From an optimization exercise on the open Yosys and OpenROAD flow, aimed at small area, a short achievable clock period and few clock cycles; shortcuts taken in it are not production practice.
Where RTL was checked, it was by simulation tests only, not by an equivalence proof against the original.
The series may have gaps, and a smaller design here may also do less where the tests do not look.
The RTL of runs 2 to 7 was laid out without a check of its function.

--- flow/run.sh ---
#!/bin/bash
# synth_recipe.tcl (not shown) runs the flow's synth.tcl, then flattens the netlist and writes it again
# the make line also repeats each setting of config.mk as NAME=value (left out here)
make -C /OpenROAD-flow-scripts/flow DESIGN_CONFIG=/design/flow/config.mk WORK_HOME=/design/flow/orfs CLKGATE_MAP_FILE= SYNTH_SCRIPT=/design/flow/synth_recipe.tcl finish
--- flow/config.mk ---
export PLATFORM = sky130hd
export DESIGN_NAME = stupid_NN_layer1
export DESIGN_NICKNAME = stupid_NN_layer1
export VERILOG_FILES = /design/flow/design.v
export SDC_FILE = /design/flow/constraint.sdc
export NUM_CORES = 4
export LEC_CHECK = 0
export CAP_MARGIN = 20
export CORE_MARGIN = 2
export CORE_UTILIZATION = 40
export SLEW_MARGIN = 20
--- flow/constraint.sdc ---
create_clock -name core_clock -period 5.0 [get_ports {clk}]
set_input_delay 1.0000 -clock core_clock [delete_from_list [all_inputs] [get_ports {clk}]]
set_output_delay 1.0000 -clock core_clock [all_outputs]
set_load 0.01 [all_outputs]
--- flow/design.v ---
module stupid_NN_layer1(
input clk,
input reset_n,
input waitrequest,
input ready,
input readdatavalid,
input [15:0] readdata,
output chipselect,
output [1:0] byteenable,
output reg done,
output reg read_n,
output reg write_n,
output reg [15:0] writedata,
output reg [31:0] address
);
localparam WAIT_READY_ST    = 4'd0;
localparam READY_ST         = 4'd1;
localparam READ_WEIGHT_ST   = 4'd2;
localparam WAIT_WEIGHT_ST   = 4'd3;
localparam READ_PIX_ST      = 4'd4;
localparam WAIT_PIX_ST      = 4'd5;
localparam CALC_ST          = 4'd6;
localparam WRITE_NODE_ST    = 4'd7;
localparam IDLE_ST          = 4'd8;
localparam RESET_ST         = 4'd9;
localparam CONTINUE_ST      = 4'd10;
localparam BASE_ADDR_WEIGHT = 32'hF1C492;
localparam BASE_ADDR_PIX = 32'h28292;
localparam BASE_ADDR_NODE = 32'h132A2;
reg [31:0] address_weight;
reg [31:0] address_pix;
reg [31:0] address_node;
reg [3:0] State;
reg [10:0] count_pix;
reg [8:0] count_node;
assign chipselect = 1;
assign byteenable = 2'b11;
reg signed [31:0] sum;
reg signed [15:0] weight;
reg signed [15:0] pix;
reg signed [3:0] psum0;
reg signed [3:0] psum1;
reg signed [3:0] psum2;
reg signed [3:0] psum3;
reg [16:0]  Timer;
localparam MAX_COUNT_TIMER          = 17'd100000;
always @(posedge clk) begin
  if (!reset_n || State == RESET_ST) begin State <= WAIT_READY_ST; end
  else begin
    case(State)
      WAIT_READY_ST:  begin State <= (Timer > MAX_COUNT_TIMER)   ? READY_ST : WAIT_READY_ST; end
      READY_ST:       begin State <= (ready)                     ? READ_WEIGHT_ST : READY_ST; end
      READ_WEIGHT_ST: begin State <= (!waitrequest)              ? WAIT_WEIGHT_ST : READ_WEIGHT_ST; end
      WAIT_WEIGHT_ST: begin State <= (readdatavalid)             ? READ_PIX_ST : WAIT_WEIGHT_ST; end
      READ_PIX_ST:    begin State <= (!waitrequest)              ? WAIT_PIX_ST : READ_PIX_ST; end
      WAIT_PIX_ST:    begin State <= (readdatavalid)             ? CALC_ST : WAIT_PIX_ST; end
      CALC_ST:        begin State <= (count_pix < 196)           ? READ_WEIGHT_ST : WRITE_NODE_ST; end
      WRITE_NODE_ST:  begin State <= (!waitrequest)              ? CONTINUE_ST : WRITE_NODE_ST; end
      CONTINUE_ST:    begin State <= (count_node < 200)          ? READ_WEIGHT_ST : IDLE_ST; end
      IDLE_ST:        begin State <= (!ready) ? READY_ST : IDLE_ST; end
      RESET_ST:       begin State <= IDLE_ST; end
      default:        begin State <= RESET_ST; end
    endcase
  end
end
always @ (posedge clk) begin
    if (!reset_n || State == RESET_ST || State == IDLE_ST)  begin
        Timer <= 0;
        address_weight  <= BASE_ADDR_WEIGHT;
        address_pix     <= BASE_ADDR_PIX;
        address_node    <= BASE_ADDR_NODE;
        count_pix       <= 0;
        count_node      <= 0;
        sum             <= 0;
        weight          <= 0;
        pix             <= 0;
    end
    else begin
        Timer <= (State == WAIT_READY_ST) ? Timer + 17'd1 : 17'b0;
        if      (State == IDLE_ST)                              begin address_weight <= BASE_ADDR_WEIGHT; end
        else if (State == WAIT_WEIGHT_ST && readdatavalid)      begin address_weight <= address_weight + 32'h2; end
        else                                                    begin address_weight <= address_weight; end
        if      (State == CONTINUE_ST)                          begin address_pix <= BASE_ADDR_PIX; end
        else if (State == WAIT_PIX_ST && readdatavalid)         begin address_pix <= address_pix + 32'h2; end
        else                                                    begin address_pix <= address_pix; end
        if      (State == IDLE_ST)                              begin address_node <= BASE_ADDR_NODE; end
        else if (State == WRITE_NODE_ST && !waitrequest)        begin address_node <= address_node + 32'h2; end
        else                                                    begin address_node <= address_node; end
        if      (State == WAIT_PIX_ST && readdatavalid) begin count_pix <= count_pix + 11'd1; end
        else if (State == WRITE_NODE_ST)                begin count_pix <= 0; end
        else                                            begin count_pix <= count_pix; end
        if      (State == IDLE_ST)                              begin count_node <= 0; end
        else if (State == WRITE_NODE_ST && !waitrequest)        begin count_node <= count_node + 9'd1; end
        else                                                    begin count_node <= count_node; end
        if      (State == CALC_ST) begin
            sum <= sum + {{28{psum3[3]}}, psum3} + {{28{psum2[3]}}, psum2} + {{28{psum1[3]}}, psum1} + {{28{psum0[3]}}, psum0};
        end
        else if   (State == CONTINUE_ST)            begin sum <= 0; end
        else                                        begin sum <= sum; end
        weight  <= (State == WAIT_WEIGHT_ST && readdatavalid)   ? readdata : weight;
        pix     <= (State == WAIT_PIX_ST && readdatavalid)      ? readdata : pix;
    end  
end
always @ (*) begin
    done    = (State == IDLE_ST)                                     ? 1'b1 : 1'b0;
    read_n  = (State == READ_WEIGHT_ST || State == READ_PIX_ST)      ? 1'b0 : 1'b1;
    write_n = (State == WRITE_NODE_ST)                               ? 1'b0 : 1'b1;
    if        (State == READ_WEIGHT_ST || State == WAIT_WEIGHT_ST)   begin address = address_weight; end
    else if   (State == READ_PIX_ST || State == WAIT_PIX_ST)         begin address = address_pix; end
    else                                                             begin address = address_node; end
    psum0 = (State == CALC_ST && (pix[15] == 1'b1 || pix[14] == 1'b1 || pix[13] == 1'b1 || pix[12] == 1'b1)) ? weight[15:12] : 4'd0;
    psum1 = (State == CALC_ST && (pix[11] == 1'b1 || pix[10] == 1'b1 || pix[9] == 1'b1 || pix[8] == 1'b1)) ? weight[11:8] : 4'd0;
    psum2 = (State == CALC_ST && (pix[7] == 1'b1 || pix[6] == 1'b1 || pix[5] == 1'b1 || pix[4] == 1'b1)) ? weight[7:4] : 4'd0;
    psum3 = (State == CALC_ST && (pix[3] == 1'b1 || pix[2] == 1'b1 || pix[1] == 1'b1 || pix[0] == 1'b1)) ? weight[3:0] : 4'd0;
    writedata = sum[15:0];
end
endmodule
Run 1, finished layout with every layer on:
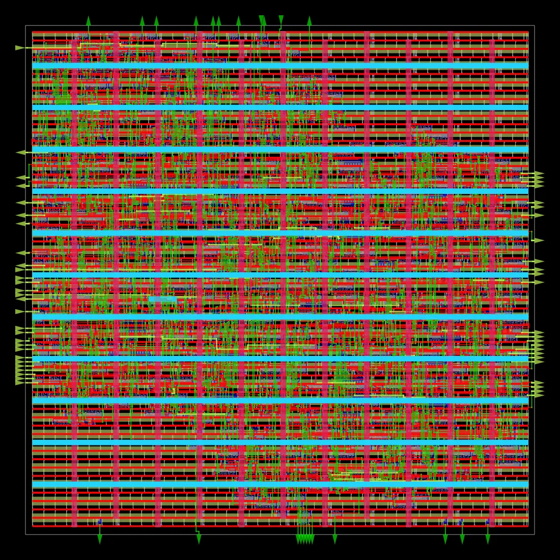
Die Y-Extent: 165.4 um
Post-Layout Cell Count: 1664
cell area after layout: 0.01204 sq mm
Routed Wire Length: 24040 um

Run 1, power grid:
Pins as bars on the die edge.
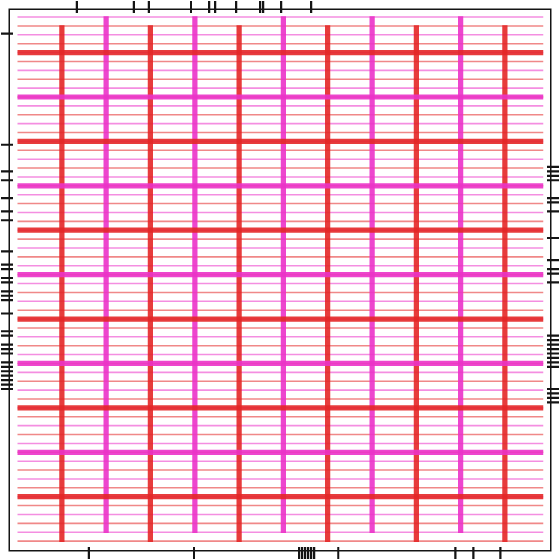
VDD -> magenta
VSS -> red
met5 straps = 11
signal pins = 75
rows = 59
met1 rails = 60
Core Footprint: 0.02584 sq mm
Die W: 165.4 um

==> results.yml, run 1 <==
outcome:
  outcome: "complete, no violations"
layout:
  drive_gt1_frac: 0.05572
  design.seq.count: 182
  mostFrequentLayoutCells: "nand2_1 (184), dfxtp_1 (182), nor2_1 (133)"
  nets: 1403
  post-route-util: 0.4661
  layout.nonclk_buf_frac: 0.06816
  nClkBuffers: 18
  multi_input_area_sq_mm: 0.006277
  fill_cells: 2565
  syn_to_final_growth_pct: 15.63
  buffers: 86
  multi_input_area_share: 0.5212
  register_area_sq_mm: 0.003643
  seq_share: 0.3025
  clk_share: 0.04904
  mostFrequentLayoutCell: "nand2_1"
synthesis:
  synth-async-reset-ratio: 0
  synth_top_area_frac: 0.3498
  synth_top_family_by_area: "simple AND/OR/NAND/NOR gates"
  yosysSeqAreaShare: 0.3498
  synth_area_per_cell_sq_um: 8.253
  ys_top_cells_by_count: "nand2_1 (186), dfxtp_1 (182), nor2_1 (133), a21oi_1 (77), inv_1 (76)"
  synthSimpleGateAreaFrac: 0.2433
  synth_area_leader_cell: "dfxtp_1"
  syn_area_sq_mm: 0.01041
  yosysMostFrequentCell: "nand2_1"
  ys_ff_latch: 182
  synth_xor_area_frac: 0.1031
  ys.flop_type: "dfxtp_1"
  synthAdderAreaFrac: 0.1036
  yosysWarningCount: 1
  muxShareOfSynthArea: 0.03292
clocking:
  clkSlewWorstSetupHoldPaths_ps: 70
  holdBufCountCts: 0
  post_cts_resized: 0
  htreeDepth: 4
  cts_setup_buffers: 0
  clock_latency_ps: 430
  cts_root_buf: "clkbuf_16"
worst_hold_path:
  min_to: "pix[3]$_SDFFE_PP0P_"
  hp-class: "reg2reg"
  min_from: "pix[3]$_SDFFE_PP0P_"
place:
  dp_cells: 1631
  dpl-instance-area_sq_mm: 0.01144
  gp_congestion: 0.8383
timing:
  tns_ps: 0
  rsz0062_at_grt: "false"
  hold_viol: 0
  period_minus_slack_ps: 4683
  holdWs_ps: 453.0
  setup_viol: 0
  finalClockSkew_ps: 9.353
  slew_headroom: 0.3276
  worst_pin_slew_ps: 1009
  slew_viol_final: 0
  period_share: 0.9366
setup_path:
  worst_ep_arrival_time_ps: 5010
  startpoint: "pix[8]$_SDFFE_PP0P_"
  r2r_cells: 16
  r2r-start: "pix[8]$_SDFFE_PP0P_"
  crit_path_end: "sum[13]$_SDFFE_PP0P_"
  cp.buffers_inverters: 1
  worstPathRequired_ps: 5330
  cp_cell_sequence: "or4_1 -> and2_1 -> nand2_1 -> fa_1 -> fa_1 -> fa_1 -> inv_1 -> ha_1 -> fa_1 -> a211oi_1 -> nor2_1 -> o22ai_2 -> o21ai_0 -> a21oi_1 -> xnor2_1 -> a22o_1"
  cp_top_family: "adder cells"
  critPathKind: "reg2reg"
  critPathMaxFanout: 4
  cp-end-kind: "flop"
  cp_slowest_cell: "or4_1"
  start_kind: "flop"
  max_stage_delay_ps: 560
grt:
  global_route.usage.met2: 0.3047
  grt_pass1_vias: 7875
  track_usage: 0.1824
  grt_pass1_wl_um: 39420
  grt-ovfl-total: 0
  grt_max_degree: 66
  antenna_found_initial: 2
floorplan:
  taps: 335
  start_util: 0.4031
  die_area_sq_mm: 0.02734
  io_pins: 75
routing:
  top_layer_used: "met5"
  vias: 8423
  wl_met2_um: 11180
  detail-route-antenna-nets: 0
  wl_per_cell_um: 14.44
  wl_met1_um: 11910
  drt_iter0_markers: 534
  met3RoutedLength_um: 785
  drc_errors: 0
  firstDrtPassIters: 5
  routed_via_density: 5.062
job:
  maxCapViolations: 0
Testbench counts for the RTL of run 1, summed over its fixed seeds: cycles 6,135,301.
Run 1, layout detail:
Window x 21 to 61, y 104 to 144 um. Cells in grey, sequential cells in the stronger grey; small squares are vias.
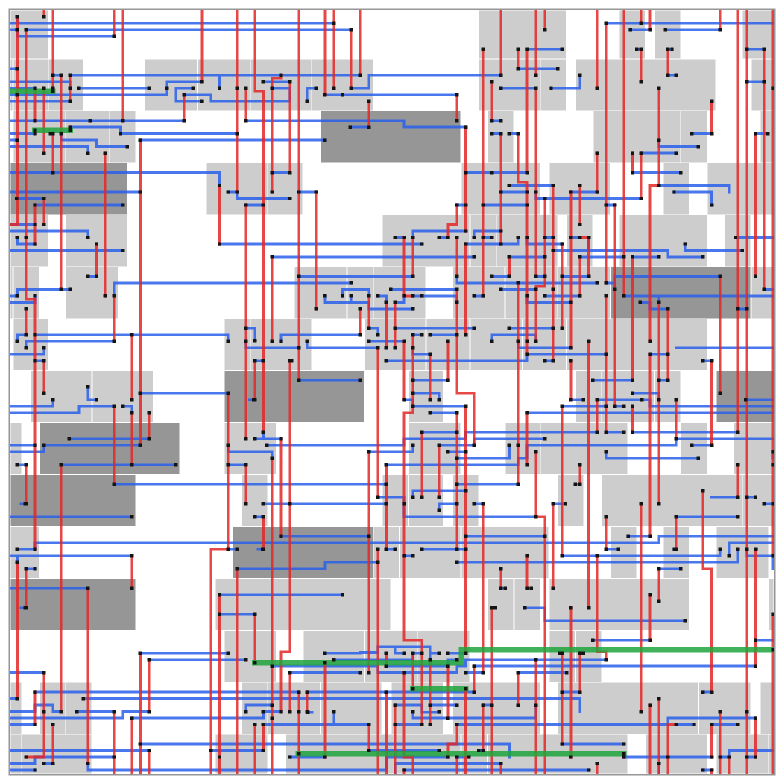
met3 -> green
met1 -> blue
met2 -> red
most frequent = inv_1 (19), nor2_1 (11)
cells with their middle in the window = 107
netlist names of flops here include = sum (8)
sequential cells in the window = 8

Run 1, pin placement:
The bar under the picture is 50 um long. Pins as bars across the die edge, other pins in grey.
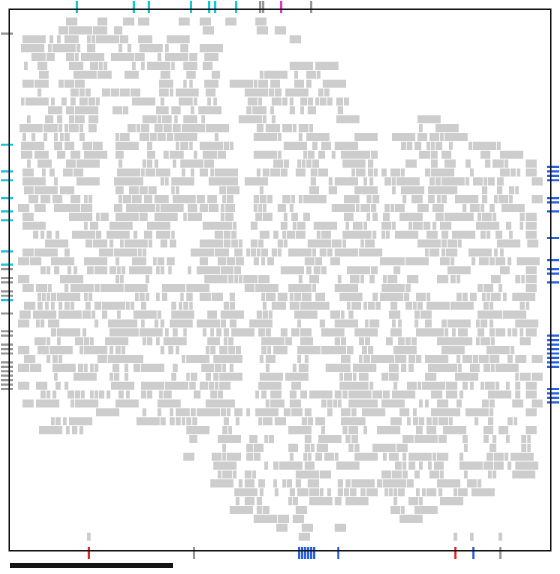

--- run 2 (diff from run 1) ---
==> flow/design.v (replaced) <==
module stupid_NN_layer1(
input clk,
input reset_n,
input waitrequest,
input ready,
input readdatavalid,
input [15:0] readdata,
output chipselect,
output [1:0] byteenable,
output reg done,
output reg read_n,
output reg write_n,
output reg [15:0] writedata,
output reg [31:0] address
);
localparam integer K  = 4;              
localparam integer KW = (K > 1) ? $clog2(K) : 1;
localparam integer RW = $clog2(K + 1);
localparam [22:0] WB = 23'h78E249;      
localparam [9:0]  PB = 10'h149;         
localparam [9:0]  PE = 10'h149 + 10'd196;
localparam [9:0]  NB = 10'h151;         
localparam [9:0]  NE = 10'h151 + 10'd199;
localparam [22:0] STEP_K = 23'd196;                        
localparam [22:0] STEP_J = 23'd1 - 23'd196 * (K - 1);      
assign chipselect = 1'b1;
assign byteenable = 2'b11;
reg st_boot, st_idle, st_p, st_w, st_wr, st_done;
reg rq, wq;
reg [22:0] wa;         
reg [9:0]  pa;         
reg [9:0]  na;         
reg [KW-1:0] kc;       
reg [RW-1:0] ret;      
reg [2:0]  out;        
reg [3:0]  msk;        
reg signed [5:0]  term;
reg tv;
reg signed [13:0] acc [0:K-1];
wire acc_r = rq & ~waitrequest;
wire acc_w = wq & ~waitrequest;
wire rdv   = readdatavalid;
wire k_last = (kc == K-1);
wire timer_end = wa[16] & wa[15] & wa[10] & wa[9] & wa[7] & wa[5];  
wire start = st_idle & ready;
wire node_end = (pa == PE);
wire last_grp = (na == NE);
wire n_p = start | (st_p & ~acc_r) | (st_w & acc_r & k_last & ~node_end)
         | (st_wr & acc_w & k_last & ~last_grp);
wire n_w = (st_w & ~(acc_r & k_last)) | (st_p & acc_r);
wire n_wr = (st_wr & ~(acc_w & k_last)) | (st_w & acc_r & k_last & node_end);
wire n_done = (st_done & ready) | (st_wr & acc_w & k_last & last_grp);
wire n_idle = (st_idle & ~ready) | (st_done & ~ready) | (st_boot & timer_end);
always @(posedge clk) begin
  if (!reset_n) begin
    st_boot <= 1'b1; st_idle <= 1'b0; st_p <= 1'b0; st_w <= 1'b0;
    st_wr <= 1'b0; st_done <= 1'b0; rq <= 1'b0; wq <= 1'b0;
  end else begin
    st_boot <= st_boot & ~timer_end;
    st_idle <= n_idle;
    st_p <= n_p; st_w <= n_w; st_wr <= n_wr; st_done <= n_done;
    rq <= (n_p | n_w) & ~(out[2] & out[1]);
    wq <= st_wr & ~(acc_w & k_last) & (out == 3'd0);
  end
end
wire [22:0] wstep = st_boot ? 23'd1 : ~k_last ? STEP_K : node_end ? 23'd1 : STEP_J;
always @(posedge clk) begin
  if (!reset_n) wa <= 23'd0;
  else if (st_idle) wa <= WB;
  else if (st_boot | (st_w & acc_r)) wa <= wa + wstep;
  if (st_idle | (st_wr & acc_w & k_last)) pa <= PB;
  else if (st_p & acc_r) pa <= pa + 10'd1;
  if (st_idle) na <= NB;
  else if (acc_w) na <= na + 10'd1;
  if (st_idle) kc <= 0;
  else if ((st_w & acc_r) | acc_w) kc <= k_last ? {KW{1'b0}} : kc + 1'b1;
  if (st_idle) ret <= 0;
  else if (rdv) ret <= (ret == K) ? {RW{1'b0}} : ret + 1'b1;
  if (st_boot | st_idle) out <= 3'd0;
  else out <= out + {2'b0, acc_r} - {2'b0, rdv};
end
always @(posedge clk) if (rdv && ret == 0)
  msk <= {|readdata[15:12], |readdata[11:8], |readdata[7:4], |readdata[3:0]};
wire signed [5:0] l0 = msk[0] ? {{2{readdata[3]}},  readdata[3:0]}   : 6'sd0;
wire signed [5:0] l1 = msk[1] ? {{2{readdata[7]}},  readdata[7:4]}   : 6'sd0;
wire signed [5:0] l2 = msk[2] ? {{2{readdata[11]}}, readdata[11:8]}  : 6'sd0;
wire signed [5:0] l3 = msk[3] ? {{2{readdata[15]}}, readdata[15:12]} : 6'sd0;
always @(posedge clk) begin
  tv <= rdv & (ret != 0);
  term <= (l0 + l1) + (l2 + l3);
end
wire signed [13:0] tail = tv ? acc[0] + {{8{term[5]}}, term} : 14'sd0;
integer i;
always @(posedge clk) if (tv | acc_w | st_boot) begin
  for (i = 0; i < K-1; i = i + 1) acc[i] <= acc[i+1];
  acc[K-1] <= tail;
end
always @(*) begin
  done = st_done;
  read_n = ~rq;
  write_n = ~wq;
  writedata = {{2{acc[0][13]}}, acc[0]};
  address = 32'd0;
  if (st_w)      address[23:1] = wa;
  else if (st_p) address[23:1] = {13'h0050 , pa};
  else           address[23:1] = {13'h0026 , na};
end
endmodule
Run 2, pin placement:
The bar under the picture is 50 um long. Pins as bars across the die edge, other pins in grey.
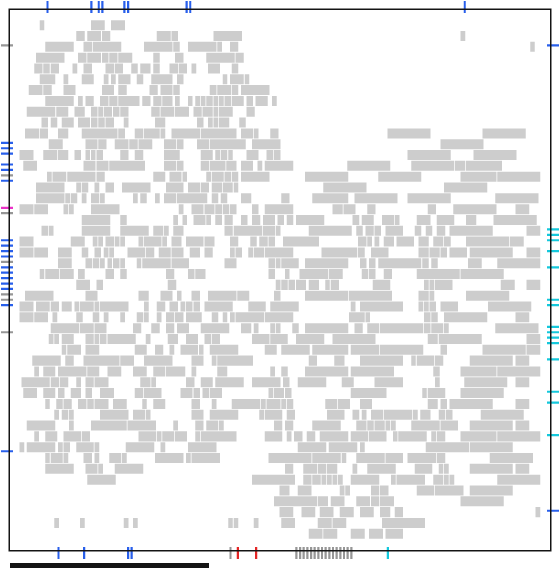
ready -> magenta  # pins 1, direction input, edge left
byteenable -> red  # pins 2, direction output, edge bottom
writedata -> cyan  # pins 16, direction output, edge 15 right, 1 bottom
address -> blue  # pins 32, direction output, edge 17 left, 9 top, 4 bottom, 2 right
all pins by edge = 25 left, 24 bottom, 17 right, 9 top
input/output buffers: 62
Die Y-Extent: 135.7 um
Die W: 135.7 um

Run 2, finished layout with every layer on:
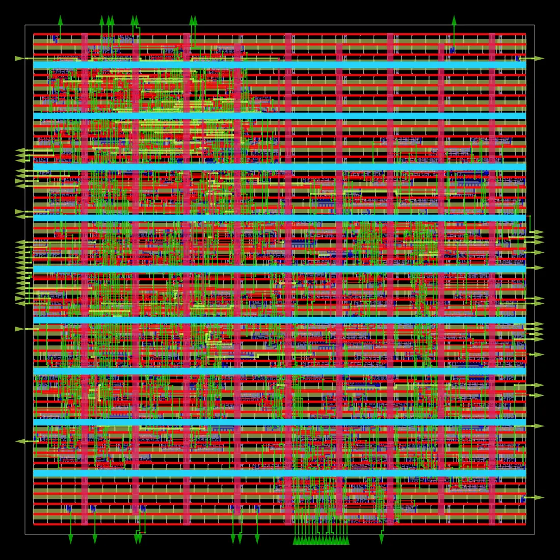
row cnt: 48
Die Footprint: 0.01842 sq mm
Final Util: 0.4833

==> run 2 against run 1 <==
Still clean. Critical path depth decreased by 3. Global-route usage shrank 0.20 points. Final area is 31% lower. Sequential share of layout area up 7.5 points. Final cell count is 39% lower. Synthesized cell count decreased by 43%. Worst hold slack worse by 36 ps. Non-clock buffer count down 18. Clock skew is 1.2 ps higher. Utilization is 1.7 points higher. Highest routed layer is now met4.
==> results.yml, run 2 <==
timing:
  slew_viol_final: 0
  tns_ps: 0
  setup_viol: 0
  period_share: 0.8212
  finalClockSkew_ps: 10.59
  rsz0062_at_grt: "false"
  hold_viol: 0
  worst_pin_slew_ps: 894.1
  holdWs_ps: 417.1
  period_minus_slack_ps: 4106
  slew_headroom: 0.4031
worst_hold_path:
  min_from: "acc[2][12]$_DFFE_PP_"
  hp-class: "reg2reg"
  min_to: "acc[1][12]$_DFFE_PP_"
synthesis:
  synth-async-reset-ratio: 0
  synth_xor_area_frac: 0.05047
  ys_ff_latch: 126
  ys.flop_type: "dfxtp_1"
  yosysMostFrequentCell: "dfxtp_1"
  synth_top_area_frac: 0.2596
  synthAdderAreaFrac: 0.09283
  synth_area_per_cell_sq_um: 9.641
  synth_area_leader_cell: "edfxtp_1"
  synth_top_family_by_area: "simple AND/OR/NAND/NOR gates"
  ys_top_cells_by_count: "dfxtp_1 (66), nand2_1 (61), edfxtp_1 (60), nor2_1 (56), a21oi_1 (44)"
  muxShareOfSynthArea: 0.02830
  yosysWarningCount: 2
clocking:
  htreeDepth: 4
  clkSlewWorstSetupHoldPaths_ps: 60
  cts_setup_buffers: 0
  clock_latency_ps: 420
  holdBufCountCts: 0
  post_cts_resized: 0
  cts_root_buf: "clkbuf_16"
  cts-buffers-inserted: 17
routing:
  firstDrtPassIters: 6
  drt_iter0_markers: 423
  wl_per_cell_um: 15.80
  wl_met2_um: 7379
  vias: 5363
  wl_met1_um: 7278
  top_layer_used: "met4"
  routed_via_density: 5.326
  detail-route-antenna-nets: 0
  drt_wl_total_um: 15910
  drc_errors: 0
grt:
  antenna_found_initial: 0
  global_route.usage.met2: 0.2918
  grt_max_degree: 57
  grt_pass1_vias: 5226
  track_usage: 0.1804
  grt-ovfl-total: 0
layout:
  multi_input_area_share: 0.4214
  mostFrequentLayoutCell: "dfxtp_1"
  nets: 834
  clk_share: 0.06942
  layout.nonclk_buf_frac: 0.08046
  mostFrequentLayoutCells: "dfxtp_1 (66), clkdlybuf4s50_1 (62), nand2_1 (61)"
  syn_to_final_growth_pct: 19.18
  seq_share: 0.3775
  nClkBuffers: 17
  regMostFlops: "acc"
  design.seq.count: 126
  stdcell_count: 1007
  design_area_sq_mm: 0.008273
  multi_input_area_sq_mm: 0.003486
  register_area_sq_mm: 0.003123
setup_path:
  worst_ep_arrival_time_ps: 4390
  start_kind: "flop"
  cp_slowest_cell: "or4b_2"
  worstPathRequired_ps: 5280
  cp-end-kind: "flop"
  r2r_cells: 13
  critPathMaxFanout: 8
  critPathKind: "reg2reg"
  startpoint: "pa[0]$_SDFFE_PP1P_"
  cp.buffers_inverters: 0
  max_stage_delay_ps: 690
  cp_cell_sequence: "ha_1 -> or4b_4 -> nor3_1 -> a21oi_1 -> ha_1 -> a21o_1 -> a21oi_1 -> nor3_1 -> o211ai_1 -> or4b_2 -> a21oi_1 -> xnor2_1 -> nor2_1"
  cp_top_family: "simple AND/OR/NAND/NOR gates"
  r2r-start: "pa[0]$_SDFFE_PP1P_"
place:
  dpl-instance-area_sq_mm: 0.007699
  dp_cells: 975
  gp_congestion: 0.9093
floorplan:
  io_pins: 75
  start_util: 0.4056
  core_area_sq_mm: 0.01712
  taps: 225
job:
  maxCapViolations: 0
outcome:
  outcome: "complete, no violations"
Run 2, layout detail:
Window x 14 to 54, y 82 to 122 um. Cells in grey, sequential cells in the stronger grey; small squares are vias.
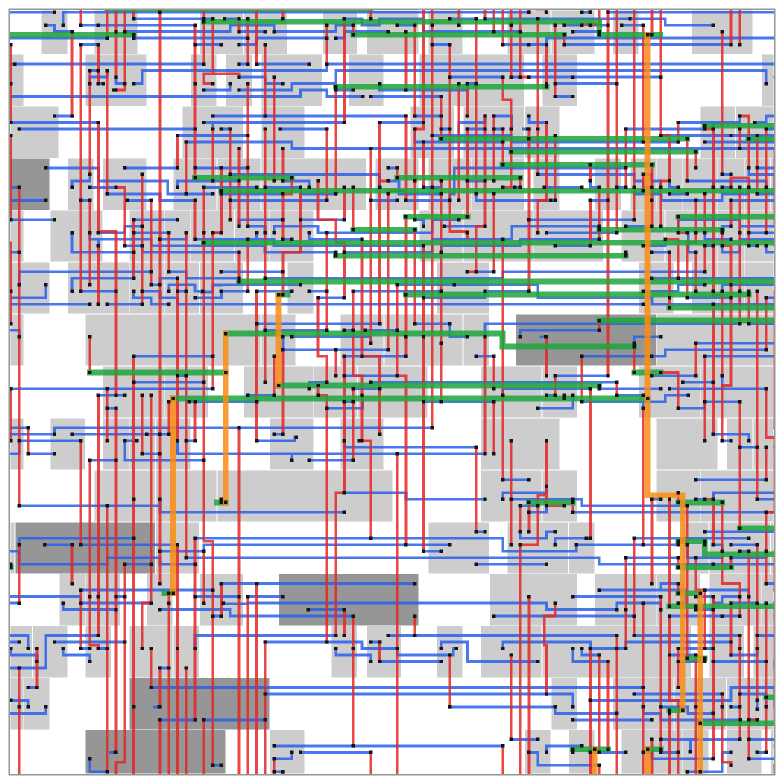

--- run 3 (diff from run 2) ---
--- a/flow/design.v
+++ b/flow/design.v
@@ -13,7 +13,7 @@
 output reg [15:0] writedata,
 output reg [31:0] address
 );
-localparam integer K  = 4;              
+localparam integer K  = 1;              
 localparam integer KW = (K > 1) ? $clog2(K) : 1;
 localparam integer RW = $clog2(K + 1);
 localparam [22:0] WB = 23'h78E249;      
Run 3, layout detail:
Window x 8 to 48, y 65 to 105 um. Cells in grey, sequential cells in the stronger grey; small squares are vias.
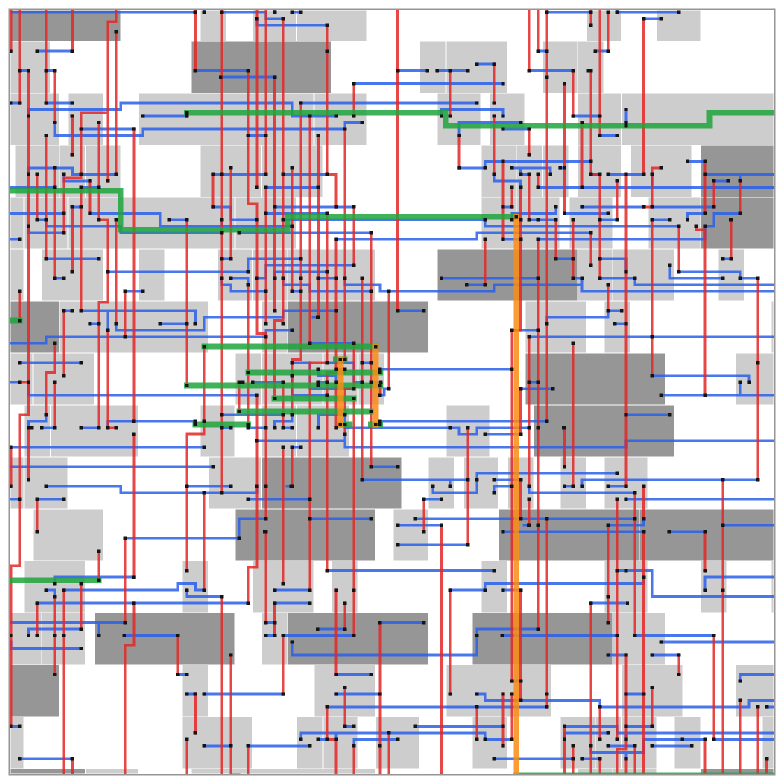
met4 -> orange
met2 -> red
met3 -> green
met1 -> blue
sequential cells in the window = 15
netlist names of flops here include = wa (13)
most frequent = dfxtp_1 (15), nor2_1 (11)
cells with their middle in the window = 108

==> run 3 against run 2 <==
Wire length is 35% lower. Highest routed layer unchanged. Critical path type is now in2reg. Synthesized cell count is 27% lower. Via count is 31% lower. Sequential cell count is 46 lower. Maximum frequency is 21% higher. Critical endpoint is now term[5]$_DFF_P_. Still clean on timing, DRC and antenna. Final area is 30% lower. Utilization is 0.42 points higher. Register-to-register slack better by 1400 ps. Sequential share of layout area is 6.9 points lower. Critical path depth is 2 lower.
==> results.yml, run 3 <==
clocking:
  clkSlewWorstSetupHoldPaths_ps: 60
  htreeDepth: 3
  clock_latency_ps: 340
  cts-buffers-inserted: 9
  cts_root_buf: "clkbuf_16"
grt:
  grt_max_degree: 30
  antenna_found_initial: 0
  grt_pass1_wl_um: 17310
  grt-ovfl-total: 0
  global_route.usage.met2: 0.2754
worst_hold_path:
  min_from: "out[2]$_SDFF_PP0_"
  hp-class: "reg2reg"
routing:
  wl_per_cell_um: 14.12
  wl_met1_um: 4807
  wl_met2_um: 4856
  drt_iter0_markers: 204
  routed_via_density: 5.086
setup_path:
  cp.buffers_inverters: 3
  crit_path_end: "term[5]$_DFF_P_"
  critPathKind: "in2reg"
  r2r_cells: 10
  cp_cell_sequence: "clkdlybuf4s50_1 -> and2_1 -> fa_1 -> fa_1 -> ha_1 -> inv_1 -> fa_1 -> inv_1 -> a21o_1 -> a21oi_1 -> xnor2_1"
timing:
  worst_pin_slew_ps: 792.8
  hold_viol: 0
  period_share: 0.6782
  slew_viol_final: 0
  setup_viol: 0
  holdWs_ps: 422.3
  tns_ps: 0
layout:
  layout.nonclk_buf_frac: 0.1112
  drive_gt1_frac: 0.04117
  multi_input_area_sq_mm: 0.002758
  fill_cells: 1134
  register_area_sq_mm: 0.001782
  mostFrequentLayoutCells: "clkdlybuf4s50_1 (62), dfxtp_1 (62), nand2_1 (46)"
  syn_to_final_growth_pct: 20.15
synthesis:
  synthSimpleGateAreaFrac: 0.2230
  synth_area_leader_cell: "dfxtp_1"
  yosysWarningCount: 2
  synthAdderAreaFrac: 0.1133
  syn_area_sq_mm: 0.004813
  ys_top_cells_by_count: "dfxtp_1 (62), nand2_1 (46), nor2_1 (37), inv_1 (34), xnor2_1 (28)"
  synth-async-reset-ratio: 0
  muxShareOfSynthArea: 0.03119
  yosysMostFrequentCell: "dfxtp_1"
outcome:
  outcome: "complete, no violations"
place:
  gp_congestion: 0.8311
  dpl-instance-area_sq_mm: 0.005494
  port_buffers: 62
floorplan:
  die_height_um: 113.7
  core_area_sq_mm: 0.01186
  start_util: 0.4058
Run 3, finished layout with every layer on:
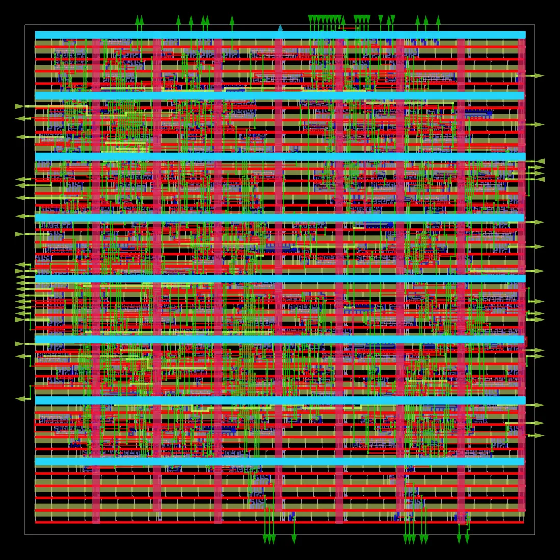
Routed Wire Length: 10310 um
Die Footprint: 0.01293 sq mm
Final Util: 0.4876
# IOs: 75

Run 3, power grid:
Pins as bars on the die edge.
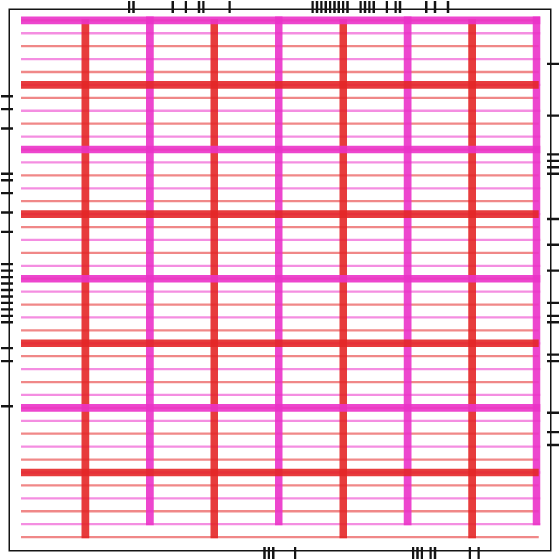

--- run 4 (diff from run 3) ---
==> flow/design.v (replaced) <==
module stupid_NN_layer1(
input clk,
input reset_n,
input waitrequest,
input ready,
input readdatavalid,
input [15:0] readdata,
output chipselect,
output [1:0] byteenable,
output reg done,
output reg read_n,
output reg write_n,
output reg [15:0] writedata,
output reg [31:0] address
);
localparam [16:0] WB  = 17'h0E249;      
localparam [7:0]  PBH = 8'h52;          
localparam [7:0]  PLH = 8'h83;          
localparam [9:0]  NB  = 10'h151;        
localparam [9:0]  NE  = 10'h151 + 10'd199;
assign chipselect = 1'b1;
assign byteenable = 2'b11;
reg st_boot, st_idle, st_p, st_w, st_wr, st_done;
reg rq, wq, dr;
reg [16:0] wa;         
reg [7:0]  ph;         
reg [9:0]  na;         
reg        ret;        
reg [2:0]  out;        
reg [3:0]  msk;        
reg [15:0] ml;         
reg signed [5:0]  term;
reg signed [13:0] acc;
wire acc_r = rq & ~waitrequest;
wire acc_w = wq & ~waitrequest;
wire rdv   = readdatavalid;
wire timer_end = wa[16] & wa[15] & wa[10] & wa[9] & wa[7] & wa[5];  
wire start = st_idle & ready;
wire node_end = (ph == PLH) & (wa[1:0] == 2'd0);
wire last_node = (na == NE);
wire n_p = start | (st_p & ~acc_r) | (st_w & acc_r & ~node_end) | (st_wr & acc_w & ~last_node);
wire n_w = (st_w & ~acc_r) | (st_p & acc_r);
wire n_wr = (st_wr & ~acc_w) | (st_w & acc_r & node_end);
wire n_done = (st_done & ready) | (st_wr & acc_w & last_node);
wire n_idle = (st_idle & ~ready) | (st_done & ~ready) | (st_boot & timer_end);
always @(posedge clk) begin
  if (!reset_n) begin
    st_boot <= 1'b1; st_idle <= 1'b0; st_p <= 1'b0; st_w <= 1'b0;
    st_wr <= 1'b0; st_done <= 1'b0; rq <= 1'b0; wq <= 1'b0; dr <= 1'b0;
  end else begin
    st_boot <= st_boot & ~timer_end;
    st_idle <= n_idle;
    st_p <= n_p; st_w <= n_w; st_wr <= n_wr; st_done <= n_done;
    rq <= (n_p | n_w) & ~(out[2] & out[1]);
    dr <= st_wr & ~acc_w & (out == 3'd0);
    wq <= st_wr & ~acc_w & dr;
  end
end
always @(posedge clk) begin
  if (!reset_n) wa <= 17'd0;
  else if (st_idle) wa <= WB;
  else if (st_boot | (st_w & acc_r)) wa <= wa + 17'd1;
  if (st_idle | (st_w & acc_r & node_end)) ph <= PBH;
  else if (st_w & acc_r & (wa[1:0] == 2'd3)) ph <= ph + 8'd1;
  if (st_idle) na <= NB;
  else if (acc_w) na <= na + 10'd1;
  if (st_idle) ret <= 1'b0;
  else if (rdv) ret <= ~ret;
  if (st_boot | st_idle) out <= 3'd0;
  else out <= out + {2'b0, acc_r} - {2'b0, rdv};
end
always @(posedge clk) if (rdv & ~ret)
  msk <= {|readdata[15:12], |readdata[11:8], |readdata[7:4], |readdata[3:0]};
wire wv = rdv & ret;
always @(posedge clk) begin
  ml <= readdata & {{4{wv & msk[3]}}, {4{wv & msk[2]}}, {4{wv & msk[1]}}, {4{wv & msk[0]}}};
  term <= ($signed(ml[3:0]) + $signed(ml[7:4])) + ($signed(ml[11:8]) + $signed(ml[15:12]));
  if (start | acc_w) acc <= 14'sd0;
  else acc <= acc + term;
end
always @(*) begin
  done = st_done;
  read_n = ~rq;
  write_n = ~wq;
  writedata = {{2{acc[13]}}, acc};
  address = 32'd0;
  if (st_w)      address[23:1] = {6'h3C, wa};
  else if (st_p) address[23:1] = {13'h0050, ph, wa[1:0]};
  else           address[23:1] = {13'h0026, na};
end
endmodule
--- a/flow/config.mk
+++ b/flow/config.mk
@@ -5,7 +5,8 @@
 export SDC_FILE = /design/flow/constraint.sdc
 export NUM_CORES = 4
 export LEC_CHECK = 0
+export ABC_CLOCK_PERIOD_IN_PS = 2000
 export CAP_MARGIN = 20
 export CORE_MARGIN = 2
-export CORE_UTILIZATION = 40
+export CORE_UTILIZATION = 60
 export SLEW_MARGIN = 20
Run 4, power grid:
Pins as bars on the die edge.
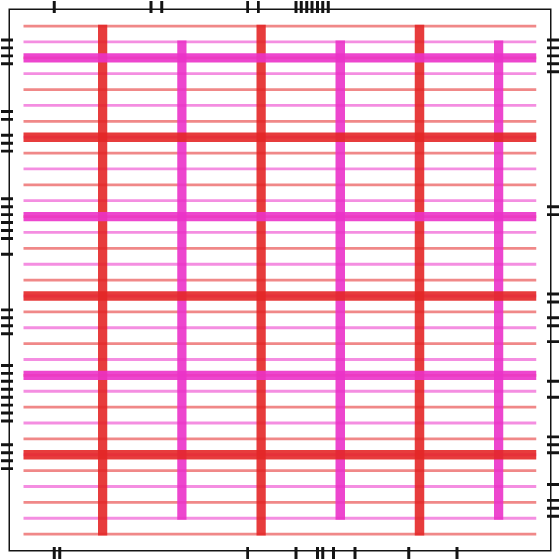
VDD -> magenta
VSS -> red
signal pins = 75
met4 straps = 6

==> run 4 against run 3 <==
Still clean on timing, DRC and antenna. Sequential cell count up 8. Synthesized cell count down 1.5%. Utilization up 23 points. Clock-buffer cell count up 2. Critical path type is now reg2out.
==> results.yml, run 4 <==
job:
  maxCapViolations: 0
setup_path:
  worst_ep_arrival_time_ps: 2170
  startpoint: "st_p$_SDFF_PN0_"
  cp_cell_sequence: "nor2b_1 -> a21o_1 -> clkdlybuf4s50_1"
  critPathMaxFanout: 12
  cp.buffers_inverters: 1
  cp-end-kind: "output port"
  cp_slowest_cell: "dfxtp_1"
worst_hold_path:
  min_from: "dr$_SDFF_PN0_"
  hp-class: "reg2reg"
routing:
  wl_met2_um: 4464
  routed_via_density: 5.360
  firstDrtPassIters: 4
  met3RoutedLength_um: 448
  wl_met1_um: 4522
layout:
  multi_input_area_sq_mm: 0.002584
  nets: 625
  register_area_sq_mm: 0.001802
  syn_to_final_growth_pct: 16.29
  fill_cells: 653
  design_area_sq_mm: 0.005466
  regMostFlops: "wa"
outcome:
  outcome: "complete, no violations"
clocking:
  clock_latency_ps: 360
  holdBufCountCts: 0
  post_cts_resized: 0
grt:
  grt_pass1_wl_um: 16300
  global_route.usage.met2: 0.3771
  grt-ovfl-total: 0
synthesis:
  synth_xor_area_frac: 0.08012
  ys_ff_latch: 88
  synth_top_family_by_area: "simple AND/OR/NAND/NOR gates"
  synth_area_leader_cell: "dfxtp_1"
  synth-async-reset-ratio: 0
  yosysMostFrequentCell: "dfxtp_1"
place:
  dp_cells: 657
  gp_congestion: 0.8506
timing:
  worst_pin_slew_ps: 653.9
  holdWs_ps: 412.6
  setup_viol: 0
Run 4, finished layout with every layer on:
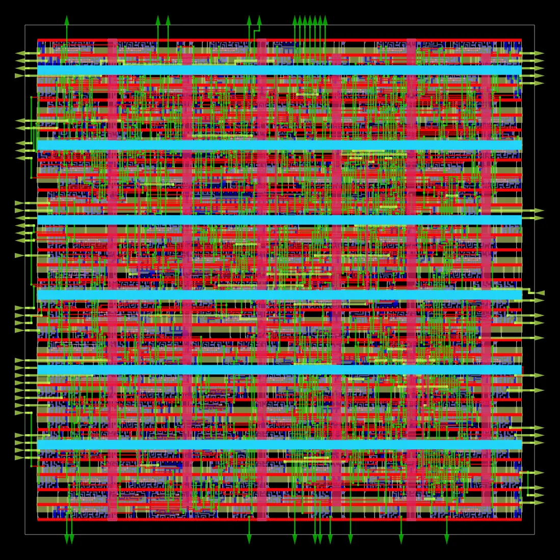
Routed Wire Length: 9604 um
Post-Layout Cell Count: 673
Final Util: 0.7148
Die W: 92.52 um
Die Footprint: 0.008559 sq mm

Run 4, layout detail:
Window x 3 to 43, y 49 to 89 um. Cells in grey, sequential cells in the stronger grey; small squares are vias.
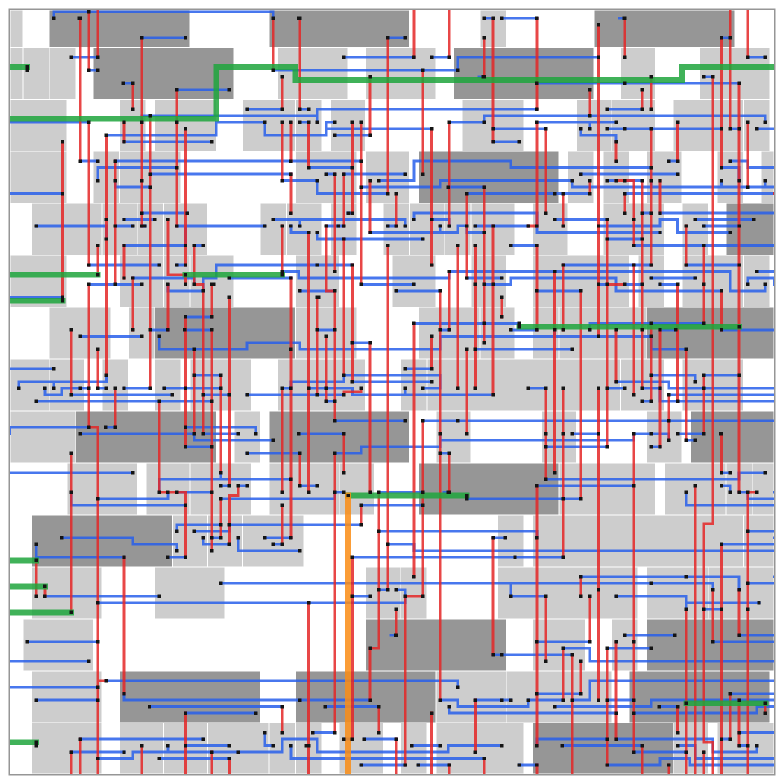

--- run 5 (diff from run 4) ---
--- a/flow/config.mk
+++ b/flow/config.mk
@@ -5,8 +5,7 @@
 export SDC_FILE = /design/flow/constraint.sdc
 export NUM_CORES = 4
 export LEC_CHECK = 0
-export ABC_CLOCK_PERIOD_IN_PS = 2000
 export CAP_MARGIN = 20
 export CORE_MARGIN = 2
-export CORE_UTILIZATION = 60
+export CORE_UTILIZATION = 40
 export SLEW_MARGIN = 20
Run 5, layout detail:
Window x 8 to 48, y 64 to 104 um. Cells in grey, sequential cells in the stronger grey; small squares are vias.
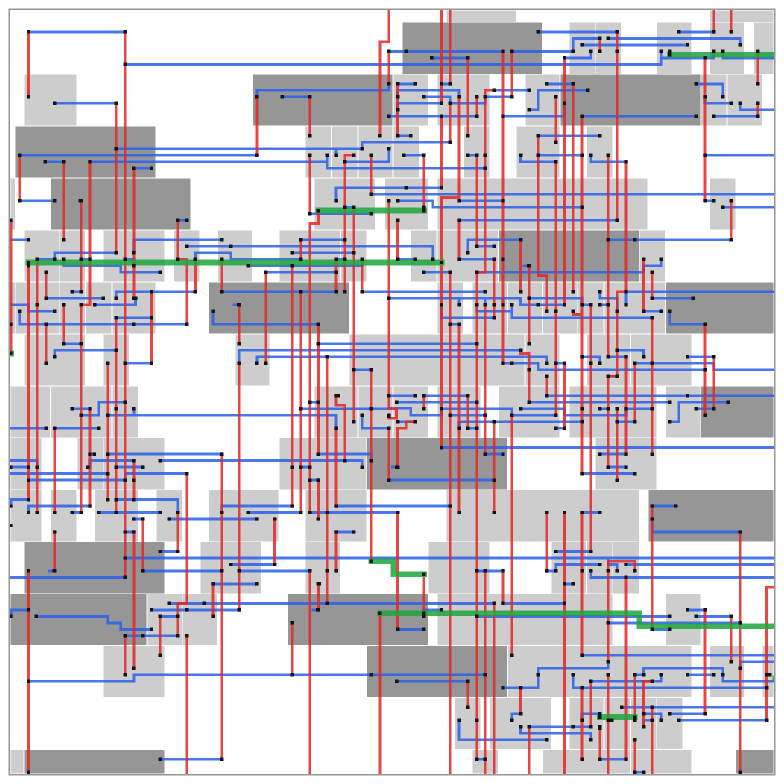
met3 -> green
met1 -> blue
met2 -> red
cells with their middle in the window = 104
sequential cells in the window = 15
netlist names of flops here include = wa (15)
most frequent = nand2_1 (15), dfxtp_1 (15), a21oi_1 (13)

Run 5, power grid:
Pins as bars on the die edge.
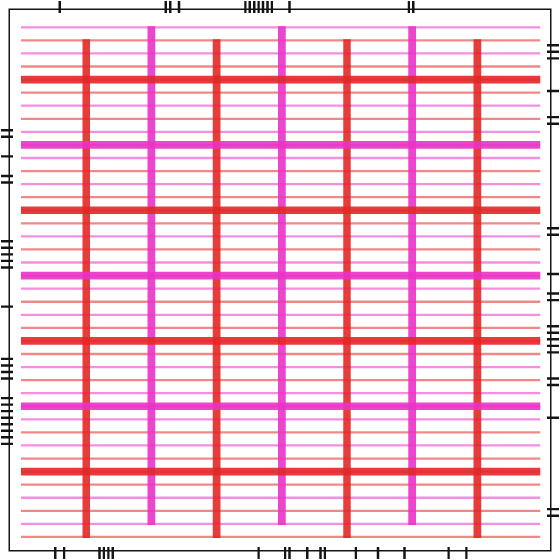
VDD -> magenta
VSS -> red
met1 rails = 40
signal pins = 75

==> run 5 against run 4 <==
Largest cell class unchanged. Worst setup slack got worse by 59 ps. Highest routed layer unchanged. Critical path depth unchanged. Sequential share of layout area decreased by 1.1 points. Still clean. Sequential cell count unchanged. Worst hold slack improved by 3.1 ps. Wire length increased by 2.6%. Critical endpoint is now address[16]. Area after synthesis unchanged.
==> results.yml, run 5 <==
layout:
  nClkBuffers: 12
  layout.nonclk_buf_frac: 0.1075
  nets: 625
  design_area_sq_mm: 0.005657
  syn_to_final_growth_pct: 20.34
  register_area_sq_mm: 0.001802
  multi_input_area_share: 0.4568
  stdcell_count: 715
  regMostFlops: "wa"
  drive_gt1_frac: 0.04545
  mostFrequentLayoutCells: "dfxtp_1 (84), clkdlybuf4s50_1 (60), nand2_1 (48)"
  post-route-util: 0.4933
  design.seq.count: 88
  clk_share: 0.05906
routing:
  top_layer_used: "met4"
  wl_met2_um: 4667
  met3RoutedLength_um: 371
  detail-route-antenna-nets: 0
  drt_wl_total_um: 9855
  firstDrtPassIters: 6
  routed_via_density: 5.085
setup_path:
  cp.buffers_inverters: 1
  critPathKind: "reg2out"
  cp_cell_sequence: "nor2b_1 -> a21oi_1 -> clkdlybuf4s50_1"
  startpoint: "st_w$_SDFF_PN0_"
  start_kind: "flop"
  worstPathRequired_ps: 4000
  r2r_cells: 11
grt:
  track_usage: 0.1631
  grt_max_degree: 24
  global_route.usage.met2: 0.2618
  grt-ovfl-total: 0
  grt_pass1_wl_um: 16460
  grt_pass1_vias: 3491
place:
  dp_cells: 699
  dpl-instance-area_sq_mm: 0.005323
  port_buffers: 60
  gp_congestion: 0.8479
clocking:
  htreeDepth: 3
  clkSlewWorstSetupHoldPaths_ps: 70
  post_cts_resized: 0
  cts_setup_buffers: 0
  holdBufCountCts: 0
floorplan:
  taps: 143
  start_util: 0.4099
  core_area_sq_mm: 0.01147
  die_area_sq_mm: 0.01263
  die_height_um: 112.4
  rows: 39
  io_pins: 75
timing:
  slew_headroom: 0.4590
  setup_viol: 0
  period_minus_slack_ps: 3232
  worst_pin_slew_ps: 810.4
  period_share: 0.6465
synthesis:
  yosysSeqAreaShare: 0.3833
  synth_area_per_cell_sq_um: 9.128
  synth_top_family_by_area: "simple AND/OR/NAND/NOR gates"
  synth-async-reset-ratio: 0
  synthAdderAreaFrac: 0.1161
  muxShareOfSynthArea: 0.02342
  synthSimpleGateAreaFrac: 0.2071
  ys_top_cells_by_count: "dfxtp_1 (84), nand2_1 (48), inv_1 (40), nor2_1 (39), a21oi_1 (33)"
  synth_xor_area_frac: 0.08012
  ys.flop_type: "dfxtp_1"
job:
  maxCapViolations: 0
worst_hold_path:
  hp-class: "reg2reg"
  min_to: "wq$_SDFF_PN0_"
outcome:
  outcome: "complete, no violations"
Run 5, where the registers sit:
The bar under the picture is 20 um long. Other sequential cells in the stronger grey, the rest of the logic in the fainter grey.
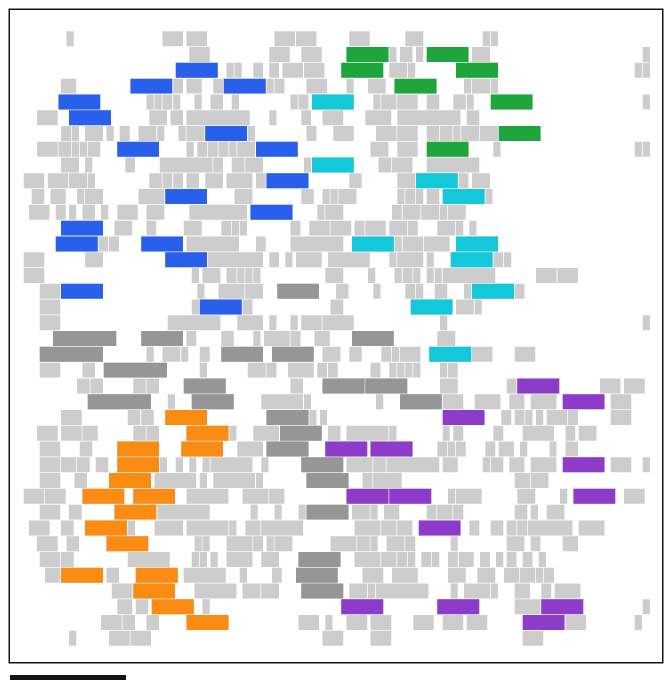

--- run 6 (diff from run 5) ---
--- a/flow/config.mk
+++ b/flow/config.mk
@@ -5,7 +5,9 @@
 export SDC_FILE = /design/flow/constraint.sdc
 export NUM_CORES = 4
 export LEC_CHECK = 0
+export ABC_CLOCK_PERIOD_IN_PS = 2000
 export CAP_MARGIN = 20
 export CORE_MARGIN = 2
 export CORE_UTILIZATION = 40
+export SETUP_SLACK_MARGIN = 3.0
 export SLEW_MARGIN = 20
Run 6, where the registers sit:
The bar under the picture is 20 um long. Other sequential cells in the stronger grey, the rest of the logic in the fainter grey.
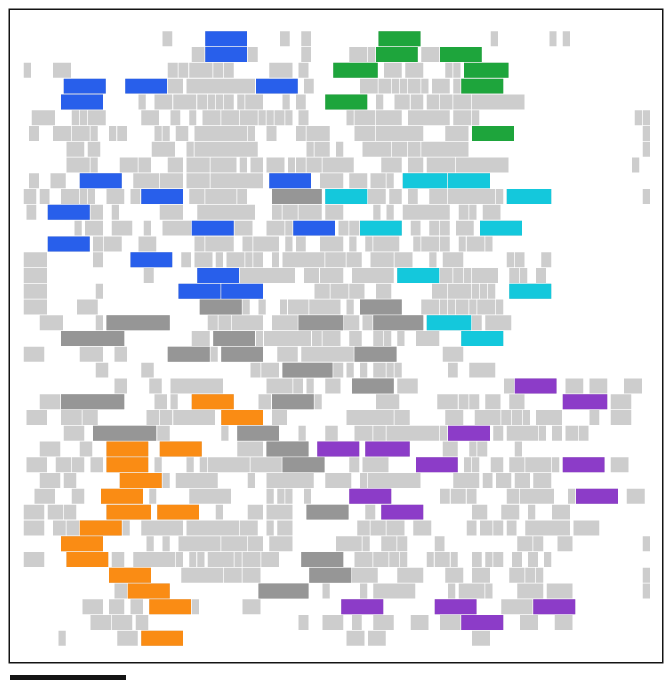
ph -> green  # placed flops 8
wa -> blue  # placed flops 17
ml -> orange  # placed flops 16, where lower left
acc -> purple  # placed flops 14
na -> cyan  # placed flops 10
not coloured = 23

Run 6, pin placement:
The bar under the picture is 20 um long. Pins as bars across the die edge, other pins in grey.
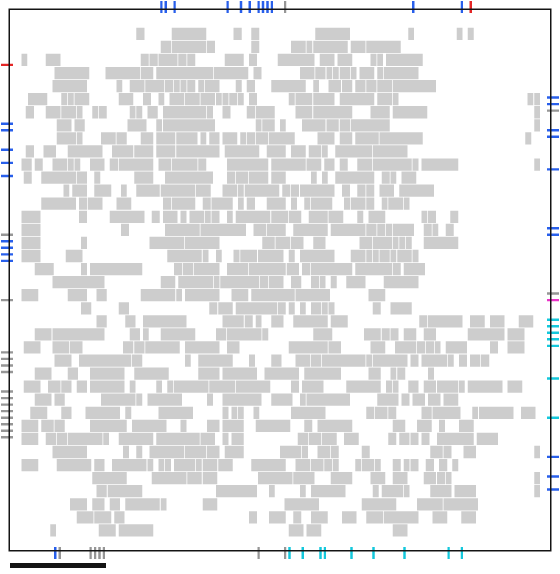
address -> blue  # pins 32, direction output, edge 12 top, 10 right, 9 left, 1 bottom
ready -> magenta  # pins 1, direction input, edge right
writedata -> cyan  # pins 16, direction output, edge 9 bottom, 7 right
byteenable -> red  # pins 2, direction output, edge 1 top, 1 left
Die Y-Extent: 112.4 um
input/output buffers: 60
Die W: 112.4 um

==> run 6 against run 5 <==
Die area did not move. Area after synthesis unchanged. Critical path type unchanged. Final area increased by 8.3%. Non-clock buffer count rose by 36. Clock skew fell by 3.8 ps.
==> results.yml, run 6 <==
layout:
  post-route-util: 0.5340
  drive_gt1_frac: 0.2303
  regMostFlops: "wa"
  buffers: 97
  mostFrequentLayoutCells: "dfxtp_1 (71), nand2_1 (46), inv_1 (37), nor2_1 (37), a21oi_1 (26)"
  seq_share: 0.2985
  multi_input_area_share: 0.4540
  mostFrequentLayoutCell: "dfxtp_1"
  layout.nonclk_buf_frac: 0.1467
  nClkBuffers: 11
  stdcell_count: 751
setup_path:
  max_stage_delay_ps: 400
  cp_slowest_cell: "dfxtp_4"
  r2r_cells: 11
  start_kind: "flop"
  r2r-start: "ml[1]$_DFF_P_"
  worst_ep_arrival_time_ps: 1450
  startpoint: "st_p$_SDFF_PN0_"
  critPathKind: "reg2out"
place:
  dpl-instance-area_sq_mm: 0.005335
synthesis:
  synth_top_area_frac: 0.3577
  yosysSeqAreaShare: 0.3833
  synth_top_family_by_area: "simple AND/OR/NAND/NOR gates"
  yosysWarningCount: 1
  synth_xor_area_frac: 0.08012
  ys_ff_latch: 88
floorplan:
  die_area_sq_mm: 0.01263
outcome:
  outcome: "complete, no violations"
worst_hold_path:
  min_from: "dr$_SDFF_PN0_"
timing:
  slew_viol_final: 0
  holdWs_ps: 406.9
  finalClockSkew_ps: 4.235
  period_share: 0.4890
clocking:
  cts_setup_buffers: 31
  clkSlewWorstSetupHoldPaths_ps: 60
  htreeDepth: 3
routing:
  wl_met1_um: 5090
  firstDrtPassIters: 4
  wl_met2_um: 5120
grt:
  grt_pass1_vias: 3522
job:
  maxCapViolations: 0
Run 6, power grid:
Pins as bars on the die edge.
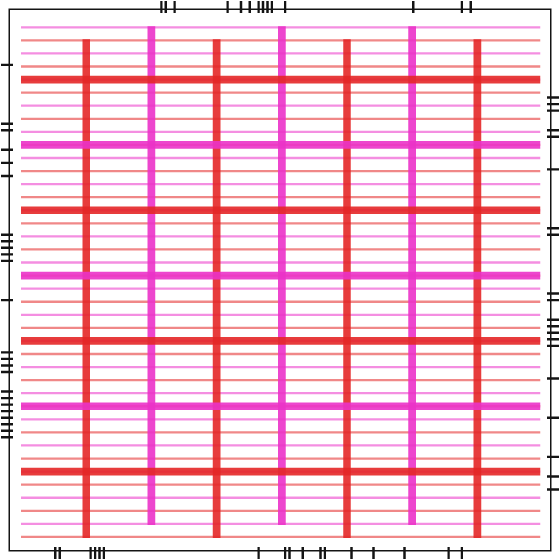

--- run 7 (diff from run 6) ---
--- a/flow/design.v
+++ b/flow/design.v
@@ -21,7 +21,7 @@
 assign chipselect = 1'b1;
 assign byteenable = 2'b11;
 reg st_boot, st_idle, st_p, st_w, st_wr, st_done;
-reg rq, wq, dr;
+reg rq, wq, dr, dr2;
 reg [16:0] wa;         
 reg [7:0]  ph;         
 reg [9:0]  na;         
@@ -29,6 +29,7 @@
 reg [2:0]  out;        
 reg [3:0]  msk;        
 reg [15:0] ml;         
+reg signed [4:0]  p0, p1;
 reg signed [5:0]  term;
 reg signed [13:0] acc;
 wire acc_r = rq & ~waitrequest;
@@ -46,16 +47,19 @@
 always @(posedge clk) begin
   if (!reset_n) begin
     st_boot <= 1'b1; st_idle <= 1'b0; st_p <= 1'b0; st_w <= 1'b0;
-    st_wr <= 1'b0; st_done <= 1'b0; rq <= 1'b0; wq <= 1'b0; dr <= 1'b0;
+    st_wr <= 1'b0; st_done <= 1'b0; rq <= 1'b0; wq <= 1'b0; dr <= 1'b0; dr2 <= 1'b0;
   end else begin
     st_boot <= st_boot & ~timer_end;
     st_idle <= n_idle;
     st_p <= n_p; st_w <= n_w; st_wr <= n_wr; st_done <= n_done;
     rq <= (n_p | n_w) & ~(out[2] & out[1]);
-    dr <= st_wr & ~acc_w & (out == 3'd0);
-    wq <= st_wr & ~acc_w & dr;
+    dr <= st_wr & (out == 3'd0);
+    dr2 <= st_wr & dr;
+    wq <= n_wr & dr2;
   end
 end
+wire [2:0] out_inc = out + 3'd1;
+wire [2:0] out_dec = out - 3'd1;
 always @(posedge clk) begin
   if (!reset_n) wa <= 17'd0;
   else if (st_idle) wa <= WB;
@@ -67,14 +71,17 @@
   if (st_idle) ret <= 1'b0;
   else if (rdv) ret <= ~ret;
   if (st_boot | st_idle) out <= 3'd0;
-  else out <= out + {2'b0, acc_r} - {2'b0, rdv};
+  else if (acc_r & ~rdv) out <= out_inc;
+  else if (rdv & ~acc_r) out <= out_dec;
 end
 always @(posedge clk) if (rdv & ~ret)
   msk <= {|readdata[15:12], |readdata[11:8], |readdata[7:4], |readdata[3:0]};
 wire wv = rdv & ret;
 always @(posedge clk) begin
   ml <= readdata & {{4{wv & msk[3]}}, {4{wv & msk[2]}}, {4{wv & msk[1]}}, {4{wv & msk[0]}}};
-  term <= ($signed(ml[3:0]) + $signed(ml[7:4])) + ($signed(ml[11:8]) + $signed(ml[15:12]));
+  p0 <= $signed(ml[3:0]) + $signed(ml[7:4]);
+  p1 <= $signed(ml[11:8]) + $signed(ml[15:12]);
+  term <= p0 + p1;
   if (start | acc_w) acc <= 14'sd0;
   else acc <= acc + term;
 end
Run 7, power grid:
Pins as bars on the die edge.
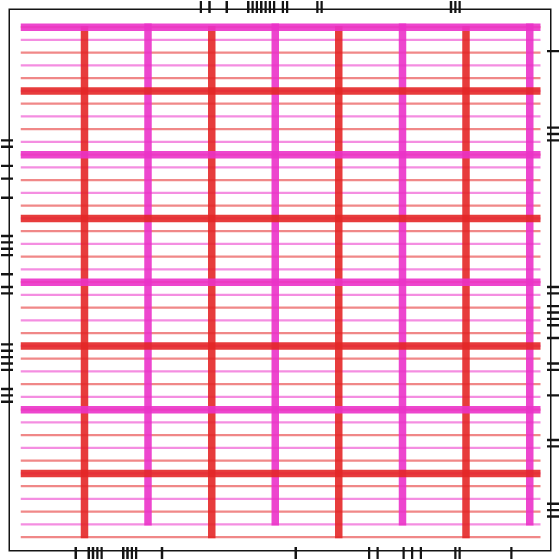
VSS -> red
VDD -> magenta
rows = 40
met4 straps = 8
Die W: 115.2 um
Core Footprint: 0.01206 sq mm

Run 7, finished layout with every layer on:
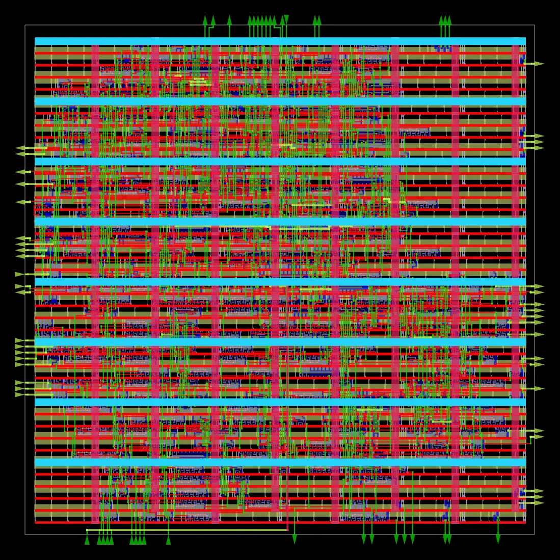
Post-Layout Cell Count: 787
Die Footprint: 0.01327 sq mm
Die Y-Extent: 115.2 um
Final Util: 0.5265

==> run 7 against run 6 <==
Die area grew 5.0%. Non-clock buffer count shrank 10. Critical path depth unchanged. Final area grew 3.7%. Synthesized cell count increased by 4.1%. Register-to-register slack improved by 440 ps. Critical path type unchanged. Highest routed layer unchanged.
==> results.yml, run 7 <==
layout:
  clk_share: 0.04650
  nets: 672
  nClkBuffers: 9
  mostFrequentLayoutCells: "dfxtp_1 (85), nor2_1 (43), nand2_1 (39)"
  design_area_sq_mm: 0.006350
  multi_input_area_share: 0.4530
  design.seq.count: 99
  seq_share: 0.3216
  syn_to_final_growth_pct: 28.42
  mostFrequentLayoutCell: "dfxtp_1"
  buffers: 87
  fill_cells: 1103
synthesis:
  muxShareOfSynthArea: 0.02682
  synth_xor_area_frac: 0.08148
  synth_top_family_by_area: "simple AND/OR/NAND/NOR gates"
  synthAdderAreaFrac: 0.1012
  yosysSeqAreaShare: 0.4089
  yosysMostFrequentCell: "dfxtp_1"
  ys_ff_latch: 99
routing:
  vias: 3851
  drt_wl_total_um: 10640
  top_layer_used: "met4"
  detail-route-antenna-nets: 0
clocking:
  clkSlewWorstSetupHoldPaths_ps: 70
  holdBufCountCts: 0
  htreeDepth: 3
place:
  dpl-instance-area_sq_mm: 0.005640
  port_buffers: 60
  gp_congestion: 0.8207
worst_hold_path:
  min_from: "dr2$_SDFF_PN0_"
  hp-class: "reg2reg"
grt:
  grt-ovfl-total: 0
  grt_max_degree: 26
  antenna_found_initial: 0
setup_path:
  r2r-start: "acc[0]$_SDFF_PP0_"
  start_kind: "flop"
  cp.buffers_inverters: 2
  max_stage_delay_ps: 420
  cp_cell_sequence: "buf_8 -> mux2i_4 -> o21ai_1 -> buf_2"
  cp_top_family: "flip-flops"
floorplan:
  taps: 168
  rows: 40
  io_pins: 75
timing:
  finalClockSkew_ps: 7.829
  hold_viol: 0
  setup_viol: 0
  period_share: 0.4747
  period_minus_slack_ps: 2374
outcome:
  outcome: "complete, no violations"
--- run 8 (diff from run 7) ---
--- a/flow/design.v
+++ b/flow/design.v
@@ -29,9 +29,9 @@
 reg [2:0]  out;        
 reg [3:0]  msk;        
 reg [15:0] ml;         
-reg signed [4:0]  p0, p1;
-reg signed [5:0]  term;
-reg signed [13:0] acc;
+reg [4:0]  p0, p1;     
+reg [5:0]  term;
+reg [13:0] acc;
 wire acc_r = rq & ~waitrequest;
 wire acc_w = wq & ~waitrequest;
 wire rdv   = readdatavalid;
@@ -79,11 +79,11 @@
 wire wv = rdv & ret;
 always @(posedge clk) begin
   ml <= readdata & {{4{wv & msk[3]}}, {4{wv & msk[2]}}, {4{wv & msk[1]}}, {4{wv & msk[0]}}};
-  p0 <= $signed(ml[3:0]) + $signed(ml[7:4]);
-  p1 <= $signed(ml[11:8]) + $signed(ml[15:12]);
-  term <= p0 + p1;
-  if (start | acc_w) acc <= 14'sd0;
-  else acc <= acc + term;
+  p0 <= {ml[3], ml[3:0]} + {ml[7], ml[7:4]};
+  p1 <= {ml[11], ml[11:8]} + {ml[15], ml[15:12]};
+  term <= {p0[4], p0} + {p1[4], p1};
+  if (start | acc_w) acc <= 14'd0;
+  else acc <= acc + {{8{term[5]}}, term};
 end
 always @(*) begin
   done = st_done;
Run 8, layout detail:
Window x 9 to 49, y 66 to 106 um. Cells in grey, sequential cells in the stronger grey; small squares are vias.
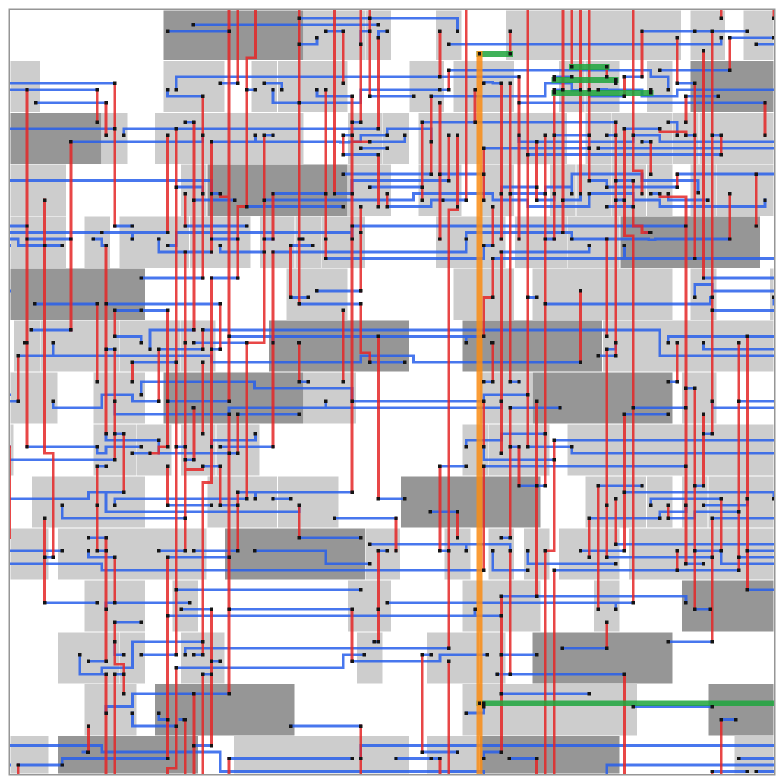
met1 -> blue
met2 -> red
met4 -> orange
met3 -> green
netlist names of flops here include = wa (15)
most frequent = dfxtp_1 (17), nor2_1 (13), xnor2_1 (9)
cells with their middle in the window = 112
sequential cells in the window = 17

==> run 8 against run 7 <==
Global-route usage unchanged. Via count stayed put. Final cell count stayed put. First-iteration DRC count unchanged. Clock skew stayed put. Clock-buffer cell count stayed put. Still clean on timing, DRC and antenna. Area after synthesis stayed put. Worst setup slack unchanged. Register-to-register slack about the same. Largest cell class unchanged. Worst hold slack stayed put.
==> results.yml, run 8 <==
worst_hold_path:
  min_from: "dr2$_SDFF_PN0_"
  hp-class: "reg2reg"
  min_to: "wq$_SDFF_PN0_"
clocking:
  post_cts_resized: 183
  clock_latency_ps: 340
  holdBufCountCts: 0
  clkSlewWorstSetupHoldPaths_ps: 70
  cts_setup_buffers: 15
layout:
  multi_input_area_sq_mm: 0.002877
  stdcell_count: 787
  multi_input_area_share: 0.4530
  drive_gt1_frac: 0.2132
  syn_to_final_growth_pct: 28.42
  design_area_sq_mm: 0.006350
  buffers: 87
  mostFrequentLayoutCell: "dfxtp_1"
  layout.nonclk_buf_frac: 0.1259
  seq_share: 0.3216
  register_area_sq_mm: 0.002042
  post-route-util: 0.5265
  nClkBuffers: 9
  design.seq.count: 99
  nets: 672
  clk_share: 0.04650
  mostFrequentLayoutCells: "dfxtp_1 (85), nor2_1 (43), nand2_1 (39)"
  regMostFlops: "wa"
timing:
  setup_viol: 0
  period_minus_slack_ps: 2374
  holdWs_ps: 440.7
  hold_viol: 0
  period_share: 0.4747
  slew_viol_final: 0
  rsz0062_at_grt: "true"
  finalClockSkew_ps: 7.829
  tns_ps: 0
floorplan:
  io_pins: 75
  taps: 168
  start_util: 0.4100
  rows: 40
  die_height_um: 115.2
  core_area_sq_mm: 0.01206
  die_area_sq_mm: 0.01327
  die_w_um: 115.2
grt:
  grt_max_degree: 26
  grt_pass1_wl_um: 17400
  antenna_found_initial: 0
  grtUsageMet1: 0.2159
  grt_pass1_vias: 3695
  global_route.usage.met2: 0.2769
  track_usage: 0.1654
setup_path:
  cp-end-kind: "output port"
  critPathMaxFanout: 6
  r2r-start: "acc[0]$_SDFF_PP0_"
  critPathKind: "reg2out"
  start_kind: "flop"
  max_stage_delay_ps: 420
  cp_cell_sequence: "buf_8 -> mux2i_4 -> o21ai_1 -> buf_2"
  worstPathRequired_ps: 4000
  crit_path_end: "address[10]"
  worst_ep_arrival_time_ps: 1370
  cp_top_family: "flip-flops"
  cp.buffers_inverters: 2
  cp_slowest_cell: "dfxtp_4"
synthesis:
  yosysWarningCount: 1
  muxShareOfSynthArea: 0.02682
  synth_area_per_cell_sq_um: 9.225
  synth_top_family_by_area: "simple AND/OR/NAND/NOR gates"
  ys.flop_type: "dfxtp_1"
  synthSimpleGateAreaFrac: 0.2080
  synth_top_area_frac: 0.3846
  yosysSeqAreaShare: 0.4089
  yosysMostFrequentCell: "dfxtp_1"
  synthAdderAreaFrac: 0.1012
  ys_ff_latch: 99
  synth_xor_area_frac: 0.08148
  synth_area_leader_cell: "dfxtp_1"
  synth-async-reset-ratio: 0
  syn_area_sq_mm: 0.004945
  ys_top_cells_by_count: "dfxtp_1 (95), nor2_1 (46), nand2_1 (42), inv_1 (33), ha_1 (32)"
routing:
  wl_per_cell_um: 13.52
  detail-route-antenna-nets: 0
  firstDrtPassIters: 5
  drc_errors: 0
  wl_met1_um: 5035
  met3RoutedLength_um: 268
  wl_met2_um: 5226
  drt_iter0_markers: 171
  top_layer_used: "met4"
  routed_via_density: 4.893
  drt_wl_total_um: 10640
  vias: 3851
place:
  dpl-instance-area_sq_mm: 0.005640
  gp_congestion: 0.8207
  dp_cells: 745
job:
  maxCapViolations: 0
outcome:
  outcome: "complete, no violations"
Testbench counts for the RTL of run 8, summed over its fixed seeds: cycles 1,917,822.
Run 8, where the registers sit:
The bar under the picture is 20 um long. Other sequential cells in the stronger grey, the rest of the logic in the fainter grey.
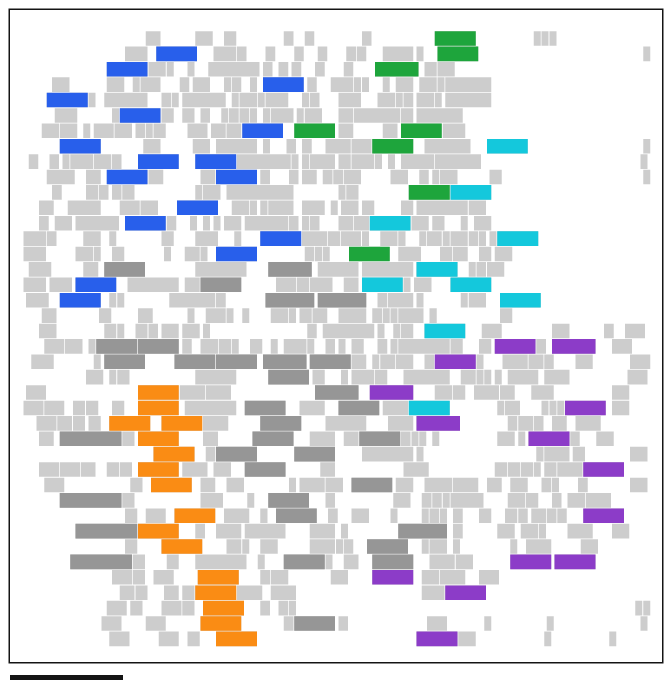
ph -> green  # placed flops 8, where top centre
na -> cyan  # placed flops 10
acc -> purple  # placed flops 14
wa -> blue  # placed flops 17, where upper left
ml -> orange  # placed flops 16, where lower left
not coloured = 34

Run 8, pin placement:
The bar under the picture is 20 um long. Pins as bars across the die edge, other pins in grey.
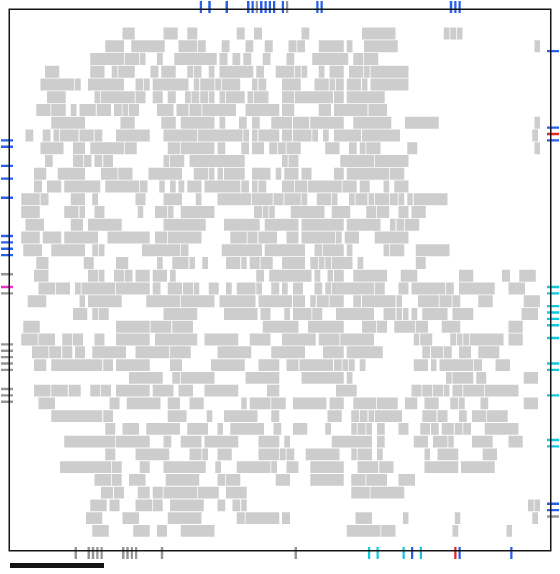

--- run 9 (diff from run 8) ---
--- a/flow/design.v
+++ b/flow/design.v
@@ -11,7 +11,7 @@
 output reg read_n,
 output reg write_n,
 output reg [15:0] writedata,
-output reg [31:0] address
+output [31:0] address
 );
 localparam [16:0] WB  = 17'h0E249;      
 localparam [7:0]  PBH = 8'h52;          
@@ -32,6 +32,7 @@
 reg [4:0]  p0, p1;     
 reg [5:0]  term;
 reg [13:0] acc;
+reg [23:1] ad;         
 wire acc_r = rq & ~waitrequest;
 wire acc_w = wq & ~waitrequest;
 wire rdv   = readdatavalid;
@@ -58,14 +59,16 @@
     wq <= n_wr & dr2;
   end
 end
+wire [16:0] wa_inc = wa + 17'd1;
+wire [7:0]  ph_inc = ph + 8'd1;
 wire [2:0] out_inc = out + 3'd1;
 wire [2:0] out_dec = out - 3'd1;
 always @(posedge clk) begin
   if (!reset_n) wa <= 17'd0;
   else if (st_idle) wa <= WB;
-  else if (st_boot | (st_w & acc_r)) wa <= wa + 17'd1;
+  else if (st_boot | (st_w & acc_r)) wa <= wa_inc;
   if (st_idle | (st_w & acc_r & node_end)) ph <= PBH;
-  else if (st_w & acc_r & (wa[1:0] == 2'd3)) ph <= ph + 8'd1;
+  else if (st_w & acc_r & (wa[1:0] == 2'd3)) ph <= ph_inc;
   if (st_idle) na <= NB;
   else if (acc_w) na <= na + 10'd1;
   if (st_idle) ret <= 1'b0;
@@ -73,6 +76,12 @@
   if (st_boot | st_idle) out <= 3'd0;
   else if (acc_r & ~rdv) out <= out_inc;
   else if (rdv & ~acc_r) out <= out_dec;
+end
+always @(posedge clk) begin
+  if (start | (st_wr & acc_w))      ad <= {13'h0050, PBH, 2'b01};
+  else if (st_p & acc_r)            ad <= {6'h3C, wa};
+  else if (st_w & acc_r & node_end) ad <= {13'h0026, na};
+  else if (st_w & acc_r)            ad <= {13'h0050, (wa[1:0] == 2'd3) ? ph_inc : ph, wa_inc[1:0]};
 end
 always @(posedge clk) if (rdv & ~ret)
   msk <= {|readdata[15:12], |readdata[11:8], |readdata[7:4], |readdata[3:0]};
@@ -90,9 +99,6 @@
   read_n = ~rq;
   write_n = ~wq;
   writedata = {{2{acc[13]}}, acc};
-  address = 32'd0;
-  if (st_w)      address[23:1] = {6'h3C, wa};
-  else if (st_p) address[23:1] = {13'h0050, ph, wa[1:0]};
-  else           address[23:1] = {13'h0026, na};
 end
+assign address = {8'd0, ad, 1'b0};
 endmodule
Run 9, pin placement:
The bar under the picture is 20 um long. Pins as bars across the die edge, other pins in grey.
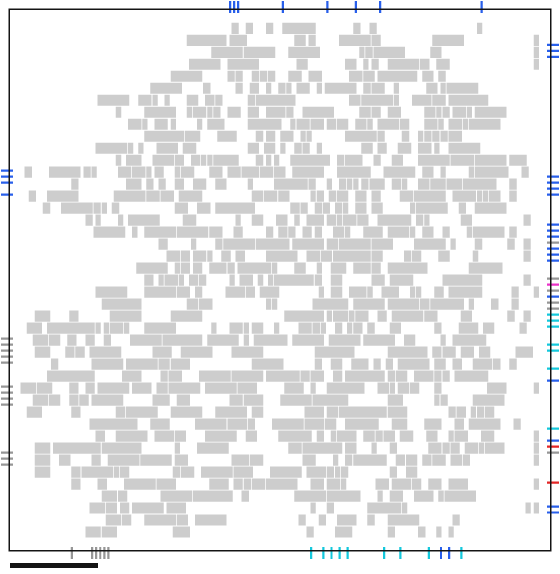
byteenable -> red  # pins 2, direction output, edge right
writedata -> cyan  # pins 16, direction output, edge 9 bottom, 7 right
ready -> magenta  # pins 1, direction input, edge right
address -> blue  # pins 32, direction output, edge 18 right, 8 top, 4 left, 2 bottom

==> run 9 against run 8 <==
Synthesized cell count grew 11%. Largest cell class unchanged. Utilization shrank 1.7 points. Area after synthesis is 14% higher. Via count is 17% higher. Critical path depth increased by 6. Non-clock buffer count increased by 1. Worst hold slack worse by 17 ps. Clock-buffer cell count up 14.
==> results.yml, run 9 <==
clocking:
  clkSlewWorstSetupHoldPaths_ps: 50
  holdBufCountCts: 0
  cts-buffers-inserted: 17
  cts_setup_buffers: 18
  cts_root_buf: "clkbuf_16"
timing:
  slew_headroom: 0.6189
  period_share: 0.4031
  tns_ps: 0
  slew_viol_final: 0
  worst_pin_slew_ps: 569.2
  period_minus_slack_ps: 2015
  hold_viol: 0
synthesis:
  synth_top_area_frac: 0.4029
  yosysMostFrequentCell: "dfxtp_1"
  synth_area_leader_cell: "dfxtp_1"
  muxShareOfSynthArea: 0.01159
  synth_top_family_by_area: "simple AND/OR/NAND/NOR gates"
  synth_xor_area_frac: 0.08268
  synthSimpleGateAreaFrac: 0.1984
  yosysSeqAreaShare: 0.4243
  synthAdderAreaFrac: 0.08915
  synth_area_per_cell_sq_um: 9.420
  ys_ff_latch: 117
  yosysWarningCount: 1
layout:
  layout.nonclk_buf_frac: 0.09023
  multi_input_area_sq_mm: 0.003120
  seq_share: 0.3440
  post-route-util: 0.5094
  multi_input_area_share: 0.4447
  design_area_sq_mm: 0.007017
  buffers: 88
  mostFrequentLayoutCells: "dfxtp_1 (92), nor2_1 (51), nand2_1 (39)"
  fill_cells: 1306
  clk_share: 0.07917
  design.seq.count: 117
  register_area_sq_mm: 0.002414
  nClkBuffers: 23
  regMostFlops: "ad"
routing:
  detail-route-antenna-nets: 0
  top_layer_used: "met4"
  drt_iter0_markers: 202
  drc_errors: 0
  firstDrtPassIters: 4
  vias: 4513
  drt_wl_total_um: 12690
  wl_met2_um: 5674
  wl_per_cell_um: 14.56
  wl_met1_um: 6122
  met3RoutedLength_um: 597
  routed_via_density: 5.175
setup_path:
  r2r_cells: 5
  startpoint: "waitrequest"
  r2r-start: "ph[2]$_SDFFE_PP0P_"
  worst_ep_arrival_time_ps: 2310
  cp.buffers_inverters: 3
  critPathKind: "in2reg"
  cp_cell_sequence: "buf_8 -> nand2b_4 -> clkinv_4 -> ha_4 -> inv_2 -> fa_2 -> xor2_1 -> nor2_1 -> xnor2_1 -> nor3_1"
  cp_slowest_cell: "fa_2"
  crit_path_end: "out[2]$_SDFFE_PP0P_"
  worstPathRequired_ps: 5290
  cp-end-kind: "flop"
  critPathMaxFanout: 4
place:
  gp_congestion: 0.8614
  dp_cells: 813
floorplan:
  rows: 43
  core_area_sq_mm: 0.01377
  die_w_um: 122.5
  die_height_um: 122.5
  io_pins: 75
  start_util: 0.4076
worst_hold_path:
  min_from: "dr2$_SDFF_PN0_"
  hp-class: "reg2reg"
  min_to: "wq$_SDFF_PN0_"
grt:
  grt_pass1_vias: 4295
  grtUsageMet1: 0.2258
  grt_pass1_wl_um: 20490
  grt-ovfl-total: 0
  global_route.usage.met2: 0.2712
  grt_max_degree: 28
  antenna_found_initial: 0
  track_usage: 0.1765
outcome:
  outcome: "complete, no violations"
job:
  maxCapViolations: 0
Testbench counts for the RTL of run 9, summed over its fixed seeds: cycles 1,917,822.
Run 9, power grid:
Pins as bars on the die edge.
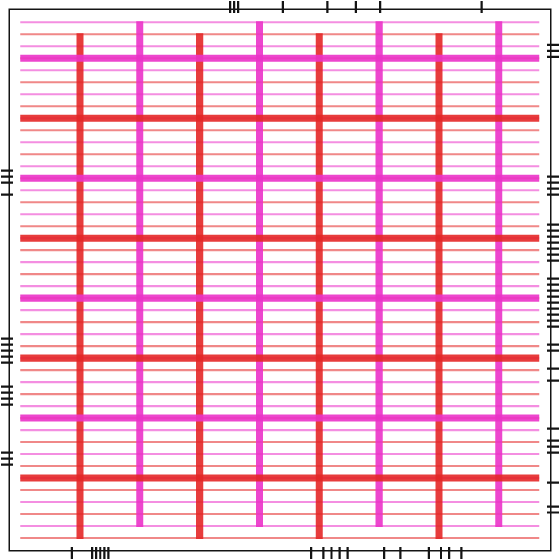
VSS -> red
VDD -> magenta
met5 straps = 8
signal pins = 75
met1 rails = 44

Run 9, layout detail:
Window x 11 to 51, y 72 to 112 um. Cells in grey, sequential cells in the stronger grey; small squares are vias.
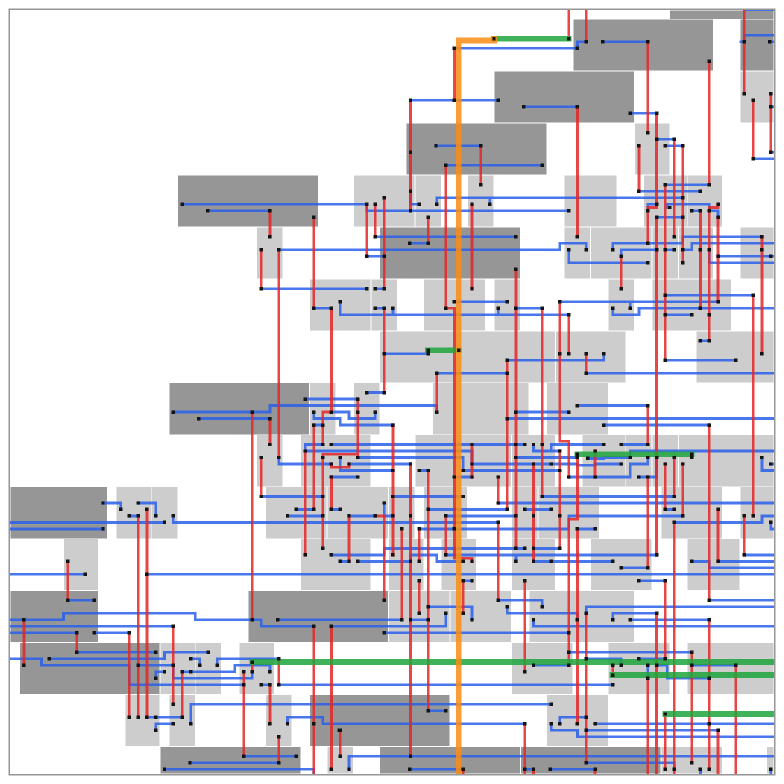

--- run 10 (diff from run 9) ---
--- a/flow/config.mk
+++ b/flow/config.mk
@@ -9,5 +9,8 @@
 export CAP_MARGIN = 20
 export CORE_MARGIN = 2
 export CORE_UTILIZATION = 40
+export CTS_BUF_LIST = sky130_fd_sc_hd__clkbuf_4 sky130_fd_sc_hd__clkbuf_8
+export CTS_CLUSTER_DIAMETER = 100
+export CTS_CLUSTER_SIZE = 30
 export SETUP_SLACK_MARGIN = 3.0
 export SLEW_MARGIN = 20
Run 10, layout detail:
Window x 11 to 51, y 72 to 112 um. Cells in grey, sequential cells in the stronger grey; small squares are vias.
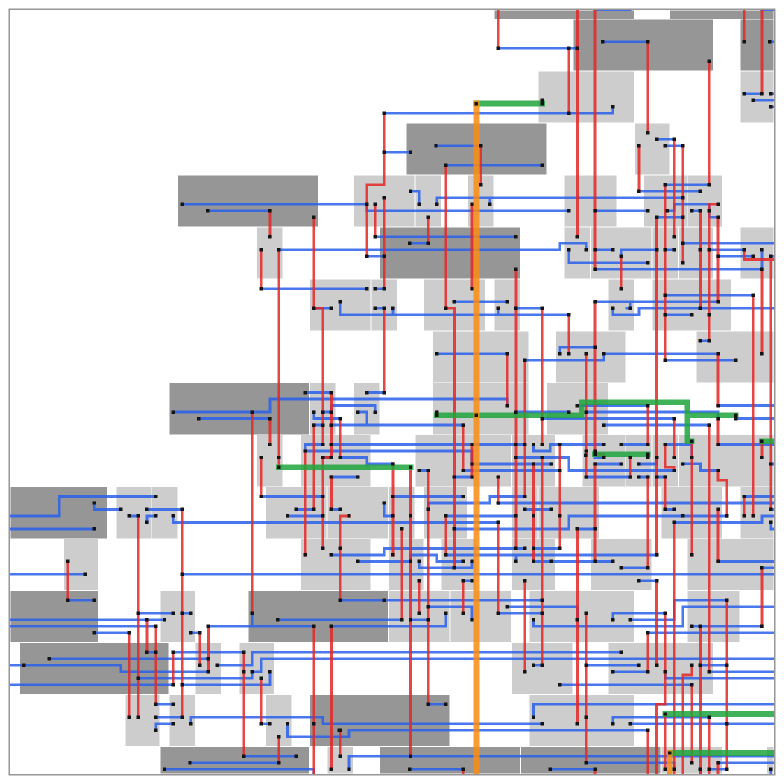
met1 -> blue
met3 -> green
met4 -> orange
met2 -> red
most frequent = nor2_1 (12), dfxtp_1 (10), xnor2_1 (9)
sequential cells in the window = 13
netlist names of flops here include = ph (7), ad (4), na (2)
cells with their middle in the window = 81

==> run 10 against run 9 <==
Still clean on timing, DRC and antenna. Wire length fell by 1.5%. Worst setup slack better by 24 ps. Largest cell class unchanged. Highest routed layer unchanged.
==> results.yml, run 10 <==
layout:
  buffers: 88
  nets: 737
  regMostFlops: "ad"
  multi_input_area_sq_mm: 0.003110
  drive_gt1_frac: 0.2558
  seq_share: 0.3554
  clk_share: 0.05493
  design.seq.count: 117
outcome:
  outcome: "complete, no violations"
place:
  gp_congestion: 0.8614
  port_buffers: 60
synthesis:
  muxShareOfSynthArea: 0.01159
  yosysMostFrequentCell: "dfxtp_1"
  synth_xor_area_frac: 0.08268
  yosysSeqAreaShare: 0.4243
  synthAdderAreaFrac: 0.08915
  ys_top_cells_by_count: "dfxtp_1 (113), nor2_1 (53), nand2_1 (43), ha_1 (32), xnor2_1 (27)"
  synth_area_leader_cell: "dfxtp_1"
  ys.flop_type: "dfxtp_1"
  synth-async-reset-ratio: 0
clocking:
  htreeDepth: 4
  holdBufCountCts: 0
  clock_latency_ps: 450
  clkSlewWorstSetupHoldPaths_ps: 70
grt:
  track_usage: 0.1756
  grt_pass1_vias: 4260
setup_path:
  r2r_cells: 5
  cp_cell_sequence: "buf_8 -> nand2b_4 -> clkinv_4 -> ha_4 -> inv_2 -> fa_2 -> xor2_1 -> nor2_1 -> xnor2_1 -> nor3_1"
  max_stage_delay_ps: 330
  startpoint: "waitrequest"
  critPathKind: "in2reg"
  worst_ep_arrival_time_ps: 2310
floorplan:
  die_height_um: 122.5
  io_pins: 75
timing:
  tns_ps: 0
  worst_pin_slew_ps: 649.7
  slew_headroom: 0.5668
  holdWs_ps: 427.0
  finalClockSkew_ps: 10.99
routing:
  top_layer_used: "met4"
  vias: 4542
  wl_met1_um: 5978
  drt_wl_total_um: 12510
worst_hold_path:
  hp-class: "reg2reg"
  min_from: "dr2$_SDFF_PN0_"
job:
  maxCapViolations: 0
Run 10, where the registers sit:
The bar under the picture is 20 um long. Other sequential cells in the stronger grey, the rest of the logic in the fainter grey.
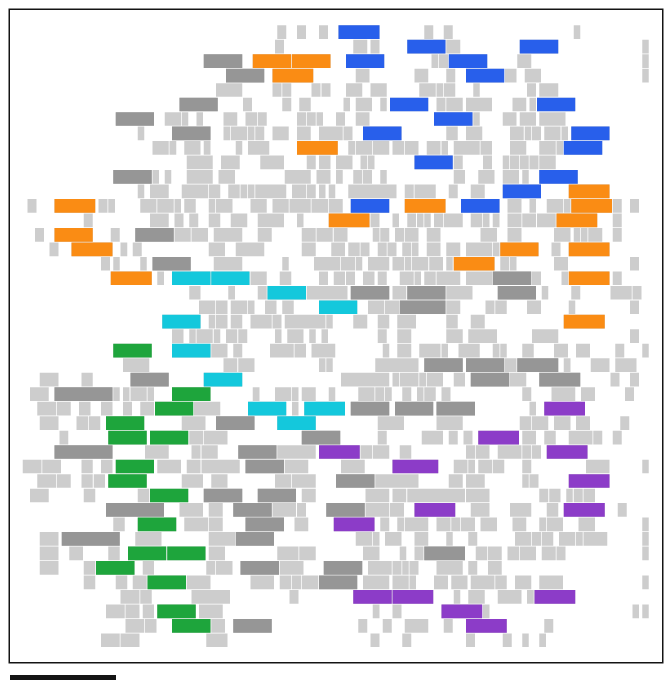
ad -> orange  # placed flops 18
acc -> purple  # placed flops 14
na -> cyan  # placed flops 10
ml -> green  # placed flops 16
wa -> blue  # placed flops 17
not coloured = 42
Reg area: 0.002429 sq mm
Final Util: 0.4962

Run 10, finished layout with every layer on:
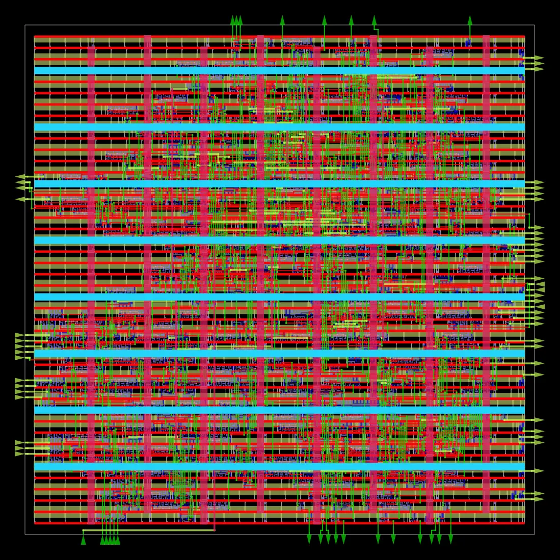

--- run 11 (diff from run 10) ---
==> flow/flow/run.sh (new file) <==
#!/bin/bash
set -e
export BUFFER_PORTS_ARGS="-buffer_cell sky130_fd_sc_hd__buf_2"
bash standard.sh > standard.log 2>&1
==> flow/standard.sh (new file) <==
#!/bin/bash
# synth_recipe.tcl (not shown) runs the flow's synth.tcl, then flattens the netlist and writes it again
# the make line also repeats each setting of config.mk as NAME=value (left out here)
make -C /OpenROAD-flow-scripts/flow DESIGN_CONFIG=/design/flow/config.mk WORK_HOME=/design/flow/orfs CLKGATE_MAP_FILE= SYNTH_SCRIPT=/design/flow/synth_recipe.tcl "${@:-finish}"
removed: flow/run.sh
Run 11, finished layout with every layer on:
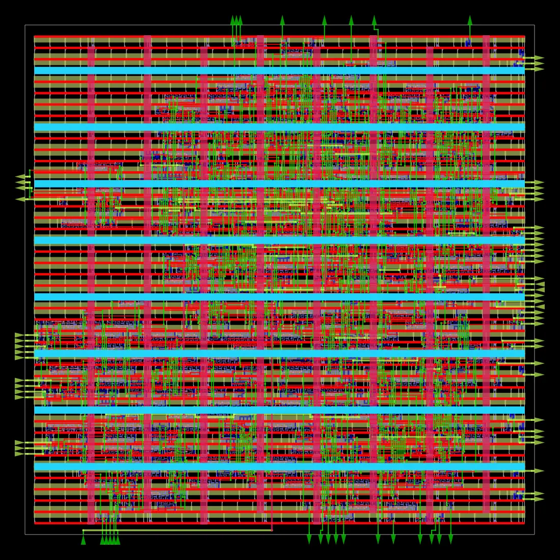
Final Util: 0.4793
Post-Layout Cell Count: 861
Die Y-Extent: 122.5 um
cell area after layout: 0.006601 sq mm

Run 11, layout detail:
Window x 11 to 51, y 72 to 112 um. Cells in grey, sequential cells in the stronger grey; small squares are vias.
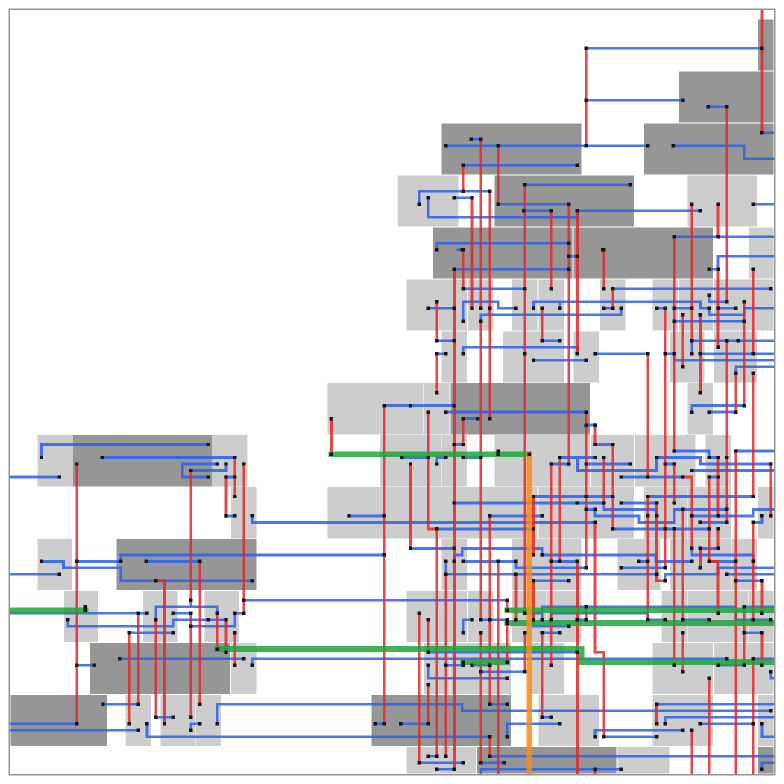
met4 -> orange
met1 -> blue
met2 -> red
met3 -> green
sequential cells in the window = 13
netlist names of flops here include = ph (8), ad (5)
most frequent = dfxtp_1 (13), nor2_1 (12)
cells with their middle in the window = 72

==> run 11 against run 10 <==
Largest cell class unchanged. Synthesized cell count did not move. Still clean. Critical path depth shrank 2. Non-clock buffer count down 12. Critical endpoint is now ad[10]$_SDFFE_PP0P_. Sequential cell count unchanged. Register-to-register slack worse by 60 ps. Worst setup slack got worse by 21 ps. First-iteration DRC count increased by 26%. Utilization fell by 1.7 points. Worst hold slack worse by 1.5 ps.
==> results.yml, run 11 <==
setup_path:
  r2r_cells: 5
  crit_path_end: "ad[10]$_SDFFE_PP0P_"
  critPathMaxFanout: 5
  cp_top_family: "simple AND/OR/NAND/NOR gates"
  max_stage_delay_ps: 380
  start_kind: "input pin"
  worst_ep_arrival_time_ps: 2310
  cp-end-kind: "flop"
clocking:
  cts_root_buf: "clkbuf_8"
  clock_latency_ps: 430
synthesis:
  yosysWarningCount: 1
  synthAdderAreaFrac: 0.08915
  synth_area_per_cell_sq_um: 9.420
  ys.flop_type: "dfxtp_1"
routing:
  top_layer_used: "met4"
  firstDrtPassIters: 4
  met3RoutedLength_um: 659
  vias: 4387
  drc_errors: 0
grt:
  antenna_found_initial: 0
  track_usage: 0.1722
timing:
  period_share: 0.4025
  slew_viol_final: 0
  hold_viol: 0
  holdWs_ps: 425.6
  worst_pin_slew_ps: 582.9
  finalClockSkew_ps: 13.87
  slew_headroom: 0.6097
layout:
  buffers: 76
  nClkBuffers: 22
  drive_gt1_frac: 0.2261
  design.seq.count: 117
  regMostFlops: "ad"
  register_area_sq_mm: 0.002391
  fill_cells: 1323
place:
  dp_cells: 813
outcome:
  outcome: "complete, no violations"
floorplan:
  io_pins: 75
  die_w_um: 122.5
  taps: 180
worst_hold_path:
  hp-class: "reg2reg"
Run 11, pin placement:
The bar under the picture is 20 um long. Pins as bars across the die edge, other pins in grey.
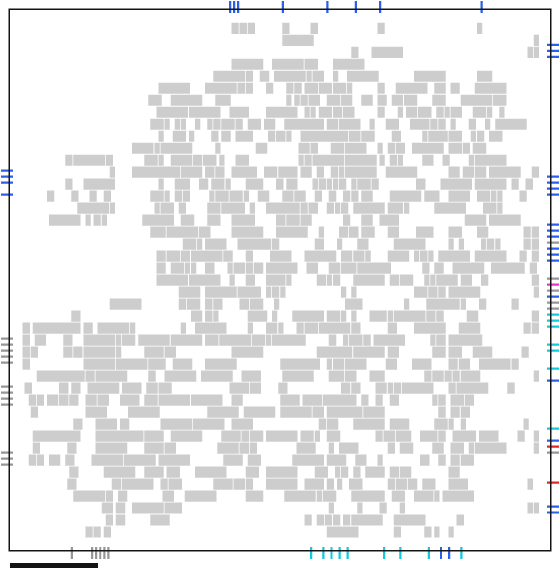

--- run 12 (diff from run 11) ---
--- a/flow/config.mk
+++ b/flow/config.mk
@@ -5,6 +5,7 @@
 export SDC_FILE = /design/flow/constraint.sdc
 export NUM_CORES = 4
 export LEC_CHECK = 0
+export ABC_AREA = 1
 export ABC_CLOCK_PERIOD_IN_PS = 2000
 export CAP_MARGIN = 20
 export CORE_MARGIN = 2
Run 12, pin placement:
The bar under the picture is 50 um long. Pins as bars across the die edge, other pins in grey.
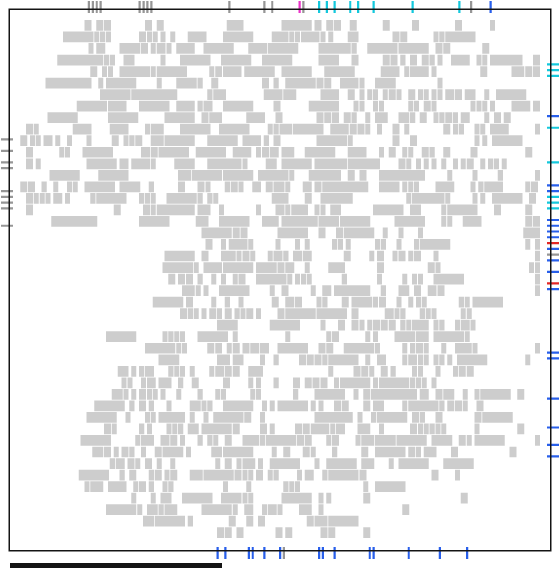
ready -> magenta  # pins 1, direction input, edge top
byteenable -> red  # pins 2, direction output, edge right
address -> blue  # pins 32, direction output, edge 17 right, 14 bottom, 1 top
writedata -> cyan  # pins 16, direction output, edge 8 top, 8 right
all pins by edge = 28 right, 23 top, 15 bottom, 9 left

Run 12, finished layout with every layer on:
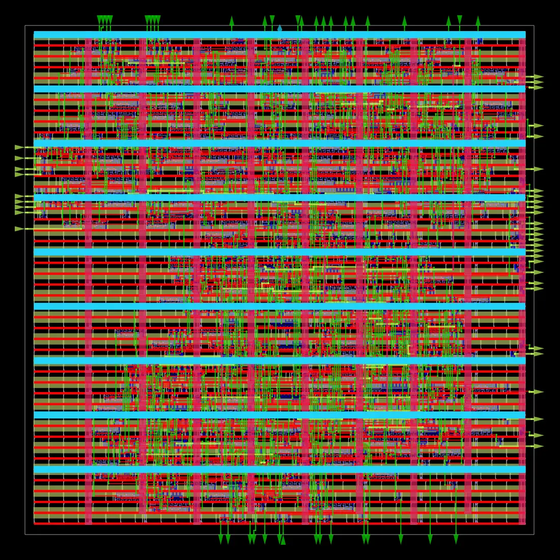
Die W: 127.4 um
Final Util: 0.4622
Post-Layout Cell Count: 1091
cell area after layout: 0.006948 sq mm

==> run 12 against run 11 <==
Synthesized cell count is 39% higher. Utilization is 1.7 points lower. Non-clock buffer count is 13 lower. Maximum frequency is 2.0% higher. Wire length is 6.1% higher. Critical path type is now reg2out. Largest cell class unchanged. Highest routed layer unchanged.
==> results.yml, run 12 <==
layout:
  nClkBuffers: 18
  layout.nonclk_buf_frac: 0.04916
  nets: 948
  buffers: 63
  drive_gt1_frac: 0.1617
  clk_share: 0.05979
  design.seq.count: 117
  register_area_sq_mm: 0.002399
  mostFrequentLayoutCells: "nand2_1 (175), nor2_1 (110), dfxtp_1 (104)"
  mostFrequentLayoutCell: "nand2_1"
  fill_cells: 1552
  regMostFlops: "ad"
grt:
  grt_max_degree: 18
  antenna_found_initial: 0
  global_route.usage.met2: 0.2875
  grt_pass1_vias: 4833
  grt_pass1_wl_um: 22610
  grt-ovfl-total: 0
  track_usage: 0.1745
  grtUsageMet1: 0.2194
routing:
  drc_errors: 0
  vias: 5186
  firstDrtPassIters: 5
  drt_iter0_markers: 335
  detail-route-antenna-nets: 0
  routed_via_density: 4.753
  top_layer_used: "met4"
  drt_wl_total_um: 13380
  wl_met1_um: 6352
  wl_per_cell_um: 12.26
  met3RoutedLength_um: 543
synthesis:
  synth_top_family_by_area: "simple AND/OR/NAND/NOR gates"
  synth_area_per_cell_sq_um: 7.374
  synth_area_leader_cell: "dfxtp_1"
  yosysSeqAreaShare: 0.3911
  yosysWarningCount: 1
  synthSimpleGateAreaFrac: 0.2833
  yosysMostFrequentCell: "nand2_1"
  synth-async-reset-ratio: 0
  muxShareOfSynthArea: 0
  synth_xor_area_frac: 0.02301
  ys_ff_latch: 117
  synth_top_area_frac: 0.3714
  synthAdderAreaFrac: 0.08217
  syn_area_sq_mm: 0.006091
setup_path:
  startpoint: "rq$_SDFF_PN0_"
  r2r_cells: 7
  worstPathRequired_ps: 4000
  worst_ep_arrival_time_ps: 970
  start_kind: "flop"
  critPathMaxFanout: 2
  crit_path_end: "read_n"
  critPathKind: "reg2out"
  cp_slowest_cell: "dfxtp_4"
  cp_top_family: "flip-flops"
  cp.buffers_inverters: 2
  cp-end-kind: "output port"
  r2r-start: "acc[0]$_SDFF_PP0_"
clocking:
  post_cts_resized: 9
  htreeDepth: 4
  holdBufCountCts: 0
  clkSlewWorstSetupHoldPaths_ps: 70
  cts-buffers-inserted: 17
  cts_root_buf: "clkbuf_8"
worst_hold_path:
  min_to: "dr2$_SDFF_PN0_"
  hp-class: "reg2reg"
place:
  dp_cells: 1056
  port_buffers: 60
  gp_congestion: 0.8398
  dpl-instance-area_sq_mm: 0.006460
job:
  maxCapViolations: 0
timing:
  period_minus_slack_ps: 1973
  holdWs_ps: 413.0
  period_share: 0.3947
  worst_pin_slew_ps: 571.9
  setup_viol: 0
  hold_viol: 0
  finalClockSkew_ps: 9.840
  tns_ps: 0
floorplan:
  io_pins: 75
  start_util: 0.4052
  core_area_sq_mm: 0.01503
  rows: 45
  taps: 188
  die_area_sq_mm: 0.01623
outcome:
  outcome: "complete, no violations"
Run 12, where the registers sit:
The bar under the picture is 50 um long. Other sequential cells in the stronger grey, the rest of the logic in the fainter grey.
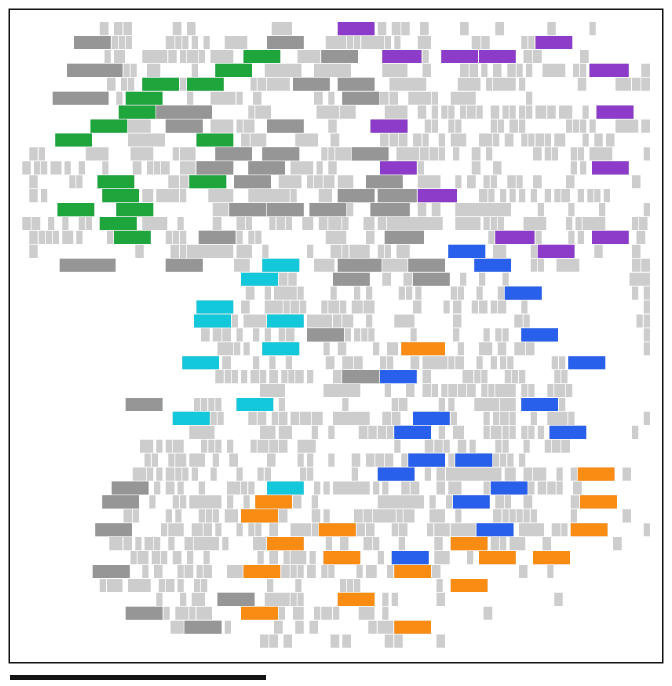

--- run 13 (diff from run 12) ---
==> flow/run.sh (new file) <==
#!/bin/bash
# synth_recipe.tcl (not shown) runs the flow's synth.tcl, then flattens the netlist and writes it again
# the make line also repeats each setting of config.mk as NAME=value (left out here)
make -C /OpenROAD-flow-scripts/flow DESIGN_CONFIG=/design/flow/config.mk WORK_HOME=/design/flow/orfs CLKGATE_MAP_FILE= SYNTH_SCRIPT=/design/flow/synth_recipe.tcl finish
==> flow/config.mk (replaced) <==
export PLATFORM = sky130hd
export DESIGN_NAME = stupid_NN_layer1
export DESIGN_NICKNAME = stupid_NN_layer1
export VERILOG_FILES = /design/flow/design.v
export SDC_FILE = /design/flow/constraint.sdc
export NUM_CORES = 4
export LEC_CHECK = 0
export ABC_CLOCK_PERIOD_IN_PS = 2000
export CAP_MARGIN = 20
export CORE_MARGIN = 2
export CORE_UTILIZATION = 40
export CTS_BUF_LIST = sky130_fd_sc_hd__clkbuf_4
export CTS_CLUSTER_DIAMETER = 200
export CTS_CLUSTER_SIZE = 50
export SETUP_SLACK_MARGIN = 3.0
export SLEW_MARGIN = 20
removed: flow/flow/run.sh
removed: flow/standard.sh
Run 13, where the registers sit:
The bar under the picture is 20 um long. Other sequential cells in the stronger grey, the rest of the logic in the fainter grey.
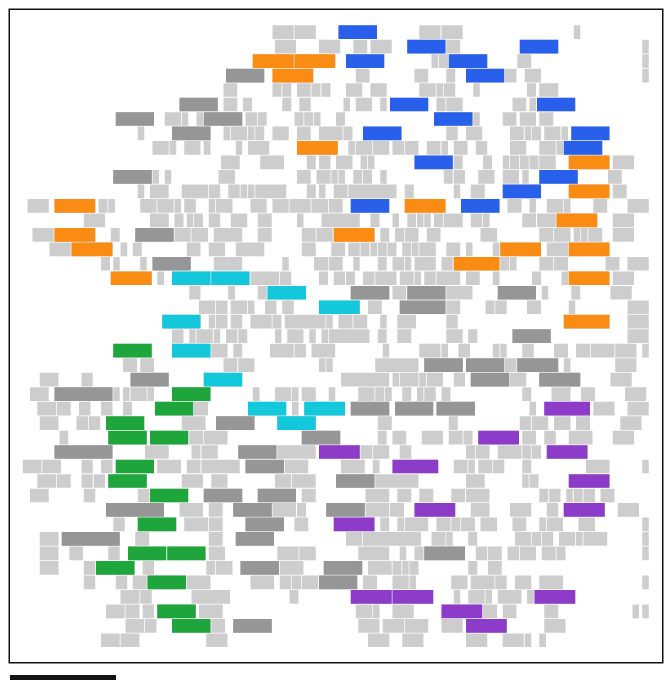
acc -> purple  # placed flops 14
wa -> blue  # placed flops 17
na -> cyan  # placed flops 10
ad -> orange  # placed flops 18
ml -> green  # placed flops 16
not coloured = 42
Reg area: 0.002442 sq mm
register share of the cell area: 0.3497

==> run 13 against run 12 <==
Still clean on timing, DRC and antenna. Die area is 7.6% lower. Global-route usage is 0.065 points higher. Maximum frequency is 3.7% lower. Non-clock buffer count is 28 higher. Sequential share of layout area is 0.45 points higher. Register-to-register slack worse by 90 ps. Area after synthesis is 7.8% lower. Clock-buffer cell count is 2 higher. Largest cell class unchanged.
==> results.yml, run 13 <==
outcome:
  outcome: "complete, no violations"
layout:
  design.seq.count: 117
  clk_share: 0.03422
  stdcell_count: 876
  multi_input_area_sq_mm: 0.003118
  multi_input_area_share: 0.4464
  drive_gt1_frac: 0.2647
  post-route-util: 0.5071
  design_area_sq_mm: 0.006984
  syn_to_final_growth_pct: 24.40
  buffers: 91
grt:
  antenna_found_initial: 1
  track_usage: 0.1752
  global_route.usage.met2: 0.2729
  grtUsageMet1: 0.2240
synthesis:
  yosysWarningCount: 1
  muxShareOfSynthArea: 0.01159
  synth_top_area_frac: 0.4029
  yosysSeqAreaShare: 0.4243
  syn_area_sq_mm: 0.005614
  synth_area_per_cell_sq_um: 9.420
  ys_top_cells_by_count: "dfxtp_1 (113), nor2_1 (53), nand2_1 (43), ha_1 (32), xnor2_1 (27)"
  synth-async-reset-ratio: 0
  yosysMostFrequentCell: "dfxtp_1"
  synthAdderAreaFrac: 0.08915
  synth_top_family_by_area: "simple AND/OR/NAND/NOR gates"
  ys_ff_latch: 117
floorplan:
  core_area_sq_mm: 0.01377
  die_area_sq_mm: 0.01500
place:
  dp_cells: 813
  gp_congestion: 0.8614
  dpl-instance-area_sq_mm: 0.006291
  port_buffers: 60
timing:
  period_minus_slack_ps: 2049
  hold_viol: 0
  slew_headroom: 0.5600
  worst_pin_slew_ps: 659.0
  setup_viol: 0
job:
  maxCapViolations: 0
routing:
  wl_per_cell_um: 14.31
  wl_met1_um: 5867
setup_path:
  worstPathRequired_ps: 4000
  cp.buffers_inverters: 2
  critPathMaxFanout: 2
  cp-end-kind: "output port"
  critPathKind: "reg2out"
  crit_path_end: "read_n"
  cp_cell_sequence: "inv_2 -> buf_6"
clocking:
  clock_latency_ps: 550
  clkSlewWorstSetupHoldPaths_ps: 100
  cts-buffers-inserted: 17
  post_cts_resized: 253
  cts_setup_buffers: 26
  holdBufCountCts: 0
worst_hold_path:
  hp-class: "reg2reg"
Run 13, pin placement:
The bar under the picture is 20 um long. Pins as bars across the die edge, other pins in grey.
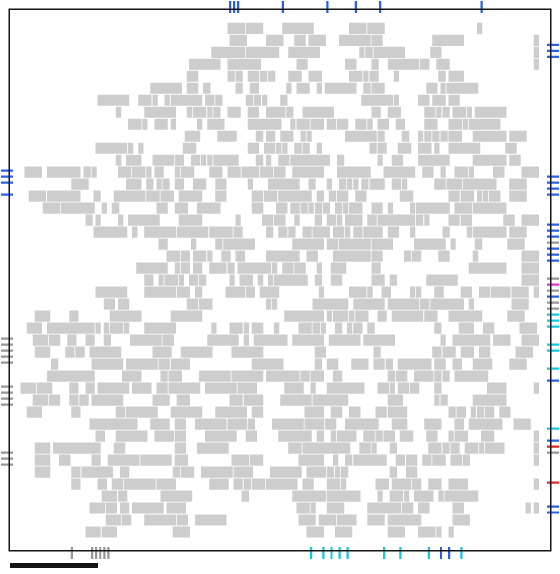
byteenable -> red  # pins 2, direction output, edge right
ready -> magenta  # pins 1, direction input, edge right
writedata -> cyan  # pins 16, direction output, edge 9 bottom, 7 right
address -> blue  # pins 32, direction output, edge 18 right, 8 top, 4 left, 2 bottom
Die W: 122.5 um

Run 13, finished layout with every layer on:
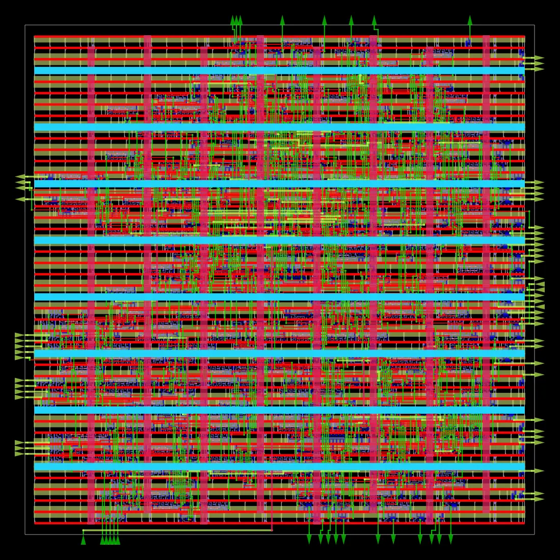

--- run 14 (diff from run 13) ---
--- a/flow/config.mk
+++ b/flow/config.mk
@@ -8,9 +8,9 @@
 export ABC_CLOCK_PERIOD_IN_PS = 2000
 export CAP_MARGIN = 20
 export CORE_MARGIN = 2
-export CORE_UTILIZATION = 40
-export CTS_BUF_LIST = sky130_fd_sc_hd__clkbuf_4
-export CTS_CLUSTER_DIAMETER = 200
-export CTS_CLUSTER_SIZE = 50
+export CORE_UTILIZATION = 55
+export CTS_BUF_LIST = sky130_fd_sc_hd__clkbuf_8
+export CTS_CLUSTER_DIAMETER = 150
+export CTS_CLUSTER_SIZE = 40
 export SETUP_SLACK_MARGIN = 3.0
 export SLEW_MARGIN = 20
Run 14, finished layout with every layer on:
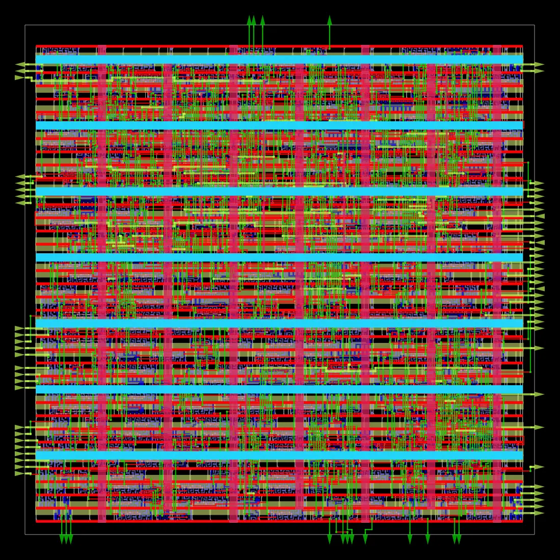
Post-Layout Cell Count: 823
Die Y-Extent: 105.0 um
row cnt: 36
Die Footprint: 0.01103 sq mm
cell area after layout: 0.006785 sq mm

==> run 14 against run 13 <==
Still clean on timing, DRC and antenna. Die area shrank 26%. Final cell count down 6.1%. Sequential share of layout area grew 0.79 points. Worst setup slack improved by 37 ps. Synthesized cell count unchanged. Critical path depth grew 8. Largest cell class unchanged.
==> results.yml, run 14 <==
outcome:
  outcome: "complete, no violations"
clocking:
  clkSlewWorstSetupHoldPaths_ps: 70
  holdBufCountCts: 0
  cts_setup_buffers: 16
  htreeDepth: 4
  cts-buffers-inserted: 17
  post_cts_resized: 207
worst_hold_path:
  min_to: "wq$_SDFF_PN0_"
  hp-class: "reg2reg"
  min_from: "dr2$_SDFF_PN0_"
setup_path:
  r2r_cells: 7
  critPathKind: "in2reg"
  crit_path_end: "out[2]$_SDFFE_PP0P_"
  cp_top_family: "adder cells"
  critPathMaxFanout: 5
  start_kind: "input pin"
  startpoint: "waitrequest"
  worstPathRequired_ps: 5320
  worst_ep_arrival_time_ps: 2330
  cp-end-kind: "flop"
grt:
  antenna_found_initial: 0
  grt_max_degree: 28
  global_route.usage.met2: 0.3460
  grt_pass1_vias: 4283
  track_usage: 0.2314
  grt_pass1_wl_um: 20310
timing:
  finalClockSkew_ps: 8.336
  period_minus_slack_ps: 2012
  holdWs_ps: 434.4
  hold_viol: 0
  slew_viol_final: 0
  setup_viol: 0
  tns_ps: 0
  worst_pin_slew_ps: 661.9
  slew_headroom: 0.5587
routing:
  vias: 4532
  wl_met1_um: 5803
  drt_wl_total_um: 12170
  wl_met2_um: 5452
  detail-route-antenna-nets: 0
  firstDrtPassIters: 4
  routed_via_density: 5.507
place:
  dp_cells: 766
  port_buffers: 60
  dpl-instance-area_sq_mm: 0.006232
floorplan:
  die_w_um: 105.0
  taps: 133
layout:
  mostFrequentLayoutCell: "dfxtp_1"
  design.seq.count: 117
  regMostFlops: "ad"
  drive_gt1_frac: 0.2377
  mostFrequentLayoutCells: "dfxtp_1 (84), nor2_1 (52), nand2_1 (40), buf_2 (40), ha_1 (29)"
  post-route-util: 0.6910
  nClkBuffers: 21
  clk_share: 0.06233
  seq_share: 0.3576
  multi_input_area_sq_mm: 0.003098
  multi_input_area_share: 0.4566
job:
  maxCapViolations: 0
synthesis:
  ys_top_cells_by_count: "dfxtp_1 (113), nor2_1 (53), nand2_1 (43), ha_1 (32), xnor2_1 (27)"
  syn_area_sq_mm: 0.005614
  muxShareOfSynthArea: 0.01159
  synthSimpleGateAreaFrac: 0.1984
Run 14, pin placement:
The bar under the picture is 20 um long. Pins as bars across the die edge, other pins in grey.
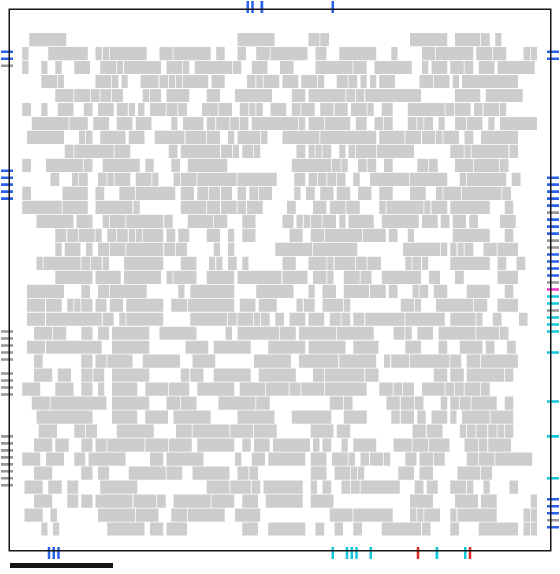
writedata -> cyan  # pins 16, direction output, edge 9 right, 7 bottom
address -> blue  # pins 32, direction output, edge 18 right, 7 left, 4 top, 3 bottom
ready -> magenta  # pins 1, direction input, edge right
byteenable -> red  # pins 2, direction output, edge bottom


==> screenshots <==
Power grid.
Pins as bars on the die edge.
(a)
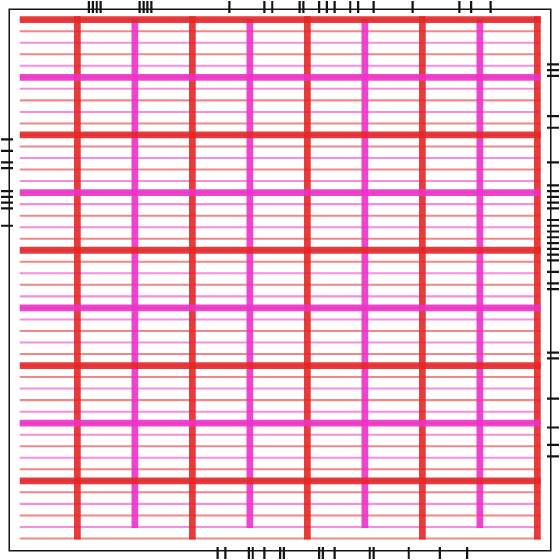
(b)
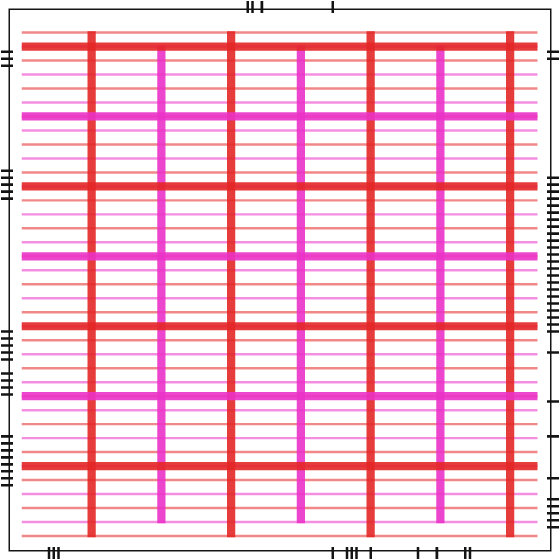
(c)
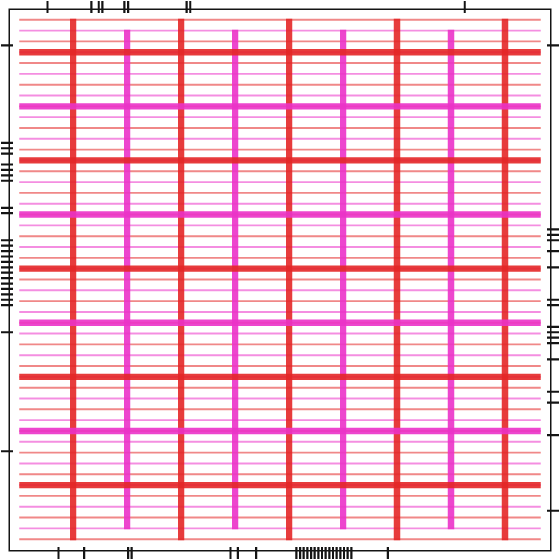
Of these, smallest die: (b)
(b) -> run 14
(a) -> run 12
(c) -> run 2

[what the ideal ports hide]
In the flow no input, the clock included, has a driving cell. The finished layouts below were timed again as built, in two steps.
Step 1 (the two cells are an assumption about what drives the block):
set clk [get_ports {clk}]
set_driving_cell -lib_cell sky130_fd_sc_hd__clkbuf_16 $clk
set_driving_cell -lib_cell sky130_fd_sc_hd__buf_2 [delete_from_list [all_inputs] $clk]
Step 2 also shifts input and output timing later by t, the mid clock arrival at the registers, as if the neighbouring blocks saw the same clock.
Slacks: ideal ports / drivers / drivers and shift; pairs: ideal ports / drivers.
run	shift t [ns]	slack for setup (ns)	clock arrival spread, ns	worst slew at a driven data input, ns
run 1	0.480	0.317 / 0.317 / 0.317	0.010 / 0.009	0.08
run 2	0.457	0.894 / 0.894 / 0.894	0.011 / 0.011	0.04
run 3	0.378	1.609 / 1.596 / 1.248	0.009 / 0.008	0.04
run 4	0.387	1.827 / 1.792 / 1.948	0.007 / 0.007	0.04
run 5	0.373	1.768 / 1.729 / 1.941	0.009 / 0.008	0.06
run 6	0.368	2.555 / 2.520 / 2.397	0.006 / 0.005	0.07
run 7	0.378	2.626 / 2.588 / 2.593	0.008 / 0.008	0.05
run 8	0.378	2.626 / 2.588 / 2.593	0.008 / 0.008	0.05
run 9	0.454	2.985 / 2.967 / 2.513	0.007 / 0.007	0.07
run 10	0.481	3.008 / 2.987 / 2.506	0.012 / 0.012	0.07
run 11	0.457	2.988 / 2.950 / 2.493	0.014 / 0.014	0.07
run 12	0.485	3.027 / 2.990 / 2.686	0.013 / 0.013	0.05
run 13	0.576	2.951 / 2.915 / 2.476	0.017 / 0.018	0.06
run 14	0.479	2.988 / 2.968 / 2.506	0.008 / 0.008	0.05
After both steps setup and hold are still met in every run listed. The setup slack of run 10, which loses most, moves by -0.021 ns with the drivers and by -0.502 ns with both steps.
